This design comes from an exercise in tuning for small area on the open sky130 flow, not from production work.
The RTL was checked by simulation tests, not by an equivalence proof against the original design.
Not every run is shown, and edits may drop behaviour that the tests do not exercise.
Power is estimated from default activity; no workload was simulated.

`design.v`:
```
`timescale 1ns / 1ps
module btn_debounce(
    input clk,               
    input rst,               
    input en,                
    input btn_in,            
    output wire btn_status   
    );
    reg [19:0] btn_shift;    
    always @ (posedge clk)
        if (rst)
            btn_shift <= 20'd0;
        else if (en)
        btn_shift <= {btn_shift[18:0], btn_in};  
    assign btn_status = &btn_shift;              
endmodule
`timescale 1ns / 1ps
module debounce_div(
    input clk,                   
    input rst,                   
    output clk_deb,              
    output deb_en                
    );
    reg [3:0] cnt;               
    assign clk_deb = cnt[3];     
    assign deb_en = (cnt == 4'b0111);
    always @(posedge clk)
        if (rst)
            cnt <= 0;            
        else
            cnt <= cnt + 1;      
endmodule
`timescale 1ns / 1ps
module clk_gen(
    output reg clk_div,
    output tick,                             
    input clk, rst);
    reg [2:0] cnt;       
    assign tick = cnt[2] & ~clk_div;
    always @ (posedge clk)                   
    begin
        if (rst == 1'b1) begin               
            cnt <= 0;
            clk_div <= 0;
            end
        else if (cnt[2] == 1'b1) begin       
            clk_div <= ~clk_div;             
            cnt <= 0;                        
            end
        else
            cnt <= cnt + 1;                  
    end
endmodule
`timescale 1ns / 1ps
module digit_selector(
    output reg [3:0] digit_sel,
    input clk, rst,
    input en                 
    );
    reg [1:0] dig_cnt;       
    always @ (posedge clk)
    begin   
        if (rst == 1'b1)             
            dig_cnt <= 0;
        else if (!en)
            dig_cnt <= dig_cnt;
        else if (dig_cnt == 2'b11)   
            dig_cnt <= 0;
        else
            dig_cnt <= dig_cnt + 1;  
     end
    always @ (*)
    begin
        case (dig_cnt)
            2'b00:      digit_sel = 4'b1110;
            2'b01:      digit_sel = 4'b1101;
            2'b10:      digit_sel = 4'b1011;
            2'b11:      digit_sel = 4'b0111;
            default:    digit_sel = 4'b1111;
        endcase
    end                                   
endmodule
`timescale 1ns / 1ps
module hex_num_gen(
    output reg [3:0] hex_num,
    input [3:0] digit_sel,
    input [15:0] sw
    );
    always @ (*)
    begin
        case (digit_sel)
            4'b1110:    hex_num = sw[3:0];
            4'b1101:    hex_num = sw[7:4];
            4'b1011:    hex_num = sw[11:8];
            4'b0111:    hex_num = sw[15:12];
            default:    hex_num = 4'b0000;
        endcase
    end
endmodule
`timescale 1ns / 1ps
module sseg_digit(
    input [3:0] sw,
    output [3:0] an,
    output dp,
    output reg [6:0] seg
    );
    assign an = 4'b1110;
    assign dp = 1'b1;
    always @ (*)
    begin
        if (sw==4'h0) seg = 7'b1000000;
        else if (sw==4'h1) seg = 7'b1111001;
        else if (sw==4'h2) seg = 7'b0100100;
        else if (sw==4'h3) seg = 7'b0110000;
        else if (sw==4'h4) seg = 7'b0011001;
        else if (sw==4'h5) seg = 7'b0010010;
        else if (sw==4'h6) seg = 7'b0000010;
        else if (sw==4'h7) seg = 7'b1111000;
        else if (sw==4'h8) seg = 7'b0000000;
        else if (sw==4'h9) seg = 7'b0011000;
        else if (sw==4'ha) seg = 7'b0001000;
        else if (sw==4'hb) seg = 7'b0000011;
        else if (sw==4'hc) seg = 7'b1000110;
        else if (sw==4'hd) seg = 7'b0100001;
        else if (sw==4'he) seg = 7'b0000110;
        else if (sw==4'hf) seg = 7'b0001110;
        else seg = 7'b1111111;
    end
endmodule
`timescale 1ns / 1ps
module sseg_disp(
    output [6:0] seg,
    output [3:0] an,
    output dp, clkd,
    input [15:0] sw,
    input btnC,
    input clk
    );
    wire [3:0] not_used;         
    wire [3:0] hex_num;          
    wire tick;                   
    clk_gen U1(                      
        .clk_div (clkd),
        .tick (tick),
        .clk (clk),
        .rst (btnC)
    );
    digit_selector U2(               
        .digit_sel (an),
        .clk (clk),
        .en (tick),
        .rst (btnC)
    );
    hex_num_gen U3(                  
        .hex_num (hex_num),
        .digit_sel (an),
        .sw (sw)
    );
    sseg_digit U4(                 
        .seg (seg),
        .an (not_used),
        .dp (dp),
        .sw (hex_num)
    );
endmodule
`timescale 1ns / 1ps
module mem_calc(
    input wire [15:0] data_in,       
    input wire clk,                  
    input wire rst,                  
    input [2:0] sel_func,            
    input wire [1:0] addr,           
    output [15:0] data_out           
    );
    reg [15:0] data_temp;            
    reg [15:0] mem [0:3];            
    assign data_out = data_temp;     
    always @ (posedge clk)
    begin
        if (rst) begin
            mem[0] <= 16'd0;
            mem[1] <= 16'd0;
            mem[2] <= 16'd0;
            mem[3] <= 16'd0;
            data_temp <= 16'd0;
        end
        else if (|sel_func)               
            mem[addr] <= data_in;    
        else
            data_temp <= mem[addr];  
    end
endmodule
`timescale 1ns / 1ps
module func_sel(
    input clk,                                   
    input rst,                                   
    input sel_add, sel_sub, sel_mult, sel_div,   
    output reg [2:0] sel_func                    
    );                                           
    parameter [2:0]
        wait2strt   = 3'b000,        
        add_func    = 3'b001,        
        mult_func   = 3'b010,        
        sub_func    = 3'b011,        
        div_func    = 3'b100;        
    reg [2:0] curr_state, next_state;    
    wire [3:0] sel;                                      
    assign sel = {sel_add, sel_mult, sel_sub, sel_div};  
    always @ (*) begin                                   
        next_state = wait2strt;
        case (curr_state)
            wait2strt   :   if      (sel == 4'b1000)     
                                next_state = add_func;   
                            else if (sel == 4'b0100)     
                                next_state = mult_func;  
                            else if (sel == 4'b0010)     
                                next_state = sub_func;   
                            else if (sel == 4'b0001)     
                                next_state = div_func;   
                            else                         
                                next_state = wait2strt;  
            add_func    :   if      (sel == 4'b0100)     
                                next_state = mult_func;  
                            else if (sel == 4'b0010)     
                                next_state = sub_func;   
                            else if (sel == 4'b0001)     
                                next_state = div_func;   
                            else if (sel == 4'b1000)     
                                next_state = add_func;   
                            else                         
                                next_state = wait2strt;  
            mult_func   :   if      (sel == 4'b0010)     
                                next_state = sub_func;   
                            else if (sel == 4'b0001)     
                                next_state = div_func;   
                            else if (sel == 4'b1000)     
                                next_state = add_func;   
                            else if (sel == 4'b0100)     
                                next_state = mult_func;  
                            else                         
                                next_state = wait2strt;  
            sub_func    :   if      (sel == 4'b0001)     
                                next_state = div_func;   
                            else if (sel == 4'b1000)     
                                next_state = add_func;   
                            else if (sel == 4'b0100)     
                                next_state = mult_func;  
                            else if (sel == 4'b0010)     
                                next_state = sub_func;   
                            else                         
                                next_state = wait2strt;  
            div_func    :   if      (sel == 4'b1000)     
                                next_state = add_func;   
                            else if (sel == 4'b0100)     
                                next_state = mult_func;  
                            else if (sel == 4'b0010)     
                                next_state = sub_func;   
                            else if (sel == 4'b0001)     
                                next_state = div_func;   
                            else                         
                                next_state = wait2strt;  
            default     :   next_state = wait2strt;
        endcase
    end
    always @ (*)                                 
    begin
        case (curr_state)
            add_func    :   sel_func = 3'b001;   
            mult_func   :   sel_func = 3'b010;   
            sub_func    :   sel_func = 3'b011;   
            div_func    :   sel_func = 3'b100;   
            default     :   sel_func = 3'b000;   
        endcase
    end
    always @ (posedge clk)
    begin
        if (rst)
            curr_state <= wait2strt;     
        else
        curr_state <= next_state;    
    end    
endmodule
`timescale 1ns / 1ps
module calc_func_top(
    input clk,           
    input rst,           
    input [15:0] sw,     
    input btnC,          
    input btnU,          
    input btnD,          
    input btnR,          
    input btnL,          
    output [3:0] an,     
    output [6:0] seg,    
    output dp,           
    output [15:0] led    
    );
    wire [15:0] data_out;                        
    wire clk_deb;                                
    wire deb_en;                                 
    wire [2:0] sel_func;                         
    wire add_in, mult_in, sub_in, div_in;        
    wire execute;                                
    reg [15:0] data_in;                          
    wire [15:0] disp_data;                       
    reg [1:0] addr;                              
    reg add_tml, mult_tml, sub_tml, div_tml;     
    reg sel_add, sel_sub, sel_mult, sel_div;     
    reg en_add, en_mult, en_sub, en_div;         
    reg add_p, mult_p, sub_p, div_p;             
    sseg_disp   disp    (.sw(disp_data), .clk(clk), .btnC(rst), .seg(seg), .an(an), .dp(dp));                   
    mem_calc    mem     (.clk(clk), .rst(rst), .data_in(data_in), .addr(addr), .sel_func(sel_func), .data_out(data_out));   
    debounce_div div1   (.clk(clk), .rst(rst), .clk_deb(clk_deb), .deb_en(deb_en));                                                          
    btn_debounce up     (.clk(clk), .rst(rst), .en(deb_en), .btn_in(btnU), .btn_status(add_in));                                     
    btn_debounce down   (.clk(clk), .rst(rst), .en(deb_en), .btn_in(btnD), .btn_status(sub_in));                                     
    btn_debounce left   (.clk(clk), .rst(rst), .en(deb_en), .btn_in(btnL), .btn_status(div_in));                                     
    btn_debounce right  (.clk(clk), .rst(rst), .en(deb_en), .btn_in(btnR), .btn_status(mult_in));                                    
    btn_debounce center (.clk(clk), .rst(rst), .en(deb_en), .btn_in(btnC), .btn_status(execute));                                    
    func_sel    f1      (.clk(clk), .rst(rst), .sel_add(sel_add), .sel_mult(sel_mult), .sel_sub(sel_sub), .sel_div(sel_div), .sel_func(sel_func));
    assign led[15:12] = {!sel_add, !sel_mult, !sel_sub, !sel_div};   
    assign led[6:4] = sel_func;                                      
    assign led[1:0] = addr;                                          
    assign led[3:2] = 0;                                             
    assign led[11:7] = 0;
    always @ (*)                             
    begin
        if (sel_func == 3'b001)              
            data_in = sw[15:8] + sw[7:0];    
        else if (sel_func == 3'b010)         
            data_in = sw[15:8] * sw[7:0];    
        else if (sel_func == 3'b011)         
            data_in = sw[15:8] - sw[7:0];    
        else if (sel_func == 3'b100)         
            data_in = (sw[7:0] == 8'd0) ? 16'hffff : sw[15:8] / sw[7:0];    
        else
            data_in = 16'h0000;              
    end
    assign disp_data = data_out;     
    always @ (*)                                             
    begin
        en_add = execute && add_in;                          
        en_mult = execute && mult_in;                        
        en_sub = execute && sub_in;                          
        en_div = execute && div_in;                          
        if (en_add)                  
        begin
            sel_add = 1;             
            sel_mult = 0;
            sel_sub = 0;
            sel_div = 0;
        end
        else if (en_mult)            
        begin
            sel_add = 0;             
            sel_mult = 1;
            sel_sub = 0;
            sel_div = 0;
        end
        else if (en_sub)             
        begin
            sel_add = 0;             
            sel_mult = 0;
            sel_sub = 1;
            sel_div = 0;
        end
        else if (en_div)             
        begin
            sel_add = 0;             
            sel_mult = 0;
            sel_sub = 0;
            sel_div = 1;
        end
        else
        begin                        
            sel_add = 0;
            sel_mult = 0;
            sel_sub = 0;
            sel_div = 0;
        end     
    end
    always @ (posedge clk)
    begin
        if (rst) begin
            add_tml <= 1'b0;
            mult_tml <= 1'b0;
            sub_tml <= 1'b0;
            div_tml <= 1'b0;
        end else begin
        add_tml <= add_in;                   
        mult_tml <= mult_in;                 
        sub_tml <= sub_in;                   
        div_tml <= div_in;                   
        end
    end
    always @ (*)
    begin                                   
        add_p = add_in && !add_tml;          
        mult_p = mult_in && !mult_tml;       
        sub_p = sub_in && !sub_tml;          
        div_p = div_in && !div_tml;          
    end
    always @ (posedge clk)
    begin
        if (rst)
            addr <= 2'b00;           
        else if (add_p)
            addr <= 2'b00;           
        else if (mult_p)
            addr <= 2'b01;           
        else if (sub_p)
            addr <= 2'b10;           
        else if (div_p)
            addr <= 2'b11;           
    end
endmodule
```
`run.sh`:
```
#!/bin/bash
# synth_recipe.tcl (not shown) runs the flow's synth.tcl, then flattens the netlist and writes it again
# the make line also repeats each setting of config.mk as NAME=value (left out here)
make -C /OpenROAD-flow-scripts/flow DESIGN_CONFIG=/design/flow/config.mk WORK_HOME=/design/flow/orfs CLKGATE_MAP_FILE= SYNTH_SCRIPT=/design/flow/synth_recipe.tcl finish
```
`config.mk`:
```
export PLATFORM = sky130hd
export DESIGN_NAME = calc_func_top
export DESIGN_NICKNAME = calc_func_top
export VERILOG_FILES = /design/flow/design.v
export SDC_FILE = /design/flow/constraint.sdc
export NUM_CORES = 4
export LEC_CHECK = 0
export CAP_MARGIN = 20
export CORE_MARGIN = 2
export CORE_UTILIZATION = 40
export SLEW_MARGIN = 20
```
`constraint.sdc`:
```
create_clock -name core_clock -period 35.0 [get_ports {clk}]
set_input_delay 7.0000 -clock core_clock [delete_from_list [all_inputs] [get_ports {clk}]]
set_output_delay 7.0000 -clock core_clock [all_outputs]
set_load 0.01 [all_outputs]
```
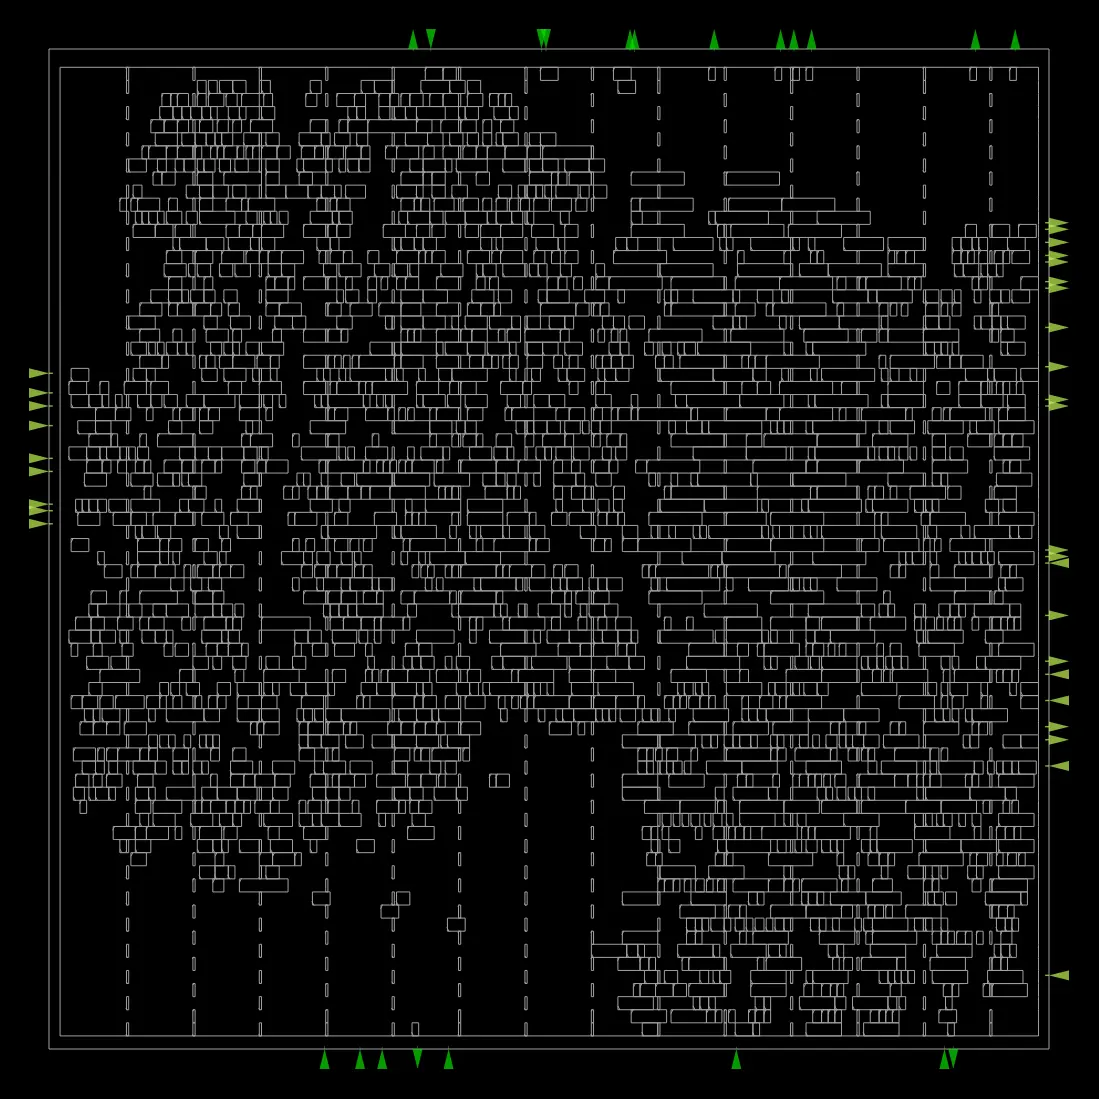
Fig. 1. Placed standard cells (run 1).
fraction of area in registers: 24.8%
final-layout fill cell count: 4051
Row Count: 74
num sequential: 199
Finished Layout Cells: 2614

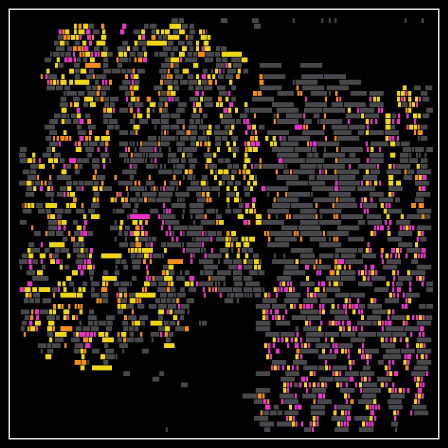
Fig. 2. Gate-type map (run 1).
| family | colour | cells | most used |
|---|---|---|---|
| nand cells | magenta | 436 | nand2_1 |
| nor cells | orange | 267 | nor2_1 |
| aoi and oai cells | yellow | 418 | a21oi_1 |

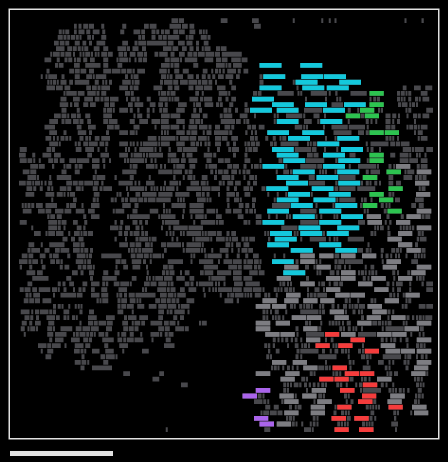
Fig. 3. Where the registers sit (run 1).
Bar = 50 µm.
| netlist name | colour | placed flops |
|---|---|---|
| `mem.mem` | cyan | 64 |
| `mem.data_temp` | green | 16 |
| `center.btn_shift` | red | 20 |
| `div1.cnt` | purple | 4 |
not coloured: 95

==> results.json, run 1 <==
{
  "yosys.area.top_type": "dfxtp_1",
  "cts_buffer_depth": 2,
  "worstSetupPathType": "primary input to flip-flop",
  "cts_sinks": 199,
  "fin_crit_ns": 33.30,
  "syn-cell-area_mm2": 0.0166,
  "relSlewSlack_pct": 34.5,
  "dp.cells": 2552,
  "insertedDiodeCount": 0,
  "fmax_ghz": 0.0300,
  "synth_most_common_cell": "nand2_1",
  "slew_violations": 0,
  "ff2ff_path_depth": 7,
  "critPathMaxStageDelay_ns": 0.54,
  "path_clk_slew_ns": 0.07,
  "reg2reg_to": "mem.mem[2][5]",
  "num_vias": 14500,
  "final_antenna_net_count": 0,
  "post-route-period-util_pct": 95.1,
  "totalWireLength_um": 44300,
  "wl_per_cell_um": 16.9,
  "grt_pass1_wl_um": 71900,
  "fin_tns_setup_ns": 0,
  "setup-violations-final": 0,
  "path_common_cell": "o21a_1",
  "grt_pass1_vias": 14100,
  "tightest_slew_ns": 0.982,
  "skew_ns": 0.00957,
  "min_to": "disp.U1.cnt[0]",
  "area_growth_pct": 12.3,
  "final_nets": 2293,
  "cts-root-buf": "clkbuf_16",
  "numCtsBuffers": 17,
  "place_hpwl_um": 32500,
  "status": "finished clean",
  "drive_gt1_share_pct": 12.4,
  "grt_max_degree": 101,
  "end_kind": "flip-flop",
  "cp.required_ns": 35.16,
  "overflow": 0,
  "gp_congestion": 0.943,
  "die_w_um": 208,
  "r2r_setup_slack_ns": 31.56,
  "core_area_mm2": 0.0409,
  "viasPerCell": 5.55,
  "p_leak_nw": 7.48,
  "synth.distinct_cells": 116,
  "hp-class": "flip-flop to flip-flop",
  "cts_hold_buf": 0,
  "seq_area_mm2": 0.00462,
  "start_util_pct": 40.6,
  "ys_async_sr_fraction_pct": 0,
  "synthesis.instances": 2008,
  "cp_max_fo": 7,
  "ys.warnings.count": 9,
  "seq_area_frac_synth_pct": 27.8,
  "synthFlopType": "dfxtp_1",
  "synth_common_cells": "345 x nand2_1, 229 x a21oi_1, 180 x nor2_1, 163 x ha_1, 135 x dfxtp_1",
  "drcViolationCount": 0,
  "synth.top_cell.area_share_pct": 16.3,
  "multi_input_area_mm2": 0.0114,
  "cts_tree": "done",
  "drv_cap": 0,
  "io_buffers": 42,
  "ir_worst_vdd_v": 0.0000994,
  "ys_ff_latch": 199,
  "clock_latency_ns": 0.43,
  "worstReg2RegStart": "f1.curr_state[0]",
  "min_from": "disp.U1.cnt[0]",
  "ioPinCount": 51,
  "htree_levels": 4,
  "fp.dieArea_mm2": 0.0432,
  "fin_util_pct": 45.6,
  "antenna_found_initial": 0,
  "hold_path_depth": 1,
  "cp.arrival_ns": 33.46,
  "synth_area_leaders": "dfxtp_1 16%, ha_1 12%, edfxtp_1 12%, nand2_1 7.8%, a21oi_1 6.9%",
  "drtIter0Drc": 943,
  "report.final.hold_viol_count": 0,
  "start_kind": "primary input",
  "synth_area_per_cell_um2": 8.27,
  "grtUsageTotal_pct": 20.0,
  "first_pass_iters": 5,
  "power_density_mw_per_mm2": 70.5,
  "critPathSlowestCell": "clkdlybuf4s50_1",
  "synth_edf_count": 64,
  "die_h_um": 208
}
==> run 1: area by class of cell <==
type,count,area share [%]
tap,532,3.57
multi-input combinational,1619,61.0
sequential,199,24.8
clock buffer,20,2.56
clock inverter,12,0.590
timing repair buffer,113,5.13
inverter,119,2.40
==> run 1: what timing repair did <==
action	4_1_cts	5_1_grt
resized for setup	0	51
buffers inserted	0	29
setup endpoints to repair	0	8
==> run 1: metal layers <==
metal / global-route usage, % / vias up / wire (µm)
li1: - / 7223 / -
met1: 26.5 / 6837 / 20300
met2: 34.2 / 383 / 21000
met3: 2.59 / 62 / 2030
met4: 5.82 / 0 / 901
met5: 0 / - / 0
==> run 1: cell families (layout without fill, tap and decap cells) <==
| family | count (synthesis) | in the layout | share of synthesized area [%] |
|---|---|---|---|
| xor+xnor | 65 | 65 | 3.43 |
| buf+inv | 205 | 264 | 5.46 |
| flops | 199 | 199 | 27.8 |
| mux | 48 | 48 | 4.36 |
| other cells | 2 | 16 | 0.0452 |
| compound gates | 509 | 510 | 20.2 |
| simple gates | 777 | 777 | 21.7 |
| fa+ha+maj | 203 | 203 | 17.0 |
==> run 1: cell usage in the layout, fill, tap and decap left out, types with 38 or more instances in the layout <==
cell	count
inv_1	117
edfxtp_1	64
fa_1	38
a21oi_1	212
nand4_1	39
o21a_1	43
ha_1	163
nor3_1	58
xnor2_1	40
nor2_1	176
buf_4	71
o21ai_0	48
clkdlybuf4s50_1	40
dfxtp_1	135
nand2_1	343
==> run 1: state kept, by name, indices dropped and copies added (netlist names) <==
| register | cells |
|---|---|
| right.btn_shift | 20 |
| disp.U2.dig_cnt | 2 |
| sub_tml | 1 |
| center.btn_shift | 20 |
| f1.curr_state | 3 |
| disp.U1.clk_div | 1 |
| mem.mem | 64 |
| down.btn_shift | 20 |
| up.btn_shift | 20 |
| left.btn_shift | 20 |
| mult_tml | 1 |
| add_tml | 1 |
| addr | 2 |
| disp.U1.cnt | 3 |
| div1.cnt | 4 |
| div_tml | 1 |
| mem.data_temp | 16 |
==> run 1: report_power, final <==
group          total (mW)  leakage, nW  internal, mW  switching [mW]
Combinational       0.880         5.49         0.413           0.467
Clock               0.191        0.289         0.101          0.0892
Sequential          0.245         1.70         0.243         0.00191
==> run 1: through the flow <==
stage                     power (mW)  setup slack (ns)  hold slack [ns]  instance area [µm²]
after global placement          1.03             0.872            0.414                17600
after CTS                       1.23             0.145            0.451                18200
after global routing            1.43            -0.176            0.470                18700
after detailed placement        1.04            -0.248            0.439                17600
after floorplan                0.894              1.70            0.404                16700
final                           1.32              1.70            0.443                18700
==> run 1: critical path, delay by kind of cell <==
family / cells / cell delay [ns]
muxes: 4 / 1.22
buffers and inverters: 4 / 0.99
adders and majority gates: 14 / 4.15
and+or+nand+nor: 36 / 6.31
AOI/OAI and AO/OA: 72 / 13.73
==> run 1: worst max-delay path by stage <==
stage / start / to / slack [ns]
3_5_place_dp: sw[2] / mem.mem[2][0] / -0.25
5_1_grt: sw[0] / mem.mem[2][0] / -0.18
2_1_floorplan: sw[1] / mem.mem[0][0] / 1.70
4_1_cts: sw[2] / mem.mem[2][0] / 0.15
6_report: sw[0] / mem.mem[2][0] / 1.70
3_3_place_gp: sw[0] / mem.mem[2][0] / 0.87
## Run 2: files that changed since run 1, shown whole
==> design.v <==
module calc_func_top(
    input clk,
    input rst,
    input [15:0] sw,
    input btnC,
    input btnU,
    input btnD,
    input btnR,
    input btnL,
    output [3:0] an,
    output [6:0] seg,
    output dp,
    output [15:0] led
    );
    wire [7:0] a = sw[15:8];
    wire [7:0] b = sw[7:0];
    reg [3:0] dcnt;
    always @(posedge clk)
        if (rst) dcnt <= 4'd0;
        else     dcnt <= dcnt + 4'd1;
    wire sen  = (dcnt == 4'd7);      
    wire post = (dcnt == 4'd8);      
    wire lvl_c, lvl_u, lvl_d, lvl_r, lvl_l;
    wire new_u, new_d, new_r, new_l;
    deb dc (.clk(clk), .rst(rst), .sen(sen), .btn(btnC), .lvl(lvl_c), .fresh());
    deb du (.clk(clk), .rst(rst), .sen(sen), .btn(btnU), .lvl(lvl_u), .fresh(new_u));
    deb dd (.clk(clk), .rst(rst), .sen(sen), .btn(btnD), .lvl(lvl_d), .fresh(new_d));
    deb dr (.clk(clk), .rst(rst), .sen(sen), .btn(btnR), .lvl(lvl_r), .fresh(new_r));
    deb dl (.clk(clk), .rst(rst), .sen(sen), .btn(btnL), .lvl(lvl_l), .fresh(new_l));
    wire add_p  = post & new_u;
    wire mult_p = post & new_r;
    wire sub_p  = post & new_d;
    wire div_p  = post & new_l;
    wire sel_add  = lvl_c & lvl_u;
    wire sel_mult = lvl_c & lvl_r & ~lvl_u;
    wire sel_sub  = lvl_c & lvl_d & ~lvl_u & ~lvl_r;
    wire sel_div  = lvl_c & lvl_l & ~lvl_u & ~lvl_r & ~lvl_d;
    reg [2:0] state;
    always @(posedge clk)
        if (rst) state <= 3'd0;
        else     state <= {sel_div, sel_mult | sel_sub, sel_add | sel_sub};
    reg [1:0] addr;
    always @(posedge clk)
        if (rst)         addr <= 2'd0;
        else if (add_p)  addr <= 2'd0;
        else if (mult_p) addr <= 2'd1;
        else if (sub_p)  addr <= 2'd2;
        else if (div_p)  addr <= 2'd3;
    assign led = {~sel_add, ~sel_mult, ~sel_sub, ~sel_div, 5'd0, state, 2'd0, addr};
    wire is_add  = (state == 3'd1);
    wire is_mult = (state == 3'd2);
    wire is_sub  = (state == 3'd3);
    wire is_div  = state[2];
    wire [8:0] as = {1'b0, a} + {1'b0, b ^ {8{is_sub}}} + {8'd0, is_sub};
    wire [15:0] r_as = is_sub ? {{8{~as[8]}}, as[7:0]} : {7'd0, as};
    wire [15:0] r_mul = a * b;
    wire bz = (b == 8'd0);
    wire [7:0] q;
    wire [7:0] r7, r6, r5, r4, r3, r2, r1;
    divstep #(1) s7 (.t(a[7]),           .b(b), .q(q[7]), .rout(r7[0:0]));
    divstep #(2) s6 (.t({r7[0:0], a[6]}), .b(b), .q(q[6]), .rout(r6[1:0]));
    divstep #(3) s5 (.t({r6[1:0], a[5]}), .b(b), .q(q[5]), .rout(r5[2:0]));
    divstep #(4) s4 (.t({r5[2:0], a[4]}), .b(b), .q(q[4]), .rout(r4[3:0]));
    divstep #(5) s3 (.t({r4[3:0], a[3]}), .b(b), .q(q[3]), .rout(r3[4:0]));
    divstep #(6) s2 (.t({r3[4:0], a[2]}), .b(b), .q(q[2]), .rout(r2[5:0]));
    divstep #(7) s1 (.t({r2[5:0], a[1]}), .b(b), .q(q[1]), .rout(r1[6:0]));
    divstep #(8) s0 (.t({r1[6:0], a[0]}), .b(b), .q(q[0]), .rout());
    assign r7[7:1] = 7'd0; assign r6[7:2] = 6'd0; assign r5[7:3] = 5'd0;
    assign r4[7:4] = 4'd0; assign r3[7:5] = 3'd0; assign r2[7:6] = 2'd0; assign r1[7] = 1'b0;
    wire [15:0] r_div = {{8{bz}}, q};
    wire [15:0] data_in = is_div ? r_div : is_mult ? r_mul : r_as;
    reg [15:0] mem0, mem1, mem2, mem3, disp;
    wire wr = |state;
    wire [15:0] wdata = rst ? 16'd0 : data_in;
    always @(posedge clk) begin
        if (rst | (wr & (addr == 2'd0))) mem0 <= wdata;
        if (rst | (wr & (addr == 2'd1))) mem1 <= wdata;
        if (rst | (wr & (addr == 2'd2))) mem2 <= wdata;
        if (rst | (wr & (addr == 2'd3))) mem3 <= wdata;
    end
    reg [15:0] rdata;
    always @(*)
        case (addr)
            2'd0: rdata = mem0;
            2'd1: rdata = mem1;
            2'd2: rdata = mem2;
            default: rdata = mem3;
        endcase
    always @(posedge clk)
        if (rst)      disp <= 16'd0;
        else if (!wr) disp <= rdata;
    reg [2:0] cnt;
    reg clkd;
    reg [1:0] dig;
    always @(posedge clk)
        if (rst) begin
            cnt <= 3'd0; clkd <= 1'b0; dig <= 2'd0;
        end else if (cnt[2]) begin
            cnt <= 3'd0; clkd <= ~clkd;
            if (!clkd) dig <= dig + 2'd1;
        end else
            cnt <= cnt + 3'd1;
    assign an = ~(4'd1 << dig);
    reg [3:0] nib;
    always @(*)
        case (dig)
            2'd0: nib = disp[3:0];
            2'd1: nib = disp[7:4];
            2'd2: nib = disp[11:8];
            default: nib = disp[15:12];
        endcase
    reg [6:0] s;
    always @(*)
        case (nib)
            4'h0: s = 7'b1000000;
            4'h1: s = 7'b1111001;
            4'h2: s = 7'b0100100;
            4'h3: s = 7'b0110000;
            4'h4: s = 7'b0011001;
            4'h5: s = 7'b0010010;
            4'h6: s = 7'b0000010;
            4'h7: s = 7'b1111000;
            4'h8: s = 7'b0000000;
            4'h9: s = 7'b0011000;
            4'ha: s = 7'b0001000;
            4'hb: s = 7'b0000011;
            4'hc: s = 7'b1000110;
            4'hd: s = 7'b0100001;
            4'he: s = 7'b0000110;
            default: s = 7'b0001110;
        endcase
    assign seg = s;
    assign dp = 1'b1;
endmodule
module deb(
    input clk,
    input rst,
    input sen,
    input btn,
    output lvl,
    output fresh
    );
    reg [4:0] c;
    always @(posedge clk)
        if (rst)
            c <= 5'd0;
        else if (sen)
            c <= !btn ? 5'd0 : (c >= 5'd20) ? 5'd21 : c + 5'd1;
    assign lvl = (c >= 5'd20);
    assign fresh = (c == 5'd20);
endmodule
module divstep #(parameter W = 8) (
    input [W-1:0] t,
    input [7:0] b,
    output q,
    output [W-1:0] rout
    );
    wire hi_zero;
    generate
        if (W < 8) begin : g_hi
            assign hi_zero = (b[7:W] == 0);
        end else begin : g_nohi
            assign hi_zero = 1'b1;
        end
    endgenerate
    wire [W:0] d = {1'b0, t} - {1'b0, b[W-1:0]};
    assign q = hi_zero & ~d[W];
    assign rout = q ? d[W-1:0] : t;
endmodule
==> results.json, run 2 <==
{
  "synth.top_cell.area_share_pct": 19.9,
  "ir_worst_vdd_v": 0.0000330,
  "cts_tree": "done",
  "grt_pass1_wl_um": 36400,
  "cp.required_ns": 35.14,
  "synthFlopType": "edfxtp_1",
  "swShare_pct": 30.8,
  "end_kind": "flip-flop",
  "placed_cell_area_mm2": 0.0104,
  "design_area_mm2": 0.0110,
  "report.final.hold_viol_count": 0,
  "num_vias": 7501,
  "synth_edf_count": 64,
  "cts_buffer_depth": 2,
  "fmax_ghz": 0.0545,
  "ctsResizeCount": 0,
  "synth.distinct_cells": 71,
  "ys_ff_latch": 120,
  "first_pass_iters": 6,
  "ys.warnings.count": 2,
  "crit_family": "compound AO/OA/AOI/OAI gates",
  "core_area_mm2": 0.0236,
  "clock_latency_ns": 0.41,
  "drtIter0Drc": 561,
  "totalWireLength_um": 22000,
  "p_leak_nw": 4.64,
  "area_growth_pct": 13.7,
  "path_buf_inv": 4,
  "antenna_found_initial": 0,
  "status": "finished clean",
  "start_util_pct": 40.9,
  "grtUsageTotal_pct": 17.5,
  "path_clk_slew_ns": 0.05,
  "grt_pass1_vias": 7243,
  "cts_setup_buffers": 0,
  "setup-violations-final": 0,
  "synth_area_leaders": "edfxtp_1 20%, ha_1 14%, dfxtp_1 12%, fa_1 8.9%, nand2_1 4.4%",
  "synth_area_per_cell_um2": 9.41,
  "critPathMaxStageDelay_ns": 0.72,
  "die_h_um": 159,
  "ys_async_sr_fraction_pct": 0,
  "fin_tns_setup_ns": 0,
  "internal_power_mw": 0.330,
  "place_hpwl_um": 16400,
  "ioPinCount": 51,
  "post-route-period-util_pct": 52.4,
  "fp.dieArea_mm2": 0.0254,
  "synthesis.instances": 1026,
  "grt_max_degree": 64,
  "die_w_um": 159,
  "yosys.area.top_type": "edfxtp_1",
  "wl_per_cell_um": 15.8,
  "drcViolationCount": 0,
  "cts_sinks": 120,
  "tightest_slew_ns": 1.06,
  "final_nets": 1238,
  "relSlewSlack_pct": 28.9,
  "viasPerCell": 5.38,
  "p_sw_mw": 0.147,
  "final_cell_mix": "113 x nand2_1, 110 x ha_1, 106 x inv_1",
  "overflow": 0,
  "hold_ws_ns": 0.428,
  "drv_cap": 0,
  "numCtsBuffers": 17,
  "cts-root-buf": "clkbuf_16",
  "seqPwrFrac_pct": 33.2,
  "syn-cell-area_mm2": 0.00966,
  "io_buffers": 42,
  "synth_common_cells": "113 x nand2_1, 110 x ha_1, 106 x inv_1, 72 x nor2_1, 71 x a21oi_1",
  "pwr-share-comb_pct": 30.2,
  "critPathSlowestCell": "clkdlybuf4s50_1",
  "drive_gt1_share_pct": 6.98,
  "pwr-share-clk_pct": 36.6,
  "cts_hold_buf": 0,
  "start_kind": "primary input"
}
-- run 2: through the flow --
stage / cells / setup slack, ns / power (mW)
global placement: 1361 / 16.56 / 0.304
floorplan: 1032 / 17.94 / 0.269
finish: 1394 / 16.66 / 0.477
global route: 1394 / 15.80 / 0.507
detailed placement: 1362 / 16.28 / 0.305
CTS: 1394 / 16.70 / 0.481
-- run 2: cell families (layout without fill, tap and decap cells) --
logic type               count (synthesis)  after routing  synth area share, %
buffers and inverters                  150            193                 6.28
flip-flops                             120            120                 31.5
multiplexers                            37             37                 6.12
AND/OR/NAND/NOR                        319            319                 15.8
adder cells (fa/ha/maj)                153            153                 23.2
other                                    2              8               0.0778
AO/OA/AOI/OAI                          217            217                 14.5
XOR/XNOR                                28             28                 2.54
-- run 2: path summary, 6_finish.rpt --
path | from | to | slack (ns) | depth (start not counted)
worst max-delay path | sw[7] | mem2[0] | 16.66 | 44
worst min-delay path | cnt[0] | cnt[0] | 0.43 | 1
worst max register to register | state[2] | mem1[13] | 30.67 | 16
worst min register to register | cnt[0] | cnt[0] | 0.43 | 1
-- run 2: layer usage --
metal / GRT usage (%) / part of all wire (%) / vias to the layer above
li1: - / - / 3712
met1: 23.5 / 47 / 3561
met2: 29.2 / 47 / 198
met3: 2.63 / 4.0 / 30
met4: 5.25 / 1.8 / 0
met5: 0 / 0 / -
-- run 2: final cells by class --
class	instances	area share (%)
clock buffer	17	3.87
clock inverter	15	1.61
inverter	109	3.73
multi-input combinational	762	55.0
sequential	120	27.7
tap	319	3.63
timing repair buffer	52	4.47
-- run 2: power by group through the flow --
stage	Combinational, mW	Sequential (mW)	Clock (mW)
CTS	0.145	0.158	0.178
global placement	0.143	0.161	0
detailed placement	0.143	0.161	0
finish	0.144	0.158	0.175
floorplan	0.109	0.160	0
global route	0.164	0.159	0.184
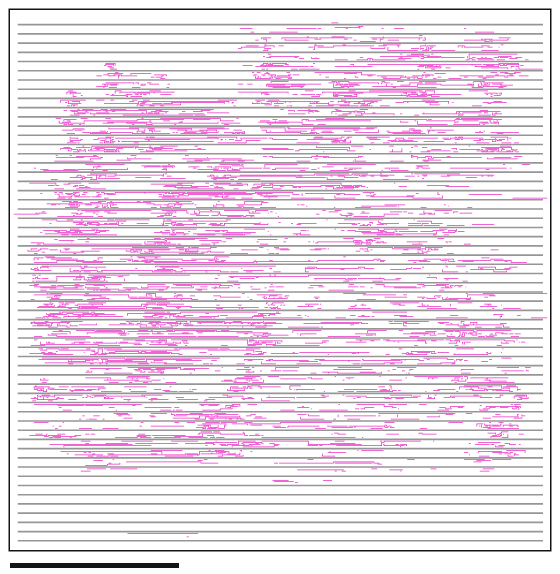
Fig. 4. Signal wires on met1 (run 2).
Bar = 50 µm. Supply wires on this layer in grey.
nets with wire on the layer: 1133
longest straight run: 35.4 µm
wire length on this layer: 10400 µm
share of all routed wire: 47%
main direction: horizontal

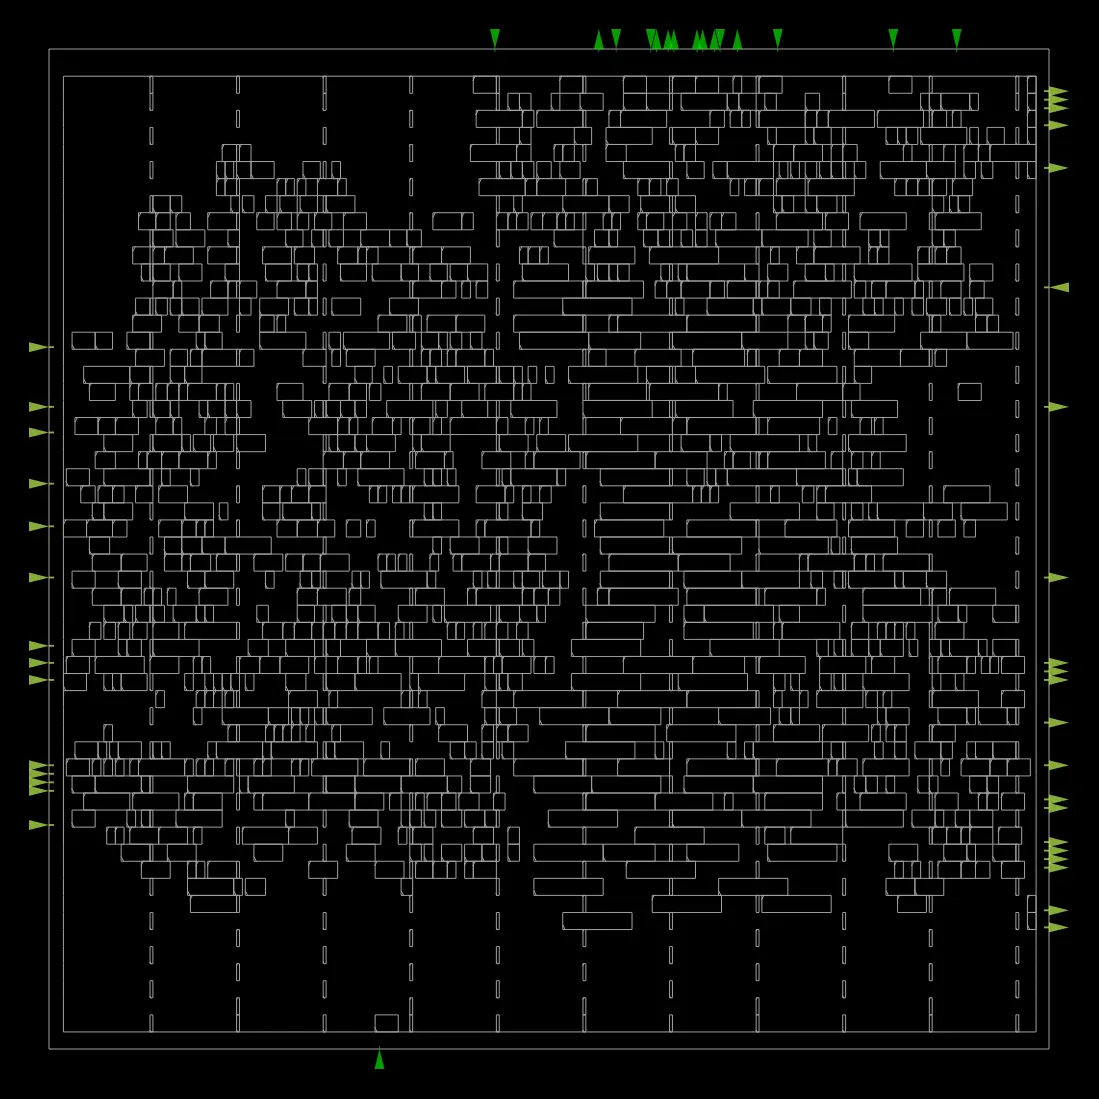
Fig. 5. Placed standard cells (run 2).
n_taps: 319
final-layout fill cell count: 2268
Row Count: 56
post-layout util: 46.5%
Finished Layout Cells: 1394

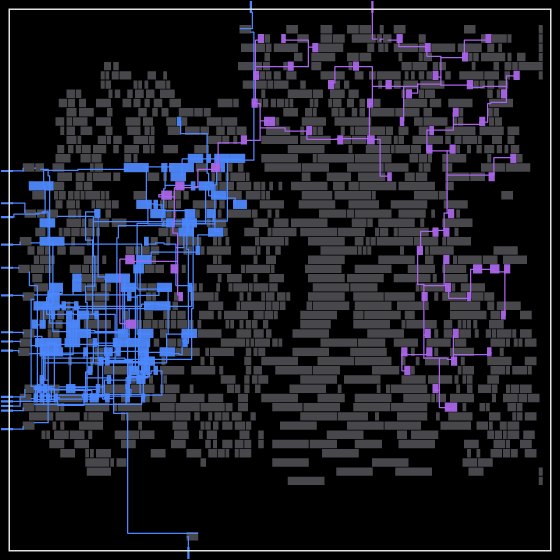
Fig. 6. Nets reached from selected ports (run 2).
| port | colour | bits | direction | edge | end cells | buffers | wire |
|---|---|---|---|---|---|---|---|
| `sw` | blue | 16 | input | 14 left, 1 top, 1 bottom | 102 | 18 | 2250 µm |
| `rst` | purple | 1 | input | top | 63 | 2 | 675 µm |

==> run 3: a larger rewrite; changed files in full <==
==> design.v <==
module mul8(
    input [7:0] a,
    input [7:0] b,
    output [15:0] p
    );
    wire pp_0_0 = ~(a[0] & b[0]);
    wire pp_0_1 = ~(a[1] & b[0]);
    wire pp_0_2 = ~(a[2] & b[0]);
    wire pp_0_3 = ~(a[3] & b[0]);
    wire pp_0_4 = ~(a[4] & b[0]);
    wire pp_0_5 = ~(a[5] & b[0]);
    wire pp_0_6 = ~(a[6] & b[0]);
    wire pp_0_7 = ~(a[7] & b[0]);
    wire pp_1_0 = ~(a[0] & b[1]);
    wire pp_1_1 = ~(a[1] & b[1]);
    wire pp_1_2 = ~(a[2] & b[1]);
    wire pp_1_3 = ~(a[3] & b[1]);
    wire pp_1_4 = ~(a[4] & b[1]);
    wire pp_1_5 = ~(a[5] & b[1]);
    wire pp_1_6 = ~(a[6] & b[1]);
    wire pp_1_7 = ~(a[7] & b[1]);
    wire pp_2_0 = ~(a[0] & b[2]);
    wire pp_2_1 = ~(a[1] & b[2]);
    wire pp_2_2 = ~(a[2] & b[2]);
    wire pp_2_3 = ~(a[3] & b[2]);
    wire pp_2_4 = ~(a[4] & b[2]);
    wire pp_2_5 = ~(a[5] & b[2]);
    wire pp_2_6 = ~(a[6] & b[2]);
    wire pp_2_7 = ~(a[7] & b[2]);
    wire pp_3_0 = ~(a[0] & b[3]);
    wire pp_3_1 = ~(a[1] & b[3]);
    wire pp_3_2 = ~(a[2] & b[3]);
    wire pp_3_3 = ~(a[3] & b[3]);
    wire pp_3_4 = ~(a[4] & b[3]);
    wire pp_3_5 = ~(a[5] & b[3]);
    wire pp_3_6 = ~(a[6] & b[3]);
    wire pp_3_7 = ~(a[7] & b[3]);
    wire pp_4_0 = ~(a[0] & b[4]);
    wire pp_4_1 = ~(a[1] & b[4]);
    wire pp_4_2 = ~(a[2] & b[4]);
    wire pp_4_3 = ~(a[3] & b[4]);
    wire pp_4_4 = ~(a[4] & b[4]);
    wire pp_4_5 = ~(a[5] & b[4]);
    wire pp_4_6 = ~(a[6] & b[4]);
    wire pp_4_7 = ~(a[7] & b[4]);
    wire pp_5_0 = ~(a[0] & b[5]);
    wire pp_5_1 = ~(a[1] & b[5]);
    wire pp_5_2 = ~(a[2] & b[5]);
    wire pp_5_3 = ~(a[3] & b[5]);
    wire pp_5_4 = ~(a[4] & b[5]);
    wire pp_5_5 = ~(a[5] & b[5]);
    wire pp_5_6 = ~(a[6] & b[5]);
    wire pp_5_7 = ~(a[7] & b[5]);
    wire pp_6_0 = ~(a[0] & b[6]);
    wire pp_6_1 = ~(a[1] & b[6]);
    wire pp_6_2 = ~(a[2] & b[6]);
    wire pp_6_3 = ~(a[3] & b[6]);
    wire pp_6_4 = ~(a[4] & b[6]);
    wire pp_6_5 = ~(a[5] & b[6]);
    wire pp_6_6 = ~(a[6] & b[6]);
    wire pp_6_7 = ~(a[7] & b[6]);
    wire pp_7_0 = ~(a[0] & b[7]);
    wire pp_7_1 = ~(a[1] & b[7]);
    wire pp_7_2 = ~(a[2] & b[7]);
    wire pp_7_3 = ~(a[3] & b[7]);
    wire pp_7_4 = ~(a[4] & b[7]);
    wire pp_7_5 = ~(a[5] & b[7]);
    wire pp_7_6 = ~(a[6] & b[7]);
    wire pp_7_7 = ~(a[7] & b[7]);
    wire hs1, hc2;
    han u_hs1 (.x(pp_0_1), .y(pp_1_0), .s(hs1), .c(hc2));
    wire fs3, fc4;
    fa u_fs3 (.x(pp_0_2), .y(pp_1_1), .z(pp_2_0), .s(fs3), .c(fc4));
    wire hs5, hc6;
    han u_hs5 (.x(fs3), .y(hc2), .s(hs5), .c(hc6));
    wire fs7, fc8;
    fa u_fs7 (.x(pp_0_3), .y(pp_1_2), .z(pp_2_1), .s(fs7), .c(fc8));
    wire fs9, fc10;
    fa u_fs9 (.x(pp_3_0), .y(fc4), .z(fs7), .s(fs9), .c(fc10));
    wire hs11, hc12;
    han u_hs11 (.x(fs9), .y(hc6), .s(hs11), .c(hc12));
    wire fs13, fc14;
    fa u_fs13 (.x(pp_0_4), .y(pp_1_3), .z(pp_2_2), .s(fs13), .c(fc14));
    wire fs15, fc16;
    fa u_fs15 (.x(pp_3_1), .y(pp_4_0), .z(fc8), .s(fs15), .c(fc16));
    wire fs17, fc18;
    fa u_fs17 (.x(fs13), .y(fc10), .z(fs15), .s(fs17), .c(fc18));
    wire hs19, hc20;
    han u_hs19 (.x(fs17), .y(hc12), .s(hs19), .c(hc20));
    wire fs21, fc22;
    fa u_fs21 (.x(pp_0_5), .y(pp_1_4), .z(pp_2_3), .s(fs21), .c(fc22));
    wire fs23, fc24;
    fa u_fs23 (.x(pp_3_2), .y(pp_4_1), .z(pp_5_0), .s(fs23), .c(fc24));
    wire fs25, fc26;
    fa u_fs25 (.x(fc14), .y(fs21), .z(fs23), .s(fs25), .c(fc26));
    wire fs27, fc28;
    fa u_fs27 (.x(fc16), .y(fs25), .z(fc18), .s(fs27), .c(fc28));
    wire hs29, hc30;
    han u_hs29 (.x(fs27), .y(hc20), .s(hs29), .c(hc30));
    wire fs31, fc32;
    fa u_fs31 (.x(pp_0_6), .y(pp_1_5), .z(pp_2_4), .s(fs31), .c(fc32));
    wire fs33, fc34;
    fa u_fs33 (.x(pp_3_3), .y(pp_4_2), .z(pp_5_1), .s(fs33), .c(fc34));
    wire fs35, fc36;
    fa u_fs35 (.x(pp_6_0), .y(fc22), .z(fc24), .s(fs35), .c(fc36));
    wire fs37, fc38;
    fa u_fs37 (.x(fs31), .y(fs33), .z(fc26), .s(fs37), .c(fc38));
    wire fs39, fc40;
    fa u_fs39 (.x(fs35), .y(fs37), .z(fc28), .s(fs39), .c(fc40));
    wire hs41, hc42;
    han u_hs41 (.x(fs39), .y(hc30), .s(hs41), .c(hc42));
    wire fs43, fc44;
    fa u_fs43 (.x(pp_0_7), .y(pp_1_6), .z(pp_2_5), .s(fs43), .c(fc44));
    wire fs45, fc46;
    fa u_fs45 (.x(pp_3_4), .y(pp_4_3), .z(pp_5_2), .s(fs45), .c(fc46));
    wire fs47, fc48;
    fa u_fs47 (.x(pp_6_1), .y(pp_7_0), .z(fc32), .s(fs47), .c(fc48));
    wire fs49, fc50;
    fa u_fs49 (.x(fc34), .y(fs43), .z(fs45), .s(fs49), .c(fc50));
    wire fs51, fc52;
    fa u_fs51 (.x(fc36), .y(fs47), .z(fs49), .s(fs51), .c(fc52));
    wire fs53, fc54;
    fa u_fs53 (.x(fc38), .y(fs51), .z(fc40), .s(fs53), .c(fc54));
    wire hs55, hc56;
    han u_hs55 (.x(fs53), .y(hc42), .s(hs55), .c(hc56));
    wire fs57, fc58;
    fa u_fs57 (.x(pp_1_7), .y(pp_2_6), .z(pp_3_5), .s(fs57), .c(fc58));
    wire fs59, fc60;
    fa u_fs59 (.x(pp_4_4), .y(pp_5_3), .z(pp_6_2), .s(fs59), .c(fc60));
    wire fs61, fc62;
    fa u_fs61 (.x(pp_7_1), .y(fc44), .z(fc46), .s(fs61), .c(fc62));
    wire fs63, fc64;
    fa u_fs63 (.x(fs57), .y(fs59), .z(fc48), .s(fs63), .c(fc64));
    wire fs65, fc66;
    fa u_fs65 (.x(fc50), .y(fs61), .z(fc52), .s(fs65), .c(fc66));
    wire fs67, fc68;
    fa u_fs67 (.x(fs63), .y(fs65), .z(fc54), .s(fs67), .c(fc68));
    wire hs69, hc70;
    han u_hs69 (.x(fs67), .y(hc56), .s(hs69), .c(hc70));
    wire fs71, fc72;
    fa u_fs71 (.x(pp_2_7), .y(pp_3_6), .z(pp_4_5), .s(fs71), .c(fc72));
    wire fs73, fc74;
    fa u_fs73 (.x(pp_5_4), .y(pp_6_3), .z(pp_7_2), .s(fs73), .c(fc74));
    wire fs75, fc76;
    fa u_fs75 (.x(fc58), .y(fc60), .z(fs71), .s(fs75), .c(fc76));
    wire fs77, fc78;
    fa u_fs77 (.x(fs73), .y(fc62), .z(fs75), .s(fs77), .c(fc78));
    wire fs79, fc80;
    fa u_fs79 (.x(fc64), .y(fs77), .z(fc66), .s(fs79), .c(fc80));
    wire fs81, fc82;
    fa u_fs81 (.x(fs79), .y(fc68), .z(hc70), .s(fs81), .c(fc82));
    wire fs83, fc84;
    fa u_fs83 (.x(pp_3_7), .y(pp_4_6), .z(pp_5_5), .s(fs83), .c(fc84));
    wire fs85, fc86;
    fa u_fs85 (.x(pp_6_4), .y(pp_7_3), .z(fc72), .s(fs85), .c(fc86));
    wire fs87, fc88;
    fa u_fs87 (.x(fc74), .y(fs83), .z(fc76), .s(fs87), .c(fc88));
    wire fs89, fc90;
    fa u_fs89 (.x(fs85), .y(fc78), .z(fs87), .s(fs89), .c(fc90));
    wire fs91, fc92;
    fa u_fs91 (.x(fs89), .y(fc80), .z(fc82), .s(fs91), .c(fc92));
    wire fs93, fc94;
    fa u_fs93 (.x(pp_4_7), .y(pp_5_6), .z(pp_6_5), .s(fs93), .c(fc94));
    wire fs95, fc96;
    fa u_fs95 (.x(pp_7_4), .y(fc84), .z(fs93), .s(fs95), .c(fc96));
    wire fs97, fc98;
    fa u_fs97 (.x(fc86), .y(fs95), .z(fc88), .s(fs97), .c(fc98));
    wire fs99, fc100;
    fa u_fs99 (.x(fc90), .y(fs97), .z(fc92), .s(fs99), .c(fc100));
    wire fs101, fc102;
    fa u_fs101 (.x(pp_5_7), .y(pp_6_6), .z(pp_7_5), .s(fs101), .c(fc102));
    wire fs103, fc104;
    fa u_fs103 (.x(fc94), .y(fs101), .z(fc96), .s(fs103), .c(fc104));
    wire fs105, fc106;
    fa u_fs105 (.x(fs103), .y(fc98), .z(fc100), .s(fs105), .c(fc106));
    wire fs107, fc108;
    fa u_fs107 (.x(pp_6_7), .y(pp_7_6), .z(fc102), .s(fs107), .c(fc108));
    wire fs109, fc110;
    fa u_fs109 (.x(fs107), .y(fc104), .z(fc106), .s(fs109), .c(fc110));
    wire fs111, fc112;
    fa u_fs111 (.x(pp_7_7), .y(fc108), .z(fc110), .s(fs111), .c(fc112));
    assign p[0] = ~pp_0_0;
    assign p[1] = ~hs1;
    assign p[2] = ~hs5;
    assign p[3] = ~hs11;
    assign p[4] = ~hs19;
    assign p[5] = ~hs29;
    assign p[6] = ~hs41;
    assign p[7] = ~hs55;
    assign p[8] = ~hs69;
    assign p[9] = ~fs81;
    assign p[10] = ~fs91;
    assign p[11] = ~fs99;
    assign p[12] = ~fs105;
    assign p[13] = ~fs109;
    assign p[14] = ~fs111;
    assign p[15] = ~fc112;
endmodule
module han(input x, input y, output s, output c);
    assign s = ~(x ^ y);
    assign c = x | y;
endmodule
module calc_func_top(
    input clk,
    input rst,
    input [15:0] sw,
    input btnC,
    input btnU,
    input btnD,
    input btnR,
    input btnL,
    output [3:0] an,
    output [6:0] seg,
    output dp,
    output [15:0] led
    );
    wire [7:0] a = sw[15:8];
    wire [7:0] b = sw[7:0];
    reg [3:0] dcnt;
    always @(posedge clk)
        if (rst) dcnt <= 4'd0;
        else     dcnt <= dcnt + 4'd1;
    wire sen  = (dcnt == 4'd7);      
    wire post = (dcnt == 4'd8);      
    localparam [4:0] S20 = 5'b11011, S21 = 5'b10110;
    reg [4:0] cc, cu, cd, cr, cl;
    always @(posedge clk)
        if (rst | sen) begin
            cc <= (btnC & ~rst) ? step(cc) : 5'd0;
            cu <= (btnU & ~rst) ? step(cu) : 5'd0;
            cd <= (btnD & ~rst) ? step(cd) : 5'd0;
            cr <= (btnR & ~rst) ? step(cr) : 5'd0;
            cl <= (btnL & ~rst) ? step(cl) : 5'd0;
        end
    function [4:0] step(input [4:0] c);
        step = (c == S21) ? S21 : {c[3:0], ~(c[4] ^ c[2])};
    endfunction
    wire lvl_c = (cc == S20) | (cc == S21);
    wire lvl_u = (cu == S20) | (cu == S21);
    wire lvl_d = (cd == S20) | (cd == S21);
    wire lvl_r = (cr == S20) | (cr == S21);
    wire lvl_l = (cl == S20) | (cl == S21);
    wire add_p  = post & (cu == S20);
    wire mult_p = post & (cr == S20);
    wire sub_p  = post & (cd == S20);
    wire div_p  = post & (cl == S20);
    wire sel_add  = lvl_c & lvl_u;
    wire sel_mult = lvl_c & lvl_r & ~lvl_u;
    wire sel_sub  = lvl_c & lvl_d & ~lvl_u & ~lvl_r;
    wire sel_div  = lvl_c & lvl_l & ~lvl_u & ~lvl_r & ~lvl_d;
    reg [2:0] state;
    always @(posedge clk)
        if (rst) state <= 3'd0;
        else     state <= {sel_div, sel_mult | sel_sub, sel_add | sel_sub};
    reg [1:0] addr;
    always @(posedge clk)
        if (rst)         addr <= 2'd0;
        else if (add_p)  addr <= 2'd0;
        else if (mult_p) addr <= 2'd1;
        else if (sub_p)  addr <= 2'd2;
        else if (div_p)  addr <= 2'd3;
    assign led = {~sel_add, ~sel_mult, ~sel_sub, ~sel_div, 5'd0, state, 2'd0, addr};
    wire wr      = |state;
    wire is_div  = state[2];
    wire is_mult = state[1] & ~state[0];
    wire is_sub  = state[1] & state[0];
    wire [7:0] as;
    wire       as_c;
    addsub8 u_as (.a(a), .b(b), .sub(is_sub), .s(as), .co(as_c));
    wire [15:0] p;
    mul8 u_mul (.a(a), .b(b), .p(p));
    wire [7:0] q;
    wire bz;
    div8 u_div (.a(a), .b(b), .q(q), .bz(bz));
    wire [15:0] r_as  = {{7{is_sub & ~as_c}}, as_c ^ is_sub, as};
    wire [15:0] r_div = {{8{bz}}, q};
    wire g_div = is_div & ~rst;
    wire g_mul = is_mult & ~rst;
    wire g_as  = ~is_div & ~is_mult & ~rst;
    wire [15:0] wdata = ({16{g_div}} & r_div) | ({16{g_mul}} & p) | ({16{g_as}} & r_as);
    reg [15:0] mem0, mem1, mem2, mem3, disp;
    always @(posedge clk) begin
        if (rst | (wr & (addr == 2'd0))) mem0 <= wdata;
        if (rst | (wr & (addr == 2'd1))) mem1 <= wdata;
        if (rst | (wr & (addr == 2'd2))) mem2 <= wdata;
        if (rst | (wr & (addr == 2'd3))) mem3 <= wdata;
    end
    wire r0 = ~rst & (addr == 2'd0);
    wire r1 = ~rst & (addr == 2'd1);
    wire r2 = ~rst & (addr == 2'd2);
    wire r3 = ~rst & (addr == 2'd3);
    wire [15:0] rdata = ({16{r0}} & mem0) | ({16{r1}} & mem1) | ({16{r2}} & mem2) | ({16{r3}} & mem3);
    always @(posedge clk)
        if (rst | ~wr) disp <= rdata;
    reg [2:0] cnt;
    reg clkd;
    reg [1:0] dig;
    always @(posedge clk)
        if (rst) begin
            cnt <= 3'd0; clkd <= 1'b0; dig <= 2'd0;
        end else if (cnt[2]) begin
            cnt <= 3'd0; clkd <= ~clkd;
            if (!clkd) dig <= dig + 2'd1;
        end else
            cnt <= cnt + 3'd1;
    assign an = ~(4'd1 << dig);
    reg [3:0] nib;
    always @(*)
        case (dig)
            2'd0: nib = disp[3:0];
            2'd1: nib = disp[7:4];
            2'd2: nib = disp[11:8];
            default: nib = disp[15:12];
        endcase
    reg [6:0] s;
    always @(*)
        case (nib)
            4'h0: s = 7'b1000000;
            4'h1: s = 7'b1111001;
            4'h2: s = 7'b0100100;
            4'h3: s = 7'b0110000;
            4'h4: s = 7'b0011001;
            4'h5: s = 7'b0010010;
            4'h6: s = 7'b0000010;
            4'h7: s = 7'b1111000;
            4'h8: s = 7'b0000000;
            4'h9: s = 7'b0011000;
            4'ha: s = 7'b0001000;
            4'hb: s = 7'b0000011;
            4'hc: s = 7'b1000110;
            4'hd: s = 7'b0100001;
            4'he: s = 7'b0000110;
            default: s = 7'b0001110;
        endcase
    assign seg = s;
    assign dp = 1'b1;
endmodule
module addsub8(
    input [7:0] a,
    input [7:0] b,
    input sub,
    output [7:0] s,
    output co
    );
    wire [8:0] c;
    assign c[0] = sub;
    genvar i;
    generate
        for (i = 0; i < 8; i = i + 1) begin : g_bit
            fa u_fa (.x(a[i]), .y(b[i] ^ sub), .z(c[i]), .s(s[i]), .c(c[i+1]));
        end
    endgenerate
    assign co = c[8];
endmodule
module div8(
    input [7:0] a,
    input [7:0] b,
    output [7:0] q,
    output bz
    );
    wire [7:0] nb = ~b;
    wire [8:1] hz;
    assign hz[8] = 1'b1;
    genvar w, j;
    generate
        for (w = 7; w >= 1; w = w - 1) begin : g_hz
            assign hz[w] = hz[w+1] & nb[w];
        end
    endgenerate
    assign bz = hz[1] & nb[0];
    wire [71:0] rem;
    generate
        for (w = 1; w <= 8; w = w + 1) begin : g_step
            wire [w-1:0] tt;
            if (w == 1) begin : g_first
                assign tt = a[7];
            end else begin : g_next
                assign tt = {rem[8*(w-1) +: w-1], a[8-w]};
            end
            wire [w:0] c;
            wire [w-1:0] d;
            assign d[0] = tt[0] ^ b[0];
            assign c[1] = tt[0] | nb[0];
            for (j = 1; j < w; j = j + 1) begin : g_bit
                if (w < 8) begin : g_fa
                    fa u_fa (.x(tt[j]), .y(nb[j]), .z(c[j]), .s(d[j]), .c(c[j+1]));
                end else begin : g_cmp
                    assign d[j] = 1'b0;
                    assign c[j+1] = (tt[j] & nb[j]) | (tt[j] & c[j]) | (nb[j] & c[j]);
                end
            end
            assign q[8-w] = hz[w] & c[w];
            assign rem[8*w +: w] = q[8-w] ? d : tt;
        end
    endgenerate
endmodule
module fa(input x, input y, input z, output s, output c);
    assign s = x ^ y ^ z;
    assign c = (x & y) | (x & z) | (y & z);
endmodule
==> config.mk <==
export PLATFORM = sky130hd
export DESIGN_NAME = calc_func_top
export DESIGN_NICKNAME = calc_func_top
export VERILOG_FILES = /design/flow/design.v
export SDC_FILE = /design/flow/constraint.sdc
export NUM_CORES = 4
export LEC_CHECK = 0
export CAP_MARGIN = 20
export CORE_MARGIN = 2
export CORE_UTILIZATION = 40
export CTS_BUF_LIST = sky130_fd_sc_hd__clkbuf_8
export CTS_CLUSTER_SIZE = 30
export SLEW_MARGIN = 20
==> results.json, run 3 <==
{
  "status": "finished clean",
  "core_area_mm2": 0.0210,
  "cts-root-buf": "clkbuf_8",
  "synth_common_cells": "105 x edfxtp_1, 81 x inv_1, 79 x nand2_1, 75 x nor2_1, 70 x fa_1",
  "num_rows": 53,
  "rsz0062_at_grt": "false",
  "area_growth_pct": 12.1,
  "cts_tree": "done",
  "pwr-share-comb_pct": 26.6,
  "post-route-period-util_pct": 60.1,
  "seqPwrFrac_pct": 44.3,
  "num_vias": 5657,
  "cts_setup_buffers": 0,
  "gp_congestion": 0.868,
  "synth.distinct_cells": 68,
  "drcViolationCount": 0,
  "io_buffers": 42,
  "cp.arrival_ns": 21.20,
  "first_pass_iters": 5,
  "totalWireLength_um": 17900,
  "pwr-share-clk_pct": 29.1,
  "hp-class": "flip-flop to flip-flop",
  "synth_edf_count": 105,
  "cts_sinks": 120,
  "slew_violations": 0,
  "end_kind": "flip-flop",
  "drtIter0Drc": 354,
  "cts_buffer_depth": 2,
  "p_sw_mw": 0.112,
  "fin_crit_ns": 21.04,
  "syn-cell-area_mm2": 0.00858,
  "grtUsageTotal_pct": 16.9,
  "ys_ff_latch": 120,
  "worstSetupPathType": "primary input to flip-flop",
  "die_h_um": 150,
  "path_clk_slew_ns": 0.06,
  "start_kind": "primary input",
  "antenna_found_initial": 0,
  "start_util_pct": 40.8,
  "place_hpwl_um": 13100,
  "yosys.area.top_type": "edfxtp_1",
  "wl_per_cell_um": 16.2,
  "ioPinCount": 51,
  "setup-violations-final": 0,
  "drive_gt1_share_pct": 8.59,
  "insertedDiodeCount": 0,
  "cp_max_fo": 18,
  "final_cell_mix": "105 x edfxtp_1, 83 x inv_1, 79 x nand2_1",
  "viasPerCell": 5.13,
  "synthFlopType": "edfxtp_1",
  "ir_worst_vdd_v": 0.0000220,
  "p_leak_nw": 3.88,
  "cp.required_ns": 35.16,
  "skew_ns": 0.00873,
  "fp.dieArea_mm2": 0.0226,
  "overflow": 0,
  "design_area_mm2": 0.00962,
  "drv_cap": 0,
  "htree_levels": 4,
  "fmax_ghz": 0.0475,
  "relSlewSlack_pct": 36.4,
  "clock_latency_ns": 0.42,
  "numCtsBuffers": 17,
  "ys.warnings.count": 1,
  "critPathMaxStageDelay_ns": 0.91,
  "internal_power_mw": 0.269,
  "ys_async_sr_fraction_pct": 0,
  "worstReg2RegStart": "state[0]",
  "cts_hold_buf": 0,
  "path_common_cell": "fa_1",
  "power_density_mw_per_mm2": 39.6,
  "grt_pass1_wl_um": 29600,
  "crit_path_start": "sw[3]",
  "ctsResizeCount": 0,
  "synth_most_common_cell": "edfxtp_1",
  "grt_max_degree": 26,
  "synth_area_per_cell_um2": 11.1,
  "fin_tns_setup_ns": 0,
  "min_from": "cnt[0]",
  "critPathSlowestCell": "clkdlybuf4s50_1",
  "final_antenna_net_count": 0,
  "finalPower_mw": 0.381,
  "placed_cell_area_mm2": 0.00927,
  "seq_area_frac_synth_pct": 40.2,
  "report.final.hold_viol_count": 0,
  "synth_area_leaders": "edfxtp_1 37%, fa_1 16%, ha_1 6.4%, mux4_2 4.2%, and2_1 3.9%",
  "die_w_um": 150,
  "final_common_cell": "edfxtp_1",
  "grt_pass1_vias": 5649,
  "synthesis.instances": 771,
  "tightest_slew_ns": 0.952,
  "swShare_pct": 29.3,
  "final_nets": 952,
  "synth.top_cell.area_share_pct": 36.7
}
## run 3: cell count changes after synthesis, sizes merged, moves of 22 or more
cell	change
o21ai	-22
fa	+27
edfxtp	+41
nand2	-33
inv	-25
dfxtp	-41
ha	-66
a21oi	-43
and2	+50
## run 3: kinds of logic after synthesis
logic type	count (synthesis)	synth area share (%)
AND/OR/NAND/NOR	271	15.7
flip-flops	120	40.2
adder cells (fa/ha/maj)	115	22.9
buffers and inverters	114	5.60
AO/OA/AOI/OAI	106	8.43
XOR/XNOR	22	2.24
multiplexers	21	4.81
other	2	0.0875
## run 3: worst max-delay path, delay by kind of cell
family	cells	cell delay [ns]
compound gates	12	2.44
simple gates	17	3.00
buf+inv	2	0.97
mux	1	0.50
fa+ha+maj	21	7.26
## run 3: layout make-up
cell class	instances	area, µm²
fill	1969	11400
multi-input combinational	543	4680
sequential	120	3450
timing repair buffer	51	488
tap	275	344
inverter	82	308
clock buffer	17	234
clock inverter	14	118
## run 3: power by group through the flow
| stage | combinational [mW] | sequential (mW) | clock [mW] |
|---|---|---|---|
| global route | 0.118 | 0.169 | 0.120 |
| CTS | 0.103 | 0.169 | 0.114 |
| floorplan | 0.0717 | 0.170 | 0 |
| finish | 0.101 | 0.169 | 0.111 |
| global placement | 0.101 | 0.171 | 0 |
| detailed placement | 0.102 | 0.172 | 0 |
## run 3: through the flow
stage | setup slack [ns] | std cells | hold slack (ns) | utilization [%]
after global routing | 12.94 | 1102 | 0.439 | 45.8
after floorplan | 15.62 | 777 | 0.398 | -
final | 13.96 | 1102 | 0.420 | 45.8
after global placement | 13.97 | 1071 | 0.415 | 44.1
after detailed placement | 13.61 | 1071 | 0.413 | 44.1
after CTS | 14.04 | 1102 | 0.427 | 45.8
## run 3: worst paths after layout
check | endpoint | slack [ns] | cells past startpoint
max | mem0[0] | 13.96 | 53
min | cnt[0] | 0.42 | 1
max reg2reg | mem1[14] | 30.38 | 14
min reg2reg | cnt[0] | 0.42 | 1
## run 3: metal layers
metal / routed length, µm / part of all wire, % / up-vias / GRT usage (%)
met4: 204 / 1.1 / 0 / 4.20
li1: - / - / 2718 / -
met1: 8430 / 47 / 2794 / 23.9
met5: 0 / 0 / - / 0
met3: 602 / 3.4 / 18 / 2.64
met2: 8660 / 48 / 127 / 27.5
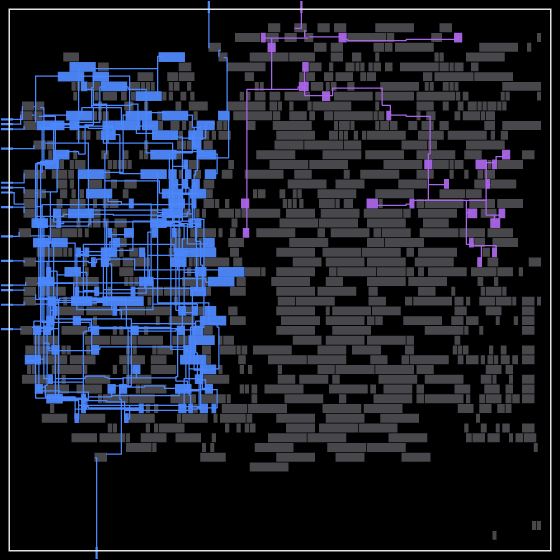
Fig. 7. Nets reached from selected ports (run 3).
| port | colour | bits | direction | edge | end cells | buffers | wire |
|---|---|---|---|---|---|---|---|
| `sw` | blue | 16 | input | 14 left, 1 bottom, 1 top | 133 | 21 | 3240 µm |
| `rst` | purple | 1 | input | top | 24 | 2 | 309 µm |

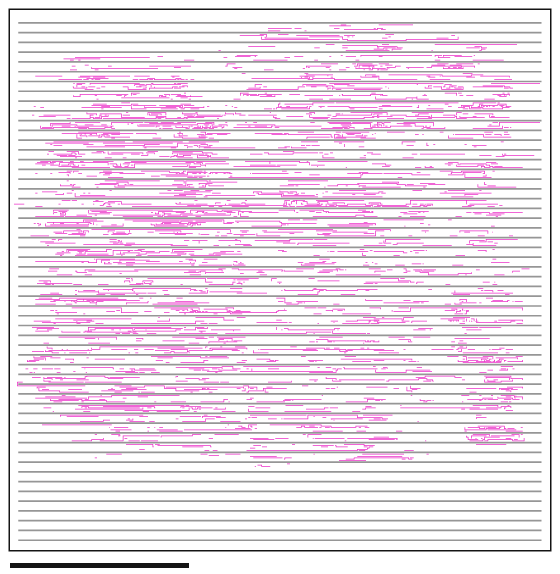
Fig. 8. Signal wires on met1 (run 3).
Bar = 50 µm. Supply wires on this layer in grey.
main direction: horizontal
share of all routed wire: 47%
wire length on this layer: 8430 µm
longest straight run: 38.6 µm

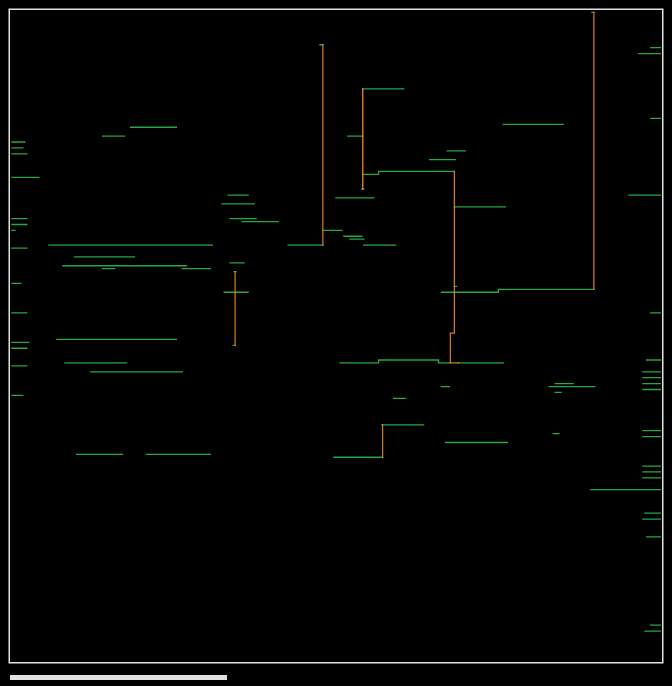
Fig. 9. Metal layers overlaid (run 3).
Bar = 50 µm. Two of the layers only.
| layer | colour | wire length |
|---|---|---|
| M4 | orange | 205 µm |
| M3 | green | 602 µm |

==> inputs of run 4 (changes only) <==
--- a/config.mk
+++ b/config.mk
@@ -10,4 +10,3 @@
 export CORE_UTILIZATION = 40
-export CTS_BUF_LIST = sky130_fd_sc_hd__clkbuf_8
-export CTS_CLUSTER_SIZE = 30
+export CTS_BUF_LIST = sky130_fd_sc_hd__clkbuf_4
 export SLEW_MARGIN = 20
==> results.json, run 4 <==
{
  "overflow": 0,
  "wl_per_cell_um": 16.1,
  "cts_hold_buf": 0,
  "r2r_setup_slack_ns": 30.37,
  "slew_violations": 0,
  "synth.top_cell.area_share_pct": 36.7,
  "place_hpwl_um": 13100,
  "cp_max_fo": 18,
  "rsz0062_at_grt": "false",
  "path_common_cell": "fa_1",
  "syn-cell-area_mm2": 0.00858,
  "synth_common_cells": "105 x edfxtp_1, 81 x inv_1, 79 x nand2_1, 75 x nor2_1, 70 x fa_1",
  "grt_max_degree": 26,
  "numCtsBuffers": 17,
  "synth_area_leaders": "edfxtp_1 37%, fa_1 16%, ha_1 6.4%, mux4_2 4.2%, and2_1 3.9%",
  "fin_tns_setup_ns": 0,
  "path_clk_slew_ns": 0.10,
  "area_growth_pct": 11.0,
  "die_h_um": 150,
  "path_buf_inv": 2,
  "tightest_slew_ns": 0.999,
  "hp-class": "flip-flop to flip-flop",
  "worstReg2RegStart": "state[0]",
  "p_leak_nw": 3.83,
  "cts_buffer_depth": 2,
  "report.final.hold_viol_count": 0,
  "synthFlopType": "edfxtp_1",
  "synth.distinct_cells": 68,
  "seq_area_frac_synth_pct": 40.2,
  "synth_area_per_cell_um2": 11.1,
  "viasPerCell": 5.12,
  "power_density_mw_per_mm2": 37.7,
  "dp.cells": 1071,
  "totalWireLength_um": 17800,
  "critPathSlowestCell": "clkdlybuf4s50_1",
  "final_nets": 952,
  "ys_async_sr_fraction_pct": 0,
  "num_vias": 5643,
  "hold_path_depth": 1,
  "final_common_cell": "edfxtp_1",
  "start_kind": "primary input",
  "gp_congestion": 0.868,
  "synth_most_common_cell": "edfxtp_1",
  "design_area_mm2": 0.00953,
  "synth_edf_count": 105,
  "reg2reg_to": "mem0[14]",
  "final_antenna_net_count": 0,
  "min_to": "cnt[0]",
  "ff2ff_path_depth": 14,
  "ys.warnings.count": 1,
  "clock_latency_ns": 0.51,
  "skew_ns": 0.0181,
  "htree_levels": 4,
  "drv_cap": 0,
  "fp.dieArea_mm2": 0.0226,
  "post-route-period-util_pct": 59.9,
  "cp.arrival_ns": 21.22,
  "grt_pass1_vias": 5639,
  "finalPower_mw": 0.359,
  "min_from": "cnt[0]",
  "yosys.area.top_type": "edfxtp_1",
  "first_pass_iters": 5,
  "cts_sinks": 120,
  "fmax_ghz": 0.0477,
  "antenna_found_initial": 1,
  "synthesis.instances": 771,
  "drcViolationCount": 0,
  "critPathMaxStageDelay_ns": 0.94,
  "drtIter0Drc": 310,
  "cts-root-buf": "clkbuf_4",
  "final_cell_mix": "105 x edfxtp_1, 81 x inv_1, 79 x nand2_1",
  "status": "finished clean",
  "grtUsageTotal_pct": 16.7,
  "io_buffers": 42,
  "relSlewSlack_pct": 33.2,
  "cts_setup_buffers": 0,
  "cts_tree": "done",
  "fin_cells": 1103,
  "crit_family": "adder cells",
  "end_kind": "flip-flop",
  "worstSetupPathType": "primary input to flip-flop",
  "grt_pass1_wl_um": 29300,
  "start_util_pct": 40.8,
  "ys_ff_latch": 120,
  "drive_gt1_share_pct": 8.83,
  "ioPinCount": 51,
  "ctsResizeCount": 0,
  "placed_cell_area_mm2": 0.00927,
  "die_w_um": 150,
  "setup-violations-final": 0,
  "hold_ws_ns": 0.424,
  "ir_worst_vdd_v": 0.0000180,
  "fin_crit_ns": 20.96,
  "cp.required_ns": 35.25
}
==> run 4: cell count changes in the layout (fill, tap and decap cells not counted), sizes merged <==
cell	change
clkbuf	+2
diode	+1
inv	-2
==> run 4: worst max-delay path by stage <==
stage	cells past startpoint	slack, ns	endpoint	startpoint
6_report	53	14.04	mem0[0]	sw[3]
5_1_grt	53	13.04	mem1[0]	sw[3]
4_1_cts	53	14.15	mem1[0]	sw[3]
3_5_place_dp	53	13.61	mem0[0]	sw[3]
3_3_place_gp	53	13.97	mem0[0]	sw[3]
2_1_floorplan	56	15.62	mem0[0]	sw[15]
==> run 4: cell families (layout without fill, tap and decap cells) <==
| family | count (synthesis) | in the layout | synth area share (%) |
|---|---|---|---|
| adders and majority gates | 115 | 115 | 22.9 |
| xor gates and xnor gates | 22 | 22 | 2.24 |
| DFF | 120 | 120 | 40.2 |
| other | 2 | 9 | 0.0875 |
| and+or+nand+nor | 271 | 271 | 15.7 |
| AOI/OAI and AO/OA | 106 | 106 | 8.43 |
| buffers and inverters | 114 | 164 | 5.60 |
| muxes | 21 | 21 | 4.81 |
==> run 4: worst register-to-register path, cell delays in order, from the launching register on <==
cell and delay, ns:
dfxtp_1 0.44, nand2_1 0.34, xnor2_1 0.35, fa_1 0.22
inv_1 0.06, fa_1 0.38, fa_1 0.40, fa_1 0.42
fa_1 0.41, fa_1 0.39, fa_1 0.37, inv_1 0.07
ha_1 0.13, a21oi_1 0.13, o21ai_0 0.26
==> run 4: per-layer routing <==
metal	up-vias	wire (µm)	part of all wire, %	global-route usage [%]
li1	2722	-	-	-
met1	2795	8470	48	23.6
met2	111	8540	48	27.2
met3	15	536	3.0	2.27
met4	0	221	1.2	4.62
met5	-	0	0	0
==> run 4: layout make-up <==
type                       count  area, µm²
fill                        1973      11500
multi-input combinational    543       4680
sequential                   120       3450
timing repair buffer          51        488
tap                          275        344
inverter                      82        308
clock buffer                  19        143
clock inverter                12        110
antenna                        1       2.50
==> run 4: metrics by stage <==
stage,setup WS [ns],utilization (%)
after floorplan,15.62,-
after global placement,13.97,44.1
after detailed placement,13.61,44.1
after CTS,14.15,45.3
after global routing,13.04,45.3
final,14.04,45.3
==> run 4: report_power, final <==
| part | internal (mW) | switching, mW | total (mW) |
|---|---|---|---|
| clock | 0.0421 | 0.0477 | 0.0897 |
| combinational | 0.0435 | 0.0577 | 0.101 |
| sequential | 0.165 | 0.00344 | 0.168 |
| total | 0.250 | 0.109 | 0.359 |
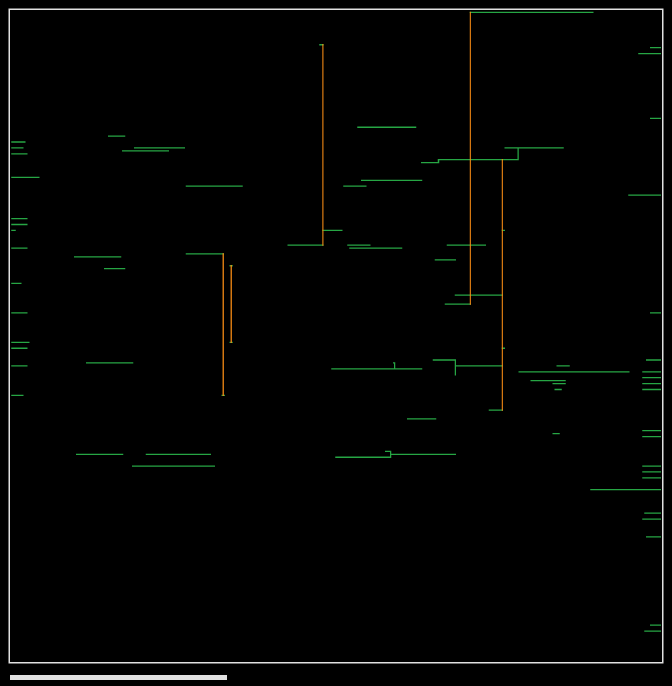
Fig. 10. Metal layers overlaid (run 4).
Bar = 50 µm. Two of the layers only.
| layer | colour | wire length |
|---|---|---|
| M3 | green | 536 µm |
| M4 | orange | 222 µm |

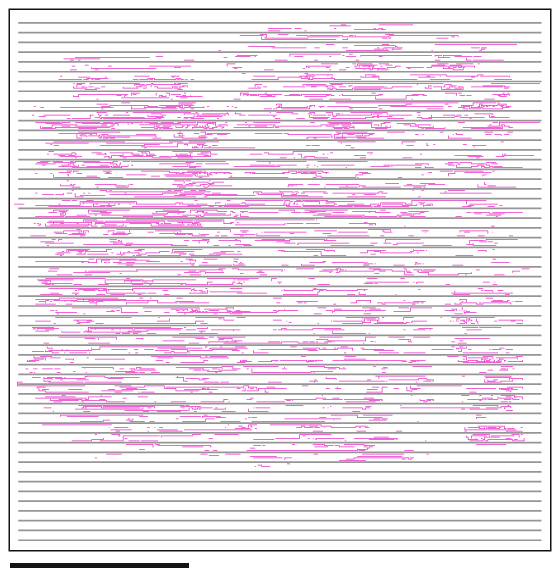
Fig. 11. Signal wires on met1 (run 4).
Bar = 50 µm. Supply wires on this layer in grey.
wire length on this layer: 8470 µm
longest straight run: 34.0 µm
share of all routed wire: 48%
nets with wire on the layer: 859
main direction: horizontal

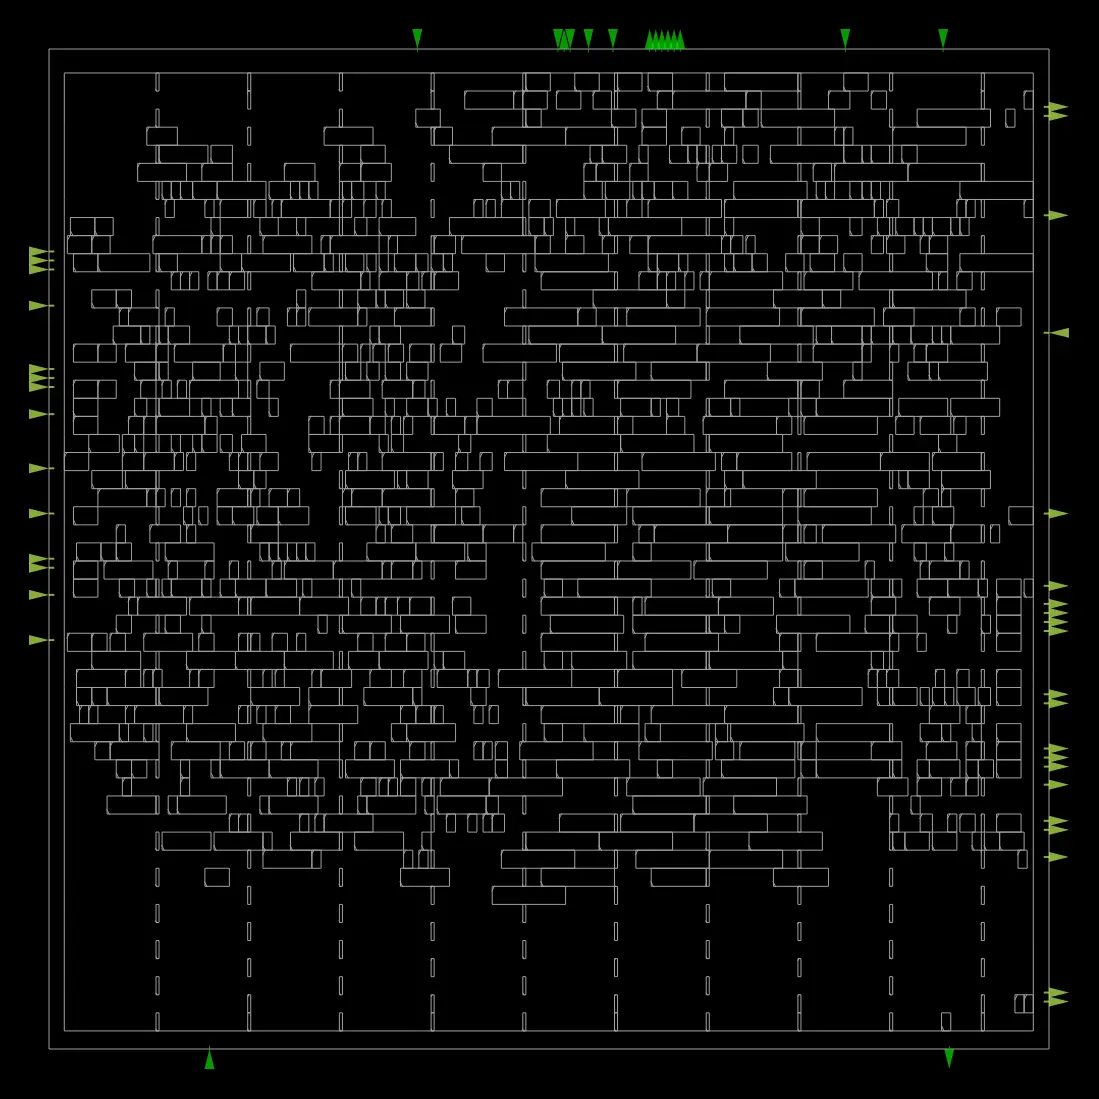
Fig. 12. Placed standard cells (run 4).
Core ar.: 0.0210 mm²
Row Count: 53

==> inputs of run 5 (changes only) <==
==> flow/run.sh (new file) <==
#!/bin/bash
# Standard layout, with plain buf_1 cells as the port buffers and the
# synthesis buffers removed at floorplan (timing has ample slack).
set -euo pipefail
bash standard.sh "BUFFER_PORTS_ARGS=-buffer_cell sky130_fd_sc_hd__buf_1" REMOVE_ABC_BUFFERS=1 finish > standard_flow.log 2>&1
==> standard.sh (new file) <==
#!/bin/bash
# synth_recipe.tcl (not shown) runs the flow's synth.tcl, then flattens the netlist and writes it again
# the make line also repeats each setting of config.mk as NAME=value (left out here)
make -C /OpenROAD-flow-scripts/flow DESIGN_CONFIG=/design/flow/config.mk WORK_HOME=/design/flow/orfs CLKGATE_MAP_FILE= SYNTH_SCRIPT=/design/flow/synth_recipe.tcl "${@:-finish}"
removed: run.sh
==> results.json, run 5 <==
{
  "status": "finished clean",
  "synthFlopType": "edfxtp_1",
  "drv_cap": 0,
  "skew_ns": 0.0125,
  "grt_pass1_vias": 5619,
  "setup-violations-final": 0,
  "ioPinCount": 51,
  "wl_per_cell_um": 16.2,
  "seq_area_mm2": 0.00345,
  "grt_pass1_wl_um": 29600,
  "cts_buffer_depth": 2,
  "p_sw_mw": 0.108,
  "report.final.hold_viol_count": 0,
  "syn-cell-area_mm2": 0.00858,
  "drtIter0Drc": 400,
  "place_hpwl_um": 12800,
  "internal_power_mw": 0.254,
  "dp_slack_ns": 14.39,
  "htree_levels": 4,
  "ys.warnings.count": 1,
  "power_density_mw_per_mm2": 38.9,
  "ys_ff_latch": 120,
  "fp.dieArea_mm2": 0.0226,
  "cts_tree": "done",
  "die_w_um": 150,
  "synthesis.instances": 771,
  "fin_tns_setup_ns": 0,
  "end_kind": "flip-flop",
  "seqPwrFrac_pct": 46.4,
  "synth_edf_count": 105,
  "start_util_pct": 40.8,
  "cts-root-buf": "clkbuf_4",
  "synth_most_common_cell": "edfxtp_1",
  "cts_setup_buffers": 0,
  "tightest_slew_ns": 0.807,
  "synth_common_cells": "105 x edfxtp_1, 81 x inv_1, 79 x nand2_1, 75 x nor2_1, 70 x fa_1",
  "antenna_found_initial": 1,
  "num_rows": 53,
  "gp_congestion": 0.860,
  "ctsResizeCount": 0,
  "first_pass_iters": 4,
  "final_nets": 955,
  "final_cell_mix": "105 x edfxtp_1, 81 x inv_1, 79 x nand2_1",
  "synth_area_leaders": "edfxtp_1 37%, fa_1 16%, ha_1 6.4%, mux4_2 4.2%, and2_1 3.9%",
  "drcViolationCount": 0,
  "synth.top_cell.area_share_pct": 36.7,
  "critPathMaxStageDelay_ns": 0.52,
  "die_h_um": 150,
  "cts_hold_buf": 0,
  "yosys.area.top_type": "edfxtp_1",
  "slew_violations": 0,
  "cp_max_fo": 12,
  "hold_ws_ns": 0.432,
  "relSlewSlack_pct": 46.1,
  "critPathSlowestCell": "or3_1",
  "cp.arrival_ns": 20.41,
  "ys_async_sr_fraction_pct": 0,
  "num_vias": 5606,
  "ir_worst_vdd_v": 0.0000158,
  "hp-class": "flip-flop to flip-flop",
  "overflow": 0,
  "fin_ws_ns": 14.84,
  "final_antenna_net_count": 0,
  "swShare_pct": 29.9,
  "path_common_cell": "fa_1",
  "area_growth_pct": 8.38,
  "totalWireLength_um": 17900,
  "crit_family": "adder cells",
  "p_leak_nw": 3.74,
  "grt_max_degree": 26,
  "post-route-period-util_pct": 57.6,
  "pwr-share-clk_pct": 26.4,
  "grtUsageTotal_pct": 16.9,
  "nFillCells": 2000,
  "path_buf_inv": 4,
  "numCtsBuffers": 17,
  "seq_area_frac_synth_pct": 40.2,
  "synth_area_per_cell_um2": 11.1,
  "path_clk_slew_ns": 0.10,
  "pwr-share-comb_pct": 27.1,
  "synth.distinct_cells": 68,
  "final_common_cell": "edfxtp_1",
  "fmax_ghz": 0.0496,
  "rsz0062_at_grt": "false",
  "worstSetupPathType": "primary input to flip-flop",
  "multi_input_area_mm2": 0.00468,
  "cts_sinks": 120,
  "drive_gt1_share_pct": 8.93,
  "io_buffers": 42,
  "start_kind": "primary input",
  "clock_latency_ns": 0.50,
  "viasPerCell": 5.07,
  "fin_crit_ns": 20.16,
  "core_area_mm2": 0.0210,
  "cp.required_ns": 35.26
}
run 5: worst paths after layout:
| check | startpoint | endpoint | slack [ns] | cells after the start |
|---|---|---|---|---|
| setup / recovery | sw[15] | mem3[0] | 14.84 | 55 |
| hold / removal | cnt[0] | cnt[0] | 0.43 | 1 |
| setup reg to reg | state[0] | mem0[14] | 30.43 | 14 |
| hold reg to reg | cnt[0] | cnt[0] | 0.43 | 1 |
run 5: power groups by stage:
stage / combinational (mW) / clock (mW) / sequential (mW)
final: 0.0983 / 0.0956 / 0.168
after global routing: 0.115 / 0.104 / 0.169
after CTS: 0.100 / 0.0981 / 0.168
after detailed placement: 0.0992 / 0 / 0.172
after global placement: 0.0977 / 0 / 0.171
after floorplan: 0.0691 / 0 / 0.170
run 5: cell type report:
type	count	area share, %
multi-input combinational	543	50.3
sequential	120	37.1
tap	275	3.70
inverter	82	3.31
timing repair buffer	54	2.66
clock buffer	18	1.45
clock inverter	12	1.45
antenna	1	0.0269
run 5: metal layers:
layer	wire, µm	GRT usage (%)	part of all wire [%]
met1	8560	23.7	48
met2	8660	27.8	48
met3	558	2.42	3.1
met4	93	3.92	0.52
met5	0	0	0
run 5: through the flow:
stage               area, µm²  utilization, %  std cells  power [mW]
global route             9300            44.3       1105       0.388
CTS                      9300            44.2       1104       0.367
floorplan                8430               -        745       0.239
global placement         9030            43.0       1074       0.269
finish                   9300            44.3       1105       0.362
detailed placement       9030            43.0       1074       0.271
run 5: logic make-up (layout without fill, tap and decap cells):
family                   Yosys count  count (layout)  share of synthesized area (%)
adder cells (fa/ha/maj)          115             115                           22.9
multiplexers                      21              21                           4.81
XOR/XNOR                          22              22                           2.24
AND/OR/NAND/NOR                  271             271                           15.7
AO/OA/AOI/OAI                    106             106                           8.43
flip-flops                       120             120                           40.2
buffers and inverters            114             166                           5.60
other                              2               9                         0.0875
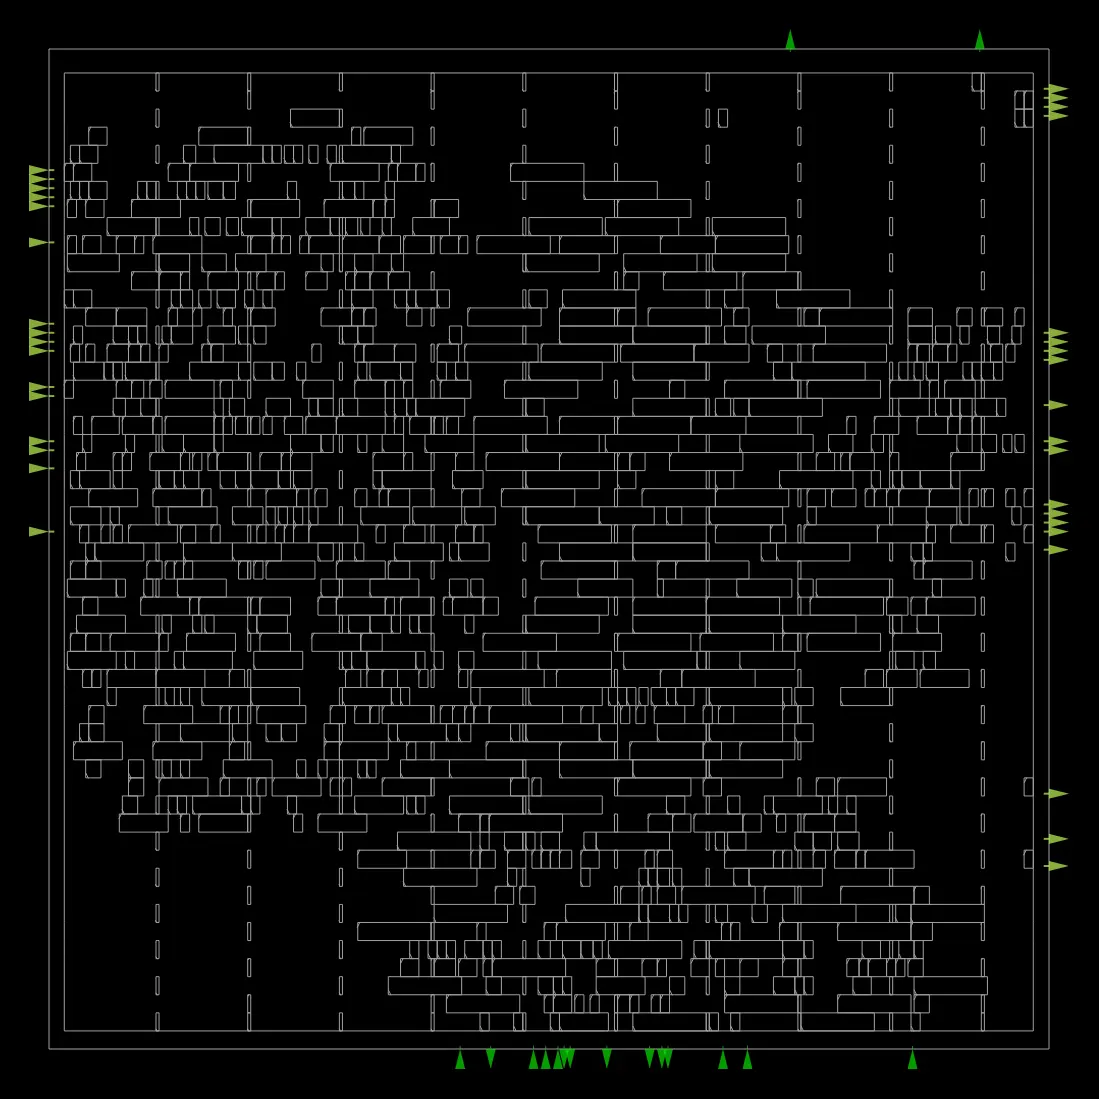
Fig. 13. Placed standard cells (run 5).
fraction of area in registers: 37.1%
num sequential: 120
n_taps: 275
post-layout util: 44.3%

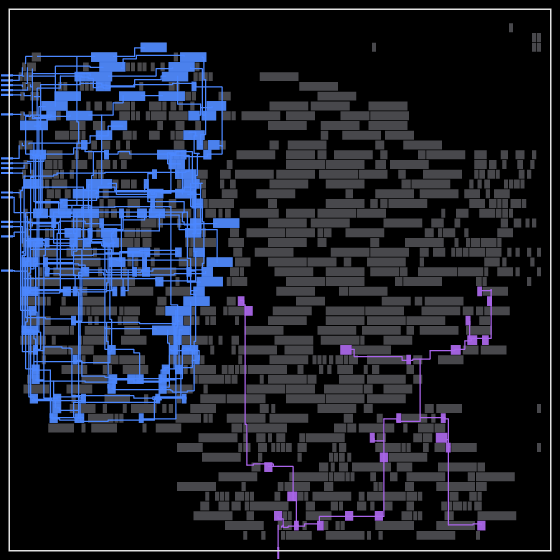
Fig. 14. Nets reached from selected ports (run 5).
| port | colour | bits | direction | edge | end cells | buffers | wire |
|---|---|---|---|---|---|---|---|
| `rst` | purple | 1 | input | bottom | 24 | 2 | 302 µm |
| `sw` | blue | 16 | input | left | 133 | 23 | 3340 µm |

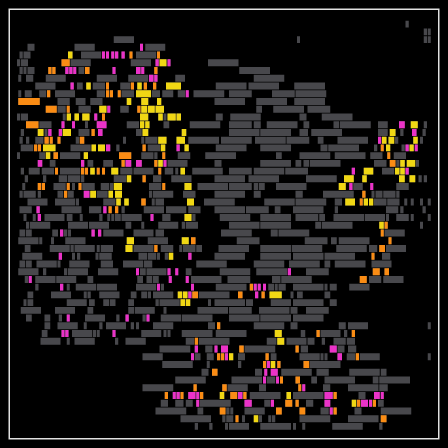
Fig. 15. Gate-type map (run 5).
| family | colour | cells | most used |
|---|---|---|---|
| nand cells | magenta | 101 | nand2_1 |
| aoi and oai cells | yellow | 87 | a21oi_1 |
| nor cells | orange | 104 | nor2_1 |

==> inputs of run 6 (changes only) <==
==> flow/run.sh (replaced) <==
#!/bin/bash
set -euo pipefail
bash standard.sh "BUFFER_PORTS_ARGS=-buffer_cell sky130_fd_sc_hd__buf_1" REMOVE_ABC_BUFFERS=1 \
  "CTS_ARGS=-sink_clustering_enable -repair_clock_nets -dont_use_dummy_load -sink_clustering_size 30 -sink_clustering_max_diameter 150 -buf_list sky130_fd_sc_hd__clkbuf_8 -root_buf sky130_fd_sc_hd__clkbuf_4" \
  finish > standard_flow.log 2>&1
==> results.json, run 6 <==
{
  "r2r_setup_slack_ns": 30.44,
  "wl_per_cell_um": 16.3,
  "synth_xor_area_share_pct": 2.24,
  "end_kind": "flip-flop",
  "path_clk_slew_ns": 0.07,
  "slew_violations": 0,
  "grt_pass1_vias": 5578,
  "num_vias": 5545,
  "reg2reg_to": "mem3[14]",
  "area_growth_pct": 7.89,
  "die_h_um": 150,
  "htree_levels": 4,
  "grt_pass1_wl_um": 29500,
  "yosys.area_share.simple_pct": 15.7,
  "setup-violations-final": 0,
  "design_area_mm2": 0.00926,
  "drive_gt1_share_pct": 8.09,
  "ff2ff_path_depth": 14,
  "tightest_slew_ns": 0.809,
  "numCtsBuffers": 17,
  "report.final.hold_viol_count": 0,
  "relSlewSlack_pct": 46.0,
  "final_common_cell": "edfxtp_1",
  "fin_ws_ns": 14.89,
  "synthFlopType": "edfxtp_1",
  "wl_met3_um": 631,
  "synthesis.instances": 771,
  "fin_tns_setup_ns": 0,
  "viasPerCell": 5.08,
  "crit_family": "adder cells",
  "rsz0062_at_grt": "false",
  "path_buf_inv": 4,
  "critPathSlowestCell": "or3_1",
  "seq_area_frac_synth_pct": 40.2,
  "io_buffers": 42,
  "final_antenna_net_count": 0,
  "final_nets": 955,
  "core_area_mm2": 0.0210,
  "skew_ns": 0.0262,
  "place_hpwl_um": 12800,
  "clock_latency_ns": 0.56,
  "cts_hold_buf": 0,
  "synth_common_cells": "105 x edfxtp_1, 81 x inv_1, 79 x nand2_1, 75 x nor2_1, 70 x fa_1",
  "ctsResizeCount": 0,
  "synth_most_common_cell": "edfxtp_1",
  "gp_congestion": 0.860,
  "start_kind": "primary input",
  "drcViolationCount": 0,
  "fin_crit_ns": 20.11,
  "synth_top_family_by_area": "adder cells",
  "hold_path_depth": 1,
  "cp.required_ns": 35.31,
  "synth_edf_count": 105,
  "synth.top_cell.area_share_pct": 36.7,
  "final_cell_mix": "105 x edfxtp_1, 81 x inv_1, 79 x nand2_1",
  "synth.distinct_cells": 68,
  "worstSetupPathType": "primary input to flip-flop",
  "synth_area_per_cell_um2": 11.1,
  "synth-compound-area-share_pct": 8.43,
  "num_rows": 53,
  "ys_ff_latch": 120,
  "fp.dieArea_mm2": 0.0226,
  "synth.area.mux_share_pct": 4.81,
  "hold_ws_ns": 0.426,
  "fmax_ghz": 0.0497,
  "cp_max_fo": 12,
  "hp-class": "flip-flop to flip-flop",
  "synth_area_leaders": "edfxtp_1 37%, fa_1 16%, ha_1 6.4%, mux4_2 4.2%, and2_1 3.9%",
  "placed_cell_area_mm2": 0.00903,
  "m1WireLength_um": 8360,
  "worstReg2RegStart": "state[0]",
  "yosys.area.top_type": "edfxtp_1",
  "dp_slack_ns": 14.39,
  "ys_async_sr_fraction_pct": 0,
  "die_w_um": 150,
  "totalWireLength_um": 17700,
  "cts-root-buf": "clkbuf_4",
  "cts_setup_buffers": 0,
  "multi_input_area_mm2": 0.00468,
  "antenna_found_initial": 1,
  "cts_sinks": 120,
  "first_pass_iters": 4,
  "ir_worst_vdd_v": 0.0000191,
  "route.met2.wl_um": 8610,
  "finalPower_mw": 0.351,
  "power_density_mw_per_mm2": 37.9,
  "min_from": "cnt[0]",
  "drv_cap": 0,
  "status": "finished clean",
  "p_leak_nw": 3.71,
  "dp.cells": 1074,
  "synthAdderAreaFrac_pct": 22.9,
  "drtIter0Drc": 350,
  "seq_area_mm2": 0.00345,
  "overflow": 0,
  "ioPinCount": 51,
  "critPathMaxStageDelay_ns": 0.51,
  "top_layer": "met4",
  "start_util_pct": 40.8,
  "min_to": "cnt[0]",
  "grtUsageTotal_pct": 16.9,
  "grt_max_degree": 26,
  "path_common_cell": "fa_1",
  "cp.arrival_ns": 20.41,
  "ys.warnings.count": 1,
  "post-route-period-util_pct": 57.4,
  "cts_buffer_depth": 2,
  "syn-cell-area_mm2": 0.00858,
  "cts_tree": "done"
}
## run 6: cell counts after synthesis
Identical to the previous run, type by type.
## run 6: cell families after synthesis
family,Yosys count
buffers and inverters,114
adder cells (fa/ha/maj),115
flip-flops,120
other,2
AND/OR/NAND/NOR,271
AO/OA/AOI/OAI,106
multiplexers,21
XOR/XNOR,22
## run 6: worst max path at each step
stage	startpoint	to	slack (ns)	cells past startpoint
after global placement	sw[15]	mem1[0]	14.74	55
final	sw[15]	mem3[0]	14.89	55
after CTS	sw[15]	mem3[0]	14.97	55
after detailed placement	sw[15]	mem1[0]	14.39	55
after floorplan	sw[2]	mem0[0]	15.86	50
after global routing	sw[15]	mem1[0]	13.96	56
## run 6: metal layers
layer | up-vias | track usage [%]
met4 | 0 | 4.06
met1 | 2715 | 23.6
met5 | - | 0
met3 | 11 | 2.79
met2 | 109 | 27.6
li1 | 2710 | -
## run 6: area by class of cell
| type | count | area share, % |
|---|---|---|
| multi-input combinational | 543 | 50.5 |
| sequential | 120 | 37.3 |
| tap | 275 | 3.72 |
| inverter | 82 | 3.32 |
| timing repair buffer | 54 | 2.68 |
| clock buffer | 17 | 2.46 |
| antenna | 1 | 0.0270 |
## run 6: power by group
| group | internal (mW) | switching (mW) |
|---|---|---|
| logic | 0.0406 | 0.0576 |
| clock network | 0.0409 | 0.0437 |
| registers | 0.165 | 0.00326 |
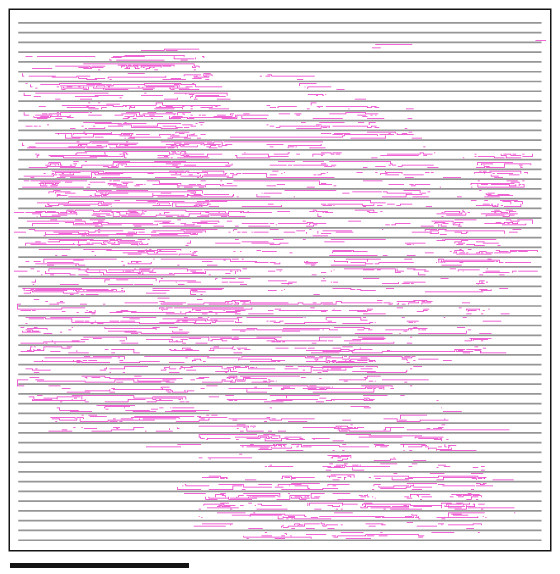
Fig. 16. Signal wires on met1 (run 6).
Bar = 50 µm. Supply wires on this layer in grey.
main direction: horizontal
share of all routed wire: 47%

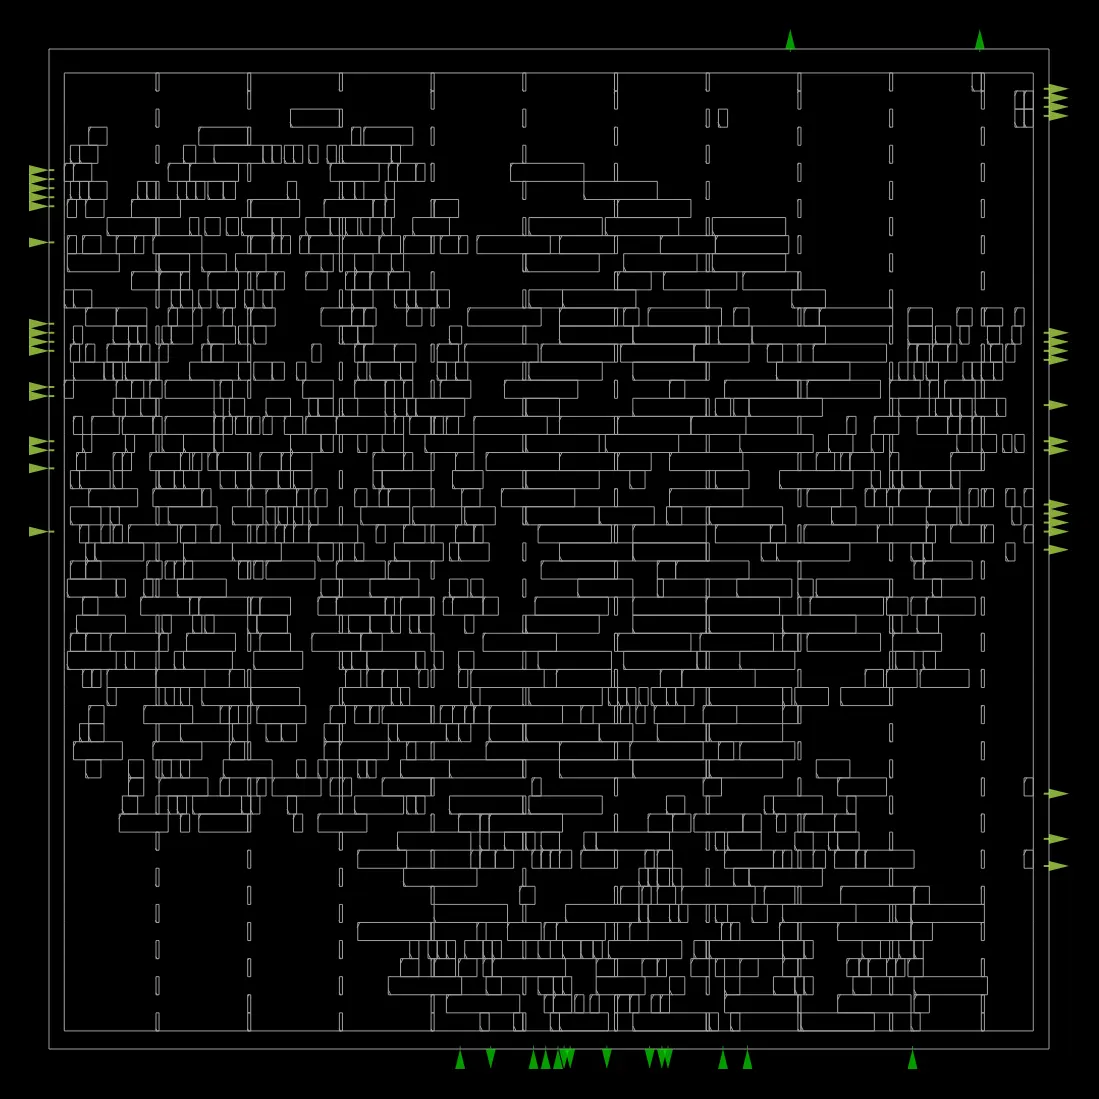
Fig. 17. Placed standard cells (run 6).
post-layout util: 44.1%
Finished Layout Cells: 1092
final-layout fill cell count: 1997

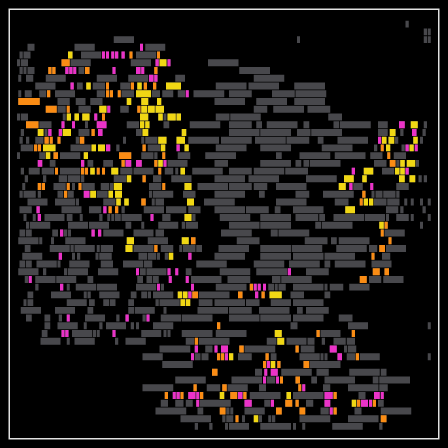
Fig. 18. Gate-type map (run 6).
| family | colour | cells | most used |
|---|---|---|---|
| aoi and oai cells | yellow | 87 | a21oi_1 |
| nand cells | magenta | 101 | nand2_1 |
| nor cells | orange | 104 | nor2_1 |

==> inputs of run 7 (changes only) <==
==> flow/run.sh (replaced) <==
#!/bin/bash
set -euo pipefail
bash standard.sh "BUFFER_PORTS_ARGS=-buffer_cell sky130_fd_sc_hd__buf_1" REMOVE_ABC_BUFFERS=1 \
  "CTS_ARGS=-sink_clustering_enable -repair_clock_nets -dont_use_dummy_load -buf_list sky130_fd_sc_hd__clkbuf_4" \
  finish > standard_flow.log 2>&1
==> results.json, run 7 <==
{
  "status": "finished clean",
  "synthesis.instances": 771,
  "min_to": "cnt[0]",
  "yosys.area.top_type": "edfxtp_1",
  "drv_cap": 0,
  "fp.dieArea_mm2": 0.0226,
  "relSlewSlack_pct": 45.5,
  "yosys.area_share.simple_pct": 15.7,
  "drcViolationCount": 0,
  "worstSetupPathType": "primary input to flip-flop",
  "fin_crit_ns": 20.14,
  "synth_most_common_cell": "edfxtp_1",
  "post-route-period-util_pct": 57.5,
  "viasPerCell": 5.12,
  "numCtsBuffers": 17,
  "fmax_ghz": 0.0496,
  "ioPinCount": 51,
  "htree_levels": 4,
  "cts_hold_buf": 0,
  "num_vias": 5596,
  "cts-root-buf": "clkbuf_4",
  "cp_max_fo": 12,
  "synth_area_leaders": "edfxtp_1 37%, fa_1 16%, ha_1 6.4%, mux4_2 4.2%, and2_1 3.9%",
  "synth.distinct_cells": 68,
  "ctsResizeCount": 0,
  "r2r_setup_slack_ns": 30.42,
  "rsz0062_at_grt": "false",
  "cts_buffer_depth": 2,
  "end_kind": "flip-flop",
  "ys_ff_latch": 120,
  "synth_area_per_cell_um2": 11.1,
  "place_hpwl_um": 12800,
  "overflow": 0,
  "ir_worst_vdd_v": 0.0000150,
  "start_util_pct": 40.8,
  "setup-violations-final": 0,
  "grt_pass1_wl_um": 29500,
  "critPathSlowestCell": "or3_1",
  "p_leak_nw": 3.67,
  "synth-compound-area-share_pct": 8.43,
  "grt_max_degree": 26,
  "power_density_mw_per_mm2": 36.0,
  "first_pass_iters": 8,
  "totalWireLength_um": 17800,
  "final_cell_mix": "105 x edfxtp_1, 81 x inv_1, 79 x nand2_1",
  "antenna_found_initial": 1,
  "area_growth_pct": 6.72,
  "synth_common_cells": "105 x edfxtp_1, 81 x inv_1, 79 x nand2_1, 75 x nor2_1, 70 x fa_1",
  "wl_per_cell_um": 16.3,
  "synth.top_cell.area_share_pct": 36.7,
  "final_nets": 955,
  "seq_area_frac_synth_pct": 40.2,
  "synth.area.mux_share_pct": 4.81,
  "tightest_slew_ns": 0.815,
  "synthFlopType": "edfxtp_1",
  "start_kind": "primary input",
  "cts_tree": "done",
  "grt_pass1_vias": 5588,
  "report.final.hold_viol_count": 0,
  "grtUsageTotal_pct": 16.8,
  "die_w_um": 150,
  "hold_path_depth": 1,
  "core_area_mm2": 0.0210,
  "final_common_cell": "edfxtp_1",
  "num_rows": 53,
  "min_from": "cnt[0]",
  "hp-class": "flip-flop to flip-flop",
  "cp.required_ns": 35.26,
  "gp_congestion": 0.860,
  "path_common_cell": "fa_1",
  "fin_tns_setup_ns": 0,
  "cp.arrival_ns": 20.40,
  "worstReg2RegStart": "state[0]",
  "slew_violations": 0,
  "path_clk_slew_ns": 0.10,
  "synth_top_family_by_area": "adder cells",
  "critPathMaxStageDelay_ns": 0.51,
  "synth_xor_area_share_pct": 2.24,
  "ff2ff_path_depth": 14,
  "cts_sinks": 120,
  "synth_edf_count": 105,
  "drive_gt1_share_pct": 8.09,
  "io_buffers": 42,
  "synthAdderAreaFrac_pct": 22.9,
  "finalPower_mw": 0.329,
  "reg2reg_to": "mem3[14]",
  "die_h_um": 150
}
==> run 7: cell count changes in the layout (fill, tap and decap cells not counted) <==
cell / before / now
clkbuf_4: 1 / 17
clkbuf_8: 16 / 0
==> run 7: through the flow <==
stage | worst slack (ns) | utilization, % | hold WS [ns] | std cells | instance area (µm²)
after floorplan | 15.86 | - | 0.396 | 745 | 8430
after global placement | 14.74 | 43.0 | 0.412 | 1074 | 9030
after detailed placement | 14.39 | 43.0 | 0.412 | 1074 | 9030
after CTS | 14.92 | 43.6 | 0.428 | 1091 | 9160
after global routing | 13.92 | 43.6 | 0.472 | 1092 | 9160
final | 14.86 | 43.6 | 0.428 | 1092 | 9160
==> run 7: logic make-up after synthesis <==
kind of cell / count (synthesis)
buffers and inverters: 114
and+or+nand+nor: 271
AOI/OAI and AO/OA: 106
other: 2
muxes: 21
adders and majority gates: 115
DFF: 120
xor gates and xnor gates: 22
==> run 7: final cells by class <==
type | instances | area, µm²
clock buffer | 17 | 128
multi-input combinational | 543 | 4680
sequential | 120 | 3450
timing repair buffer | 54 | 248
inverter | 82 | 308
antenna | 1 | 2.50
tap | 275 | 344
fill | 2014 | 11900
==> run 7: power by group <==
part | internal, mW | total, mW | leakage, nW | switching (mW)
clock network | 0.0221 | 0.0629 | 0.0782 | 0.0407
logic | 0.0406 | 0.0983 | 2.37 | 0.0577
registers | 0.165 | 0.168 | 1.22 | 0.00327
==> run 7: per-layer routing <==
metal | vias up | GRT usage (%) | routed length [µm]
met2 | 119 | 27.7 | 8540
met4 | 0 | 3.63 | 105
met1 | 2760 | 23.6 | 8510
met3 | 6 | 2.79 | 622
met5 | - | 0 | 0
li1 | 2711 | - | -
==> run 7: how the worst max path moves through the flow <==
stage	startpoint	endpoint	slack [ns]	depth (start not counted)
floorplan	sw[2]	mem0[0]	15.86	50
global placement	sw[15]	mem1[0]	14.74	55
detailed placement	sw[15]	mem1[0]	14.39	55
CTS	sw[15]	mem3[0]	14.92	55
global route	sw[15]	mem1[0]	13.92	56
finish	sw[15]	mem3[0]	14.86	55
==> run 7: critical path: cells and delay by family <==
| family | cells | cell delay, ns |
|---|---|---|
| buf+inv | 4 | 0.69 |
| mux | 1 | 0.47 |
| fa+ha+maj | 22 | 7.42 |
| simple gates | 16 | 2.48 |
| compound gates | 12 | 2.33 |
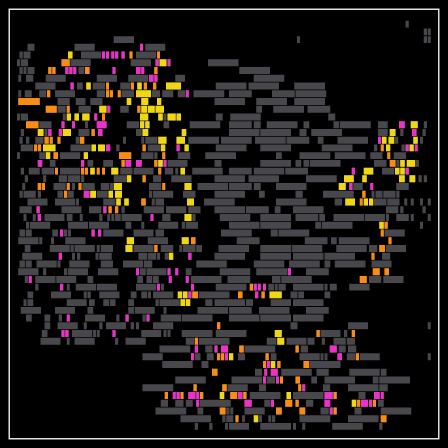
Fig. 19. Gate-type map (run 7).
| family | colour | cells | most used |
|---|---|---|---|
| nor cells | orange | 104 | nor2_1 |
| aoi and oai cells | yellow | 87 | a21oi_1 |
| nand cells | magenta | 101 | nand2_1 |

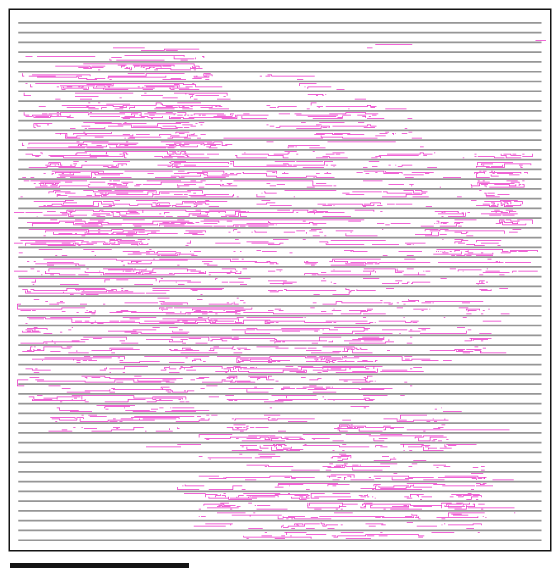
Fig. 20. Signal wires on met1 (run 7).
Bar = 50 µm. Supply wires on this layer in grey.
main direction: horizontal
share of all routed wire: 48%
nets with wire on the layer: 849

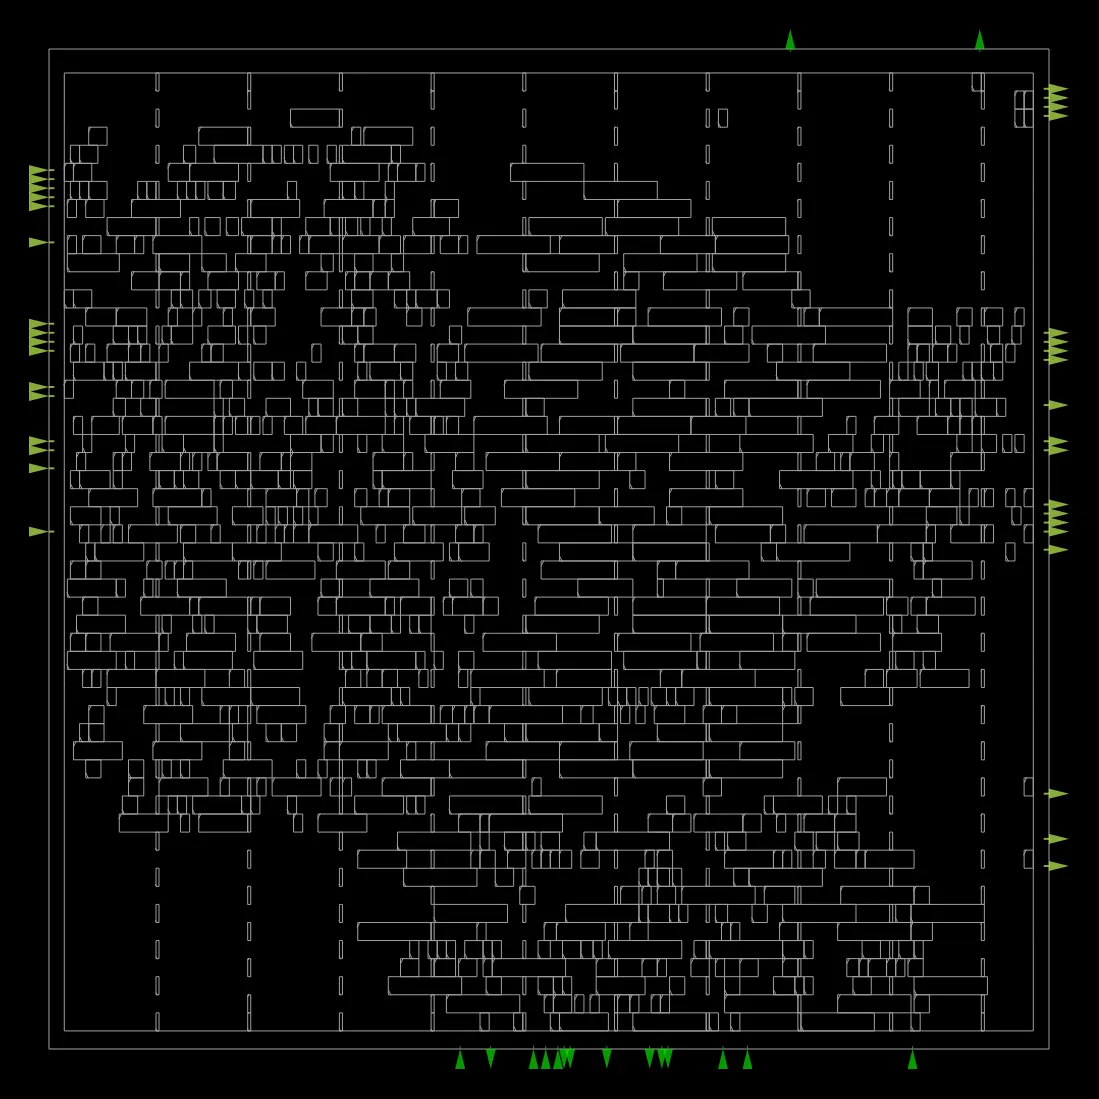
Fig. 21. Placed standard cells (run 7).
final-layout fill cell count: 2014
fraction of area in registers: 37.7%
post-layout util: 43.6%

==> inputs of run 8 (changes only) <==
==> flow/run.sh (replaced) <==
#!/bin/bash
set -euo pipefail
bash standard.sh "BUFFER_PORTS_ARGS=-buffer_cell sky130_fd_sc_hd__buf_1" REMOVE_ABC_BUFFERS=1 \
  "CTS_ARGS=-sink_clustering_enable -repair_clock_nets -dont_use_dummy_load -sink_clustering_size 30 -sink_buffer_max_cap_derate 1.0 -buf_list sky130_fd_sc_hd__clkbuf_4" \
  finish > standard_flow.log 2>&1
==> results.json, run 8 <==
{
  "status": "finished clean",
  "final_common_cell": "edfxtp_1",
  "place_hpwl_um": 12800,
  "overflow": 0,
  "crit_family": "adder cells",
  "htree_levels": 4,
  "drive_gt1_share_pct": 8.09,
  "use_met2_pct": 27.7,
  "ys_async_sr_fraction_pct": 0,
  "worstSetupPathType": "primary input to flip-flop",
  "area_growth_pct": 6.72,
  "io_buffers": 42,
  "viasPerCell": 5.12,
  "worstReg2RegStart": "state[0]",
  "ys_ff_latch": 120,
  "nFillCells": 2014,
  "gp_congestion": 0.860,
  "die_w_um": 150,
  "ys.warnings.count": 1,
  "synthesis.instances": 771,
  "r2r_setup_slack_ns": 30.42,
  "setup-violations-final": 0,
  "pwr-share-clk_pct": 19.1,
  "cts_sinks": 120,
  "swShare_pct": 30.9,
  "hold_ws_ns": 0.428,
  "cp.arrival_ns": 20.40,
  "synth_edf_count": 105,
  "num_rows": 53,
  "cp.required_ns": 35.26,
  "fin_cells": 1092,
  "final_antenna_net_count": 0,
  "tightest_slew_ns": 0.815,
  "dp_slack_ns": 14.39,
  "drcViolationCount": 0,
  "synth_common_cells": "105 x edfxtp_1, 81 x inv_1, 79 x nand2_1, 75 x nor2_1, 70 x fa_1",
  "p_sw_mw": 0.102,
  "grt-busiest-layer": "met2",
  "end_kind": "flip-flop",
  "ir_worst_vdd_v": 0.0000150,
  "cp_max_fo": 12,
  "min_to": "cnt[0]",
  "reg2reg_to": "mem3[14]",
  "numCtsBuffers": 17,
  "num_vias": 5596,
  "fin_crit_ns": 20.14,
  "grtUsageMet1_pct": 23.6,
  "drv_cap": 0,
  "grt_pass1_wl_um": 29500,
  "fin_ws_ns": 14.86,
  "seqPwrFrac_pct": 51.1,
  "grt_max_degree": 26,
  "synth.distinct_cells": 68,
  "slew_violations": 0,
  "path_buf_inv": 4,
  "path_clk_slew_ns": 0.10,
  "pwr-share-comb_pct": 29.8,
  "start_kind": "primary input",
  "post-route-period-util_pct": 57.5,
  "p_leak_nw": 3.67,
  "syn-cell-area_mm2": 0.00858,
  "critPathMaxStageDelay_ns": 0.51,
  "fin_util_pct": 43.6,
  "clock_latency_ns": 0.50,
  "hp-class": "flip-flop to flip-flop",
  "grtUsageTotal_pct": 16.8,
  "relSlewSlack_pct": 45.5,
  "dp.cells": 1074,
  "grt_pass1_vias": 5588,
  "hold_path_depth": 1,
  "start_util_pct": 40.8,
  "totalWireLength_um": 17800,
  "ioPinCount": 51,
  "power_density_mw_per_mm2": 36.0,
  "die_h_um": 150,
  "cts_hold_buf": 0,
  "first_pass_iters": 8,
  "antenna_found_initial": 1,
  "cts_buffer_depth": 2,
  "internal_power_mw": 0.228,
  "cts-root-buf": "clkbuf_4",
  "design_area_mm2": 0.00916,
  "critPathSlowestCell": "or3_1",
  "gr-usage-met3_pct": 2.79,
  "fmax_ghz": 0.0496,
  "ff2ff_path_depth": 14,
  "path_common_cell": "fa_1",
  "placed_cell_area_mm2": 0.00903,
  "fp.dieArea_mm2": 0.0226,
  "wl_per_cell_um": 16.3
}
## run 8: cell counts after synthesis
Identical to the previous run, type by type.
## run 8: area by class of cell
cell class,count,area (µm²),area share (%)
Sequential cell,120,3450,37.7
Inverter,82,308,3.36
Antenna cell,1,2.50,0.0273
Timing Repair Buffer,54,248,2.70
Clock buffer,17,128,1.39
Tap cell,275,344,3.76
Multi-Input combinational cell,543,4680,51.1
## run 8: logic make-up after synthesis
kind of cell	after synthesis	share of synthesized area, %
simple gates	271	15.7
flops	120	40.2
fa+ha+maj	115	22.9
buf+inv	114	5.60
compound gates	106	8.43
xor+xnor	22	2.24
mux	21	4.81
other cells	2	0.0875
## run 8: routing by layer
layer  part of all wire [%]  wire length [µm]
met1                     48              8510
met2                     48              8540
met3                    3.5               622
met4                   0.59               105
met5                      0                 0
## run 8: power by group through the flow
stage                     combinational, mW  sequential [mW]  clock, mW
final                                0.0983            0.168     0.0629
after floorplan                      0.0691            0.170          0
after global routing                  0.115            0.169     0.0703
after global placement               0.0977            0.171          0
after CTS                             0.100            0.168     0.0653
after detailed placement             0.0992            0.172          0
## run 8: worst max-delay path by stage
stage / startpoint / endpoint / cells after the start
2_1_floorplan: sw[2] / mem0[0] / 50
3_3_place_gp: sw[15] / mem1[0] / 55
3_5_place_dp: sw[15] / mem1[0] / 55
4_1_cts: sw[15] / mem3[0] / 55
5_1_grt: sw[15] / mem1[0] / 56
6_report: sw[15] / mem3[0] / 55
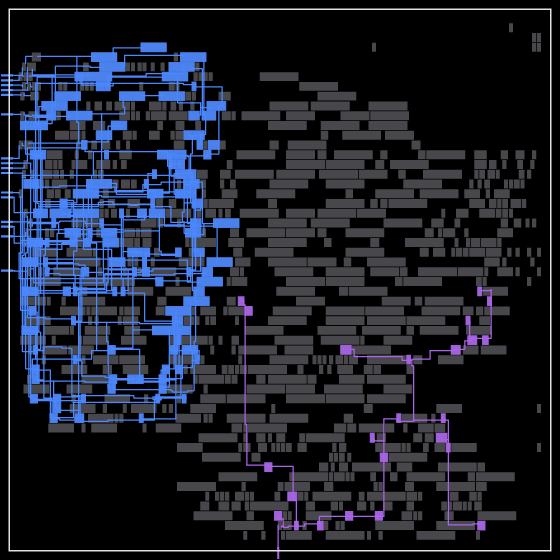
Fig. 22. Nets reached from selected ports (run 8).
| port | colour | bits | direction | edge | end cells | buffers | wire |
|---|---|---|---|---|---|---|---|
| `rst` | purple | 1 | input | bottom | 24 | 2 | 300 µm |
| `sw` | blue | 16 | input | left | 133 | 23 | 3300 µm |

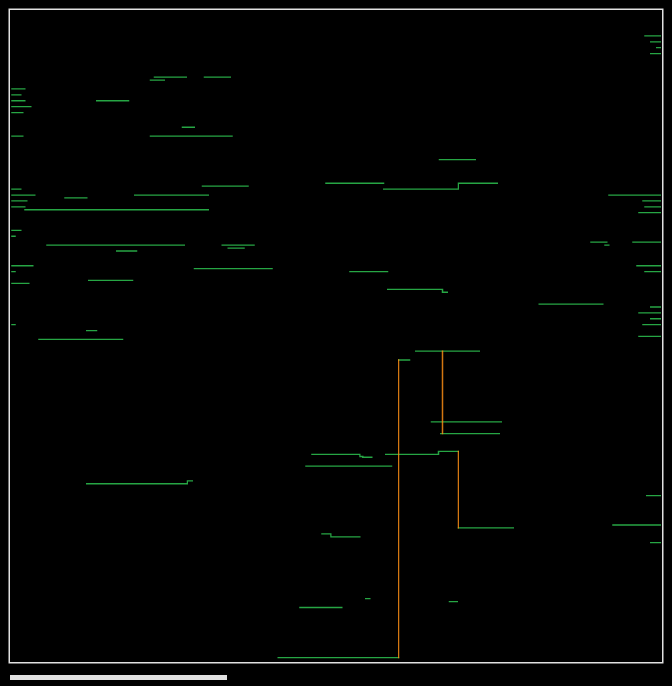
Fig. 23. Metal layers overlaid (run 8).
Bar = 50 µm. Two of the layers only.
| layer | colour | wire length |
|---|---|---|
| M3 | green | 622 µm |
| M4 | orange | 105 µm |


## Gallery

Metal layers overlaid.
Bar = 50 µm. Two of the layers only.
(a)
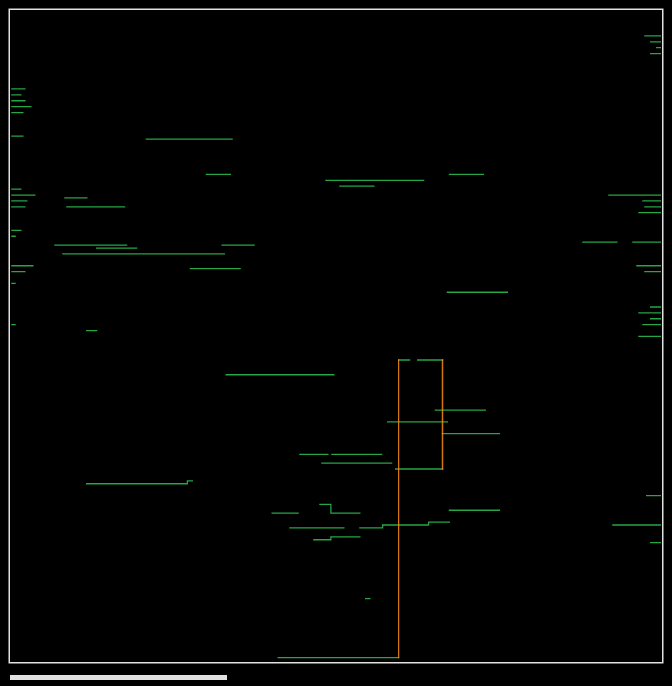
(b)
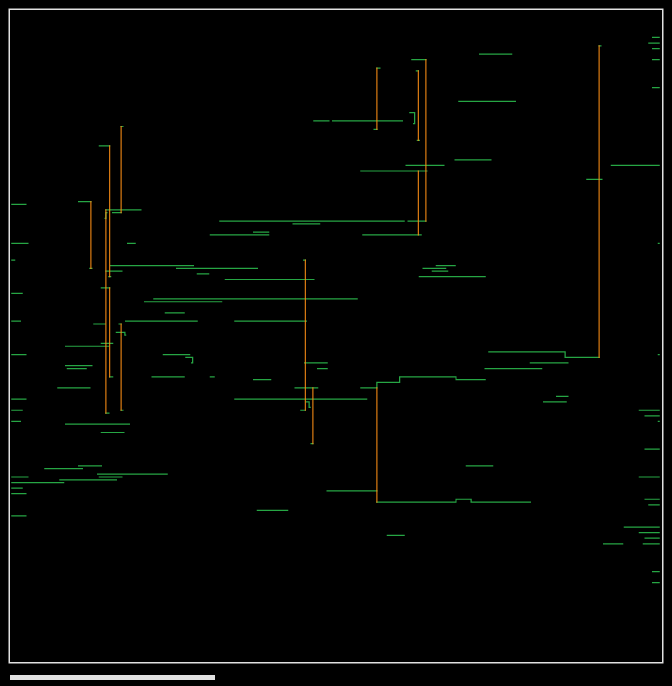
(b) -> run 2
(a) -> run 5
- most wire: (b)

Key to (a):
| layer | colour | wire length |
|---|---|---|
| M4 | orange | 93.8 µm |
| M3 | green | 559 µm |

==> separate check: timing with driven ports <==
The flow's constraints put no driver on any port. The routed layouts listed below were extracted and timed again, unchanged, in two steps.
Step 1: set_driving_cell puts a clkbuf_16 on clk and a buf_2 on each other input, an assumption about the parent block.
Step 2 moves the port delays by t, midway between the first and last clock arrival at a register: inputs arrive t later, outputs are due t later. That takes back most of the time a late clock gives input paths.
a / b / c = ideal ports / drivers / drivers and shift; a / b = the first two.
| run | shift t [ns] | setup slack, ns | worst slew at a driven data input, ns |
|---|---|---|---|
| run 1 | 0.464 | 1.700 / 1.666 / 1.202 | 0.07 |
| run 2 | 0.449 | 16.665 / 16.686 / 16.237 | 0.04 |
| run 3 | 0.452 | 13.961 / 13.973 / 13.521 | 0.04 |
| run 4 | 0.534 | 14.037 / 14.049 / 13.515 | 0.04 |
| run 5 | 0.530 | 14.843 / 14.853 / 14.324 | 0.03 |
| run 6 | 0.579 | 14.893 / 14.904 / 14.325 | 0.03 |
| run 7 | 0.518 | 14.858 / 14.869 / 14.351 | 0.03 |
| run 8 | 0.518 | 14.858 / 14.869 / 14.351 | 0.03 |
After both steps every run listed still meets setup and hold. The setup slack of run 6, which loses most, moves by +0.011 ns with the drivers and by -0.568 ns with both steps.
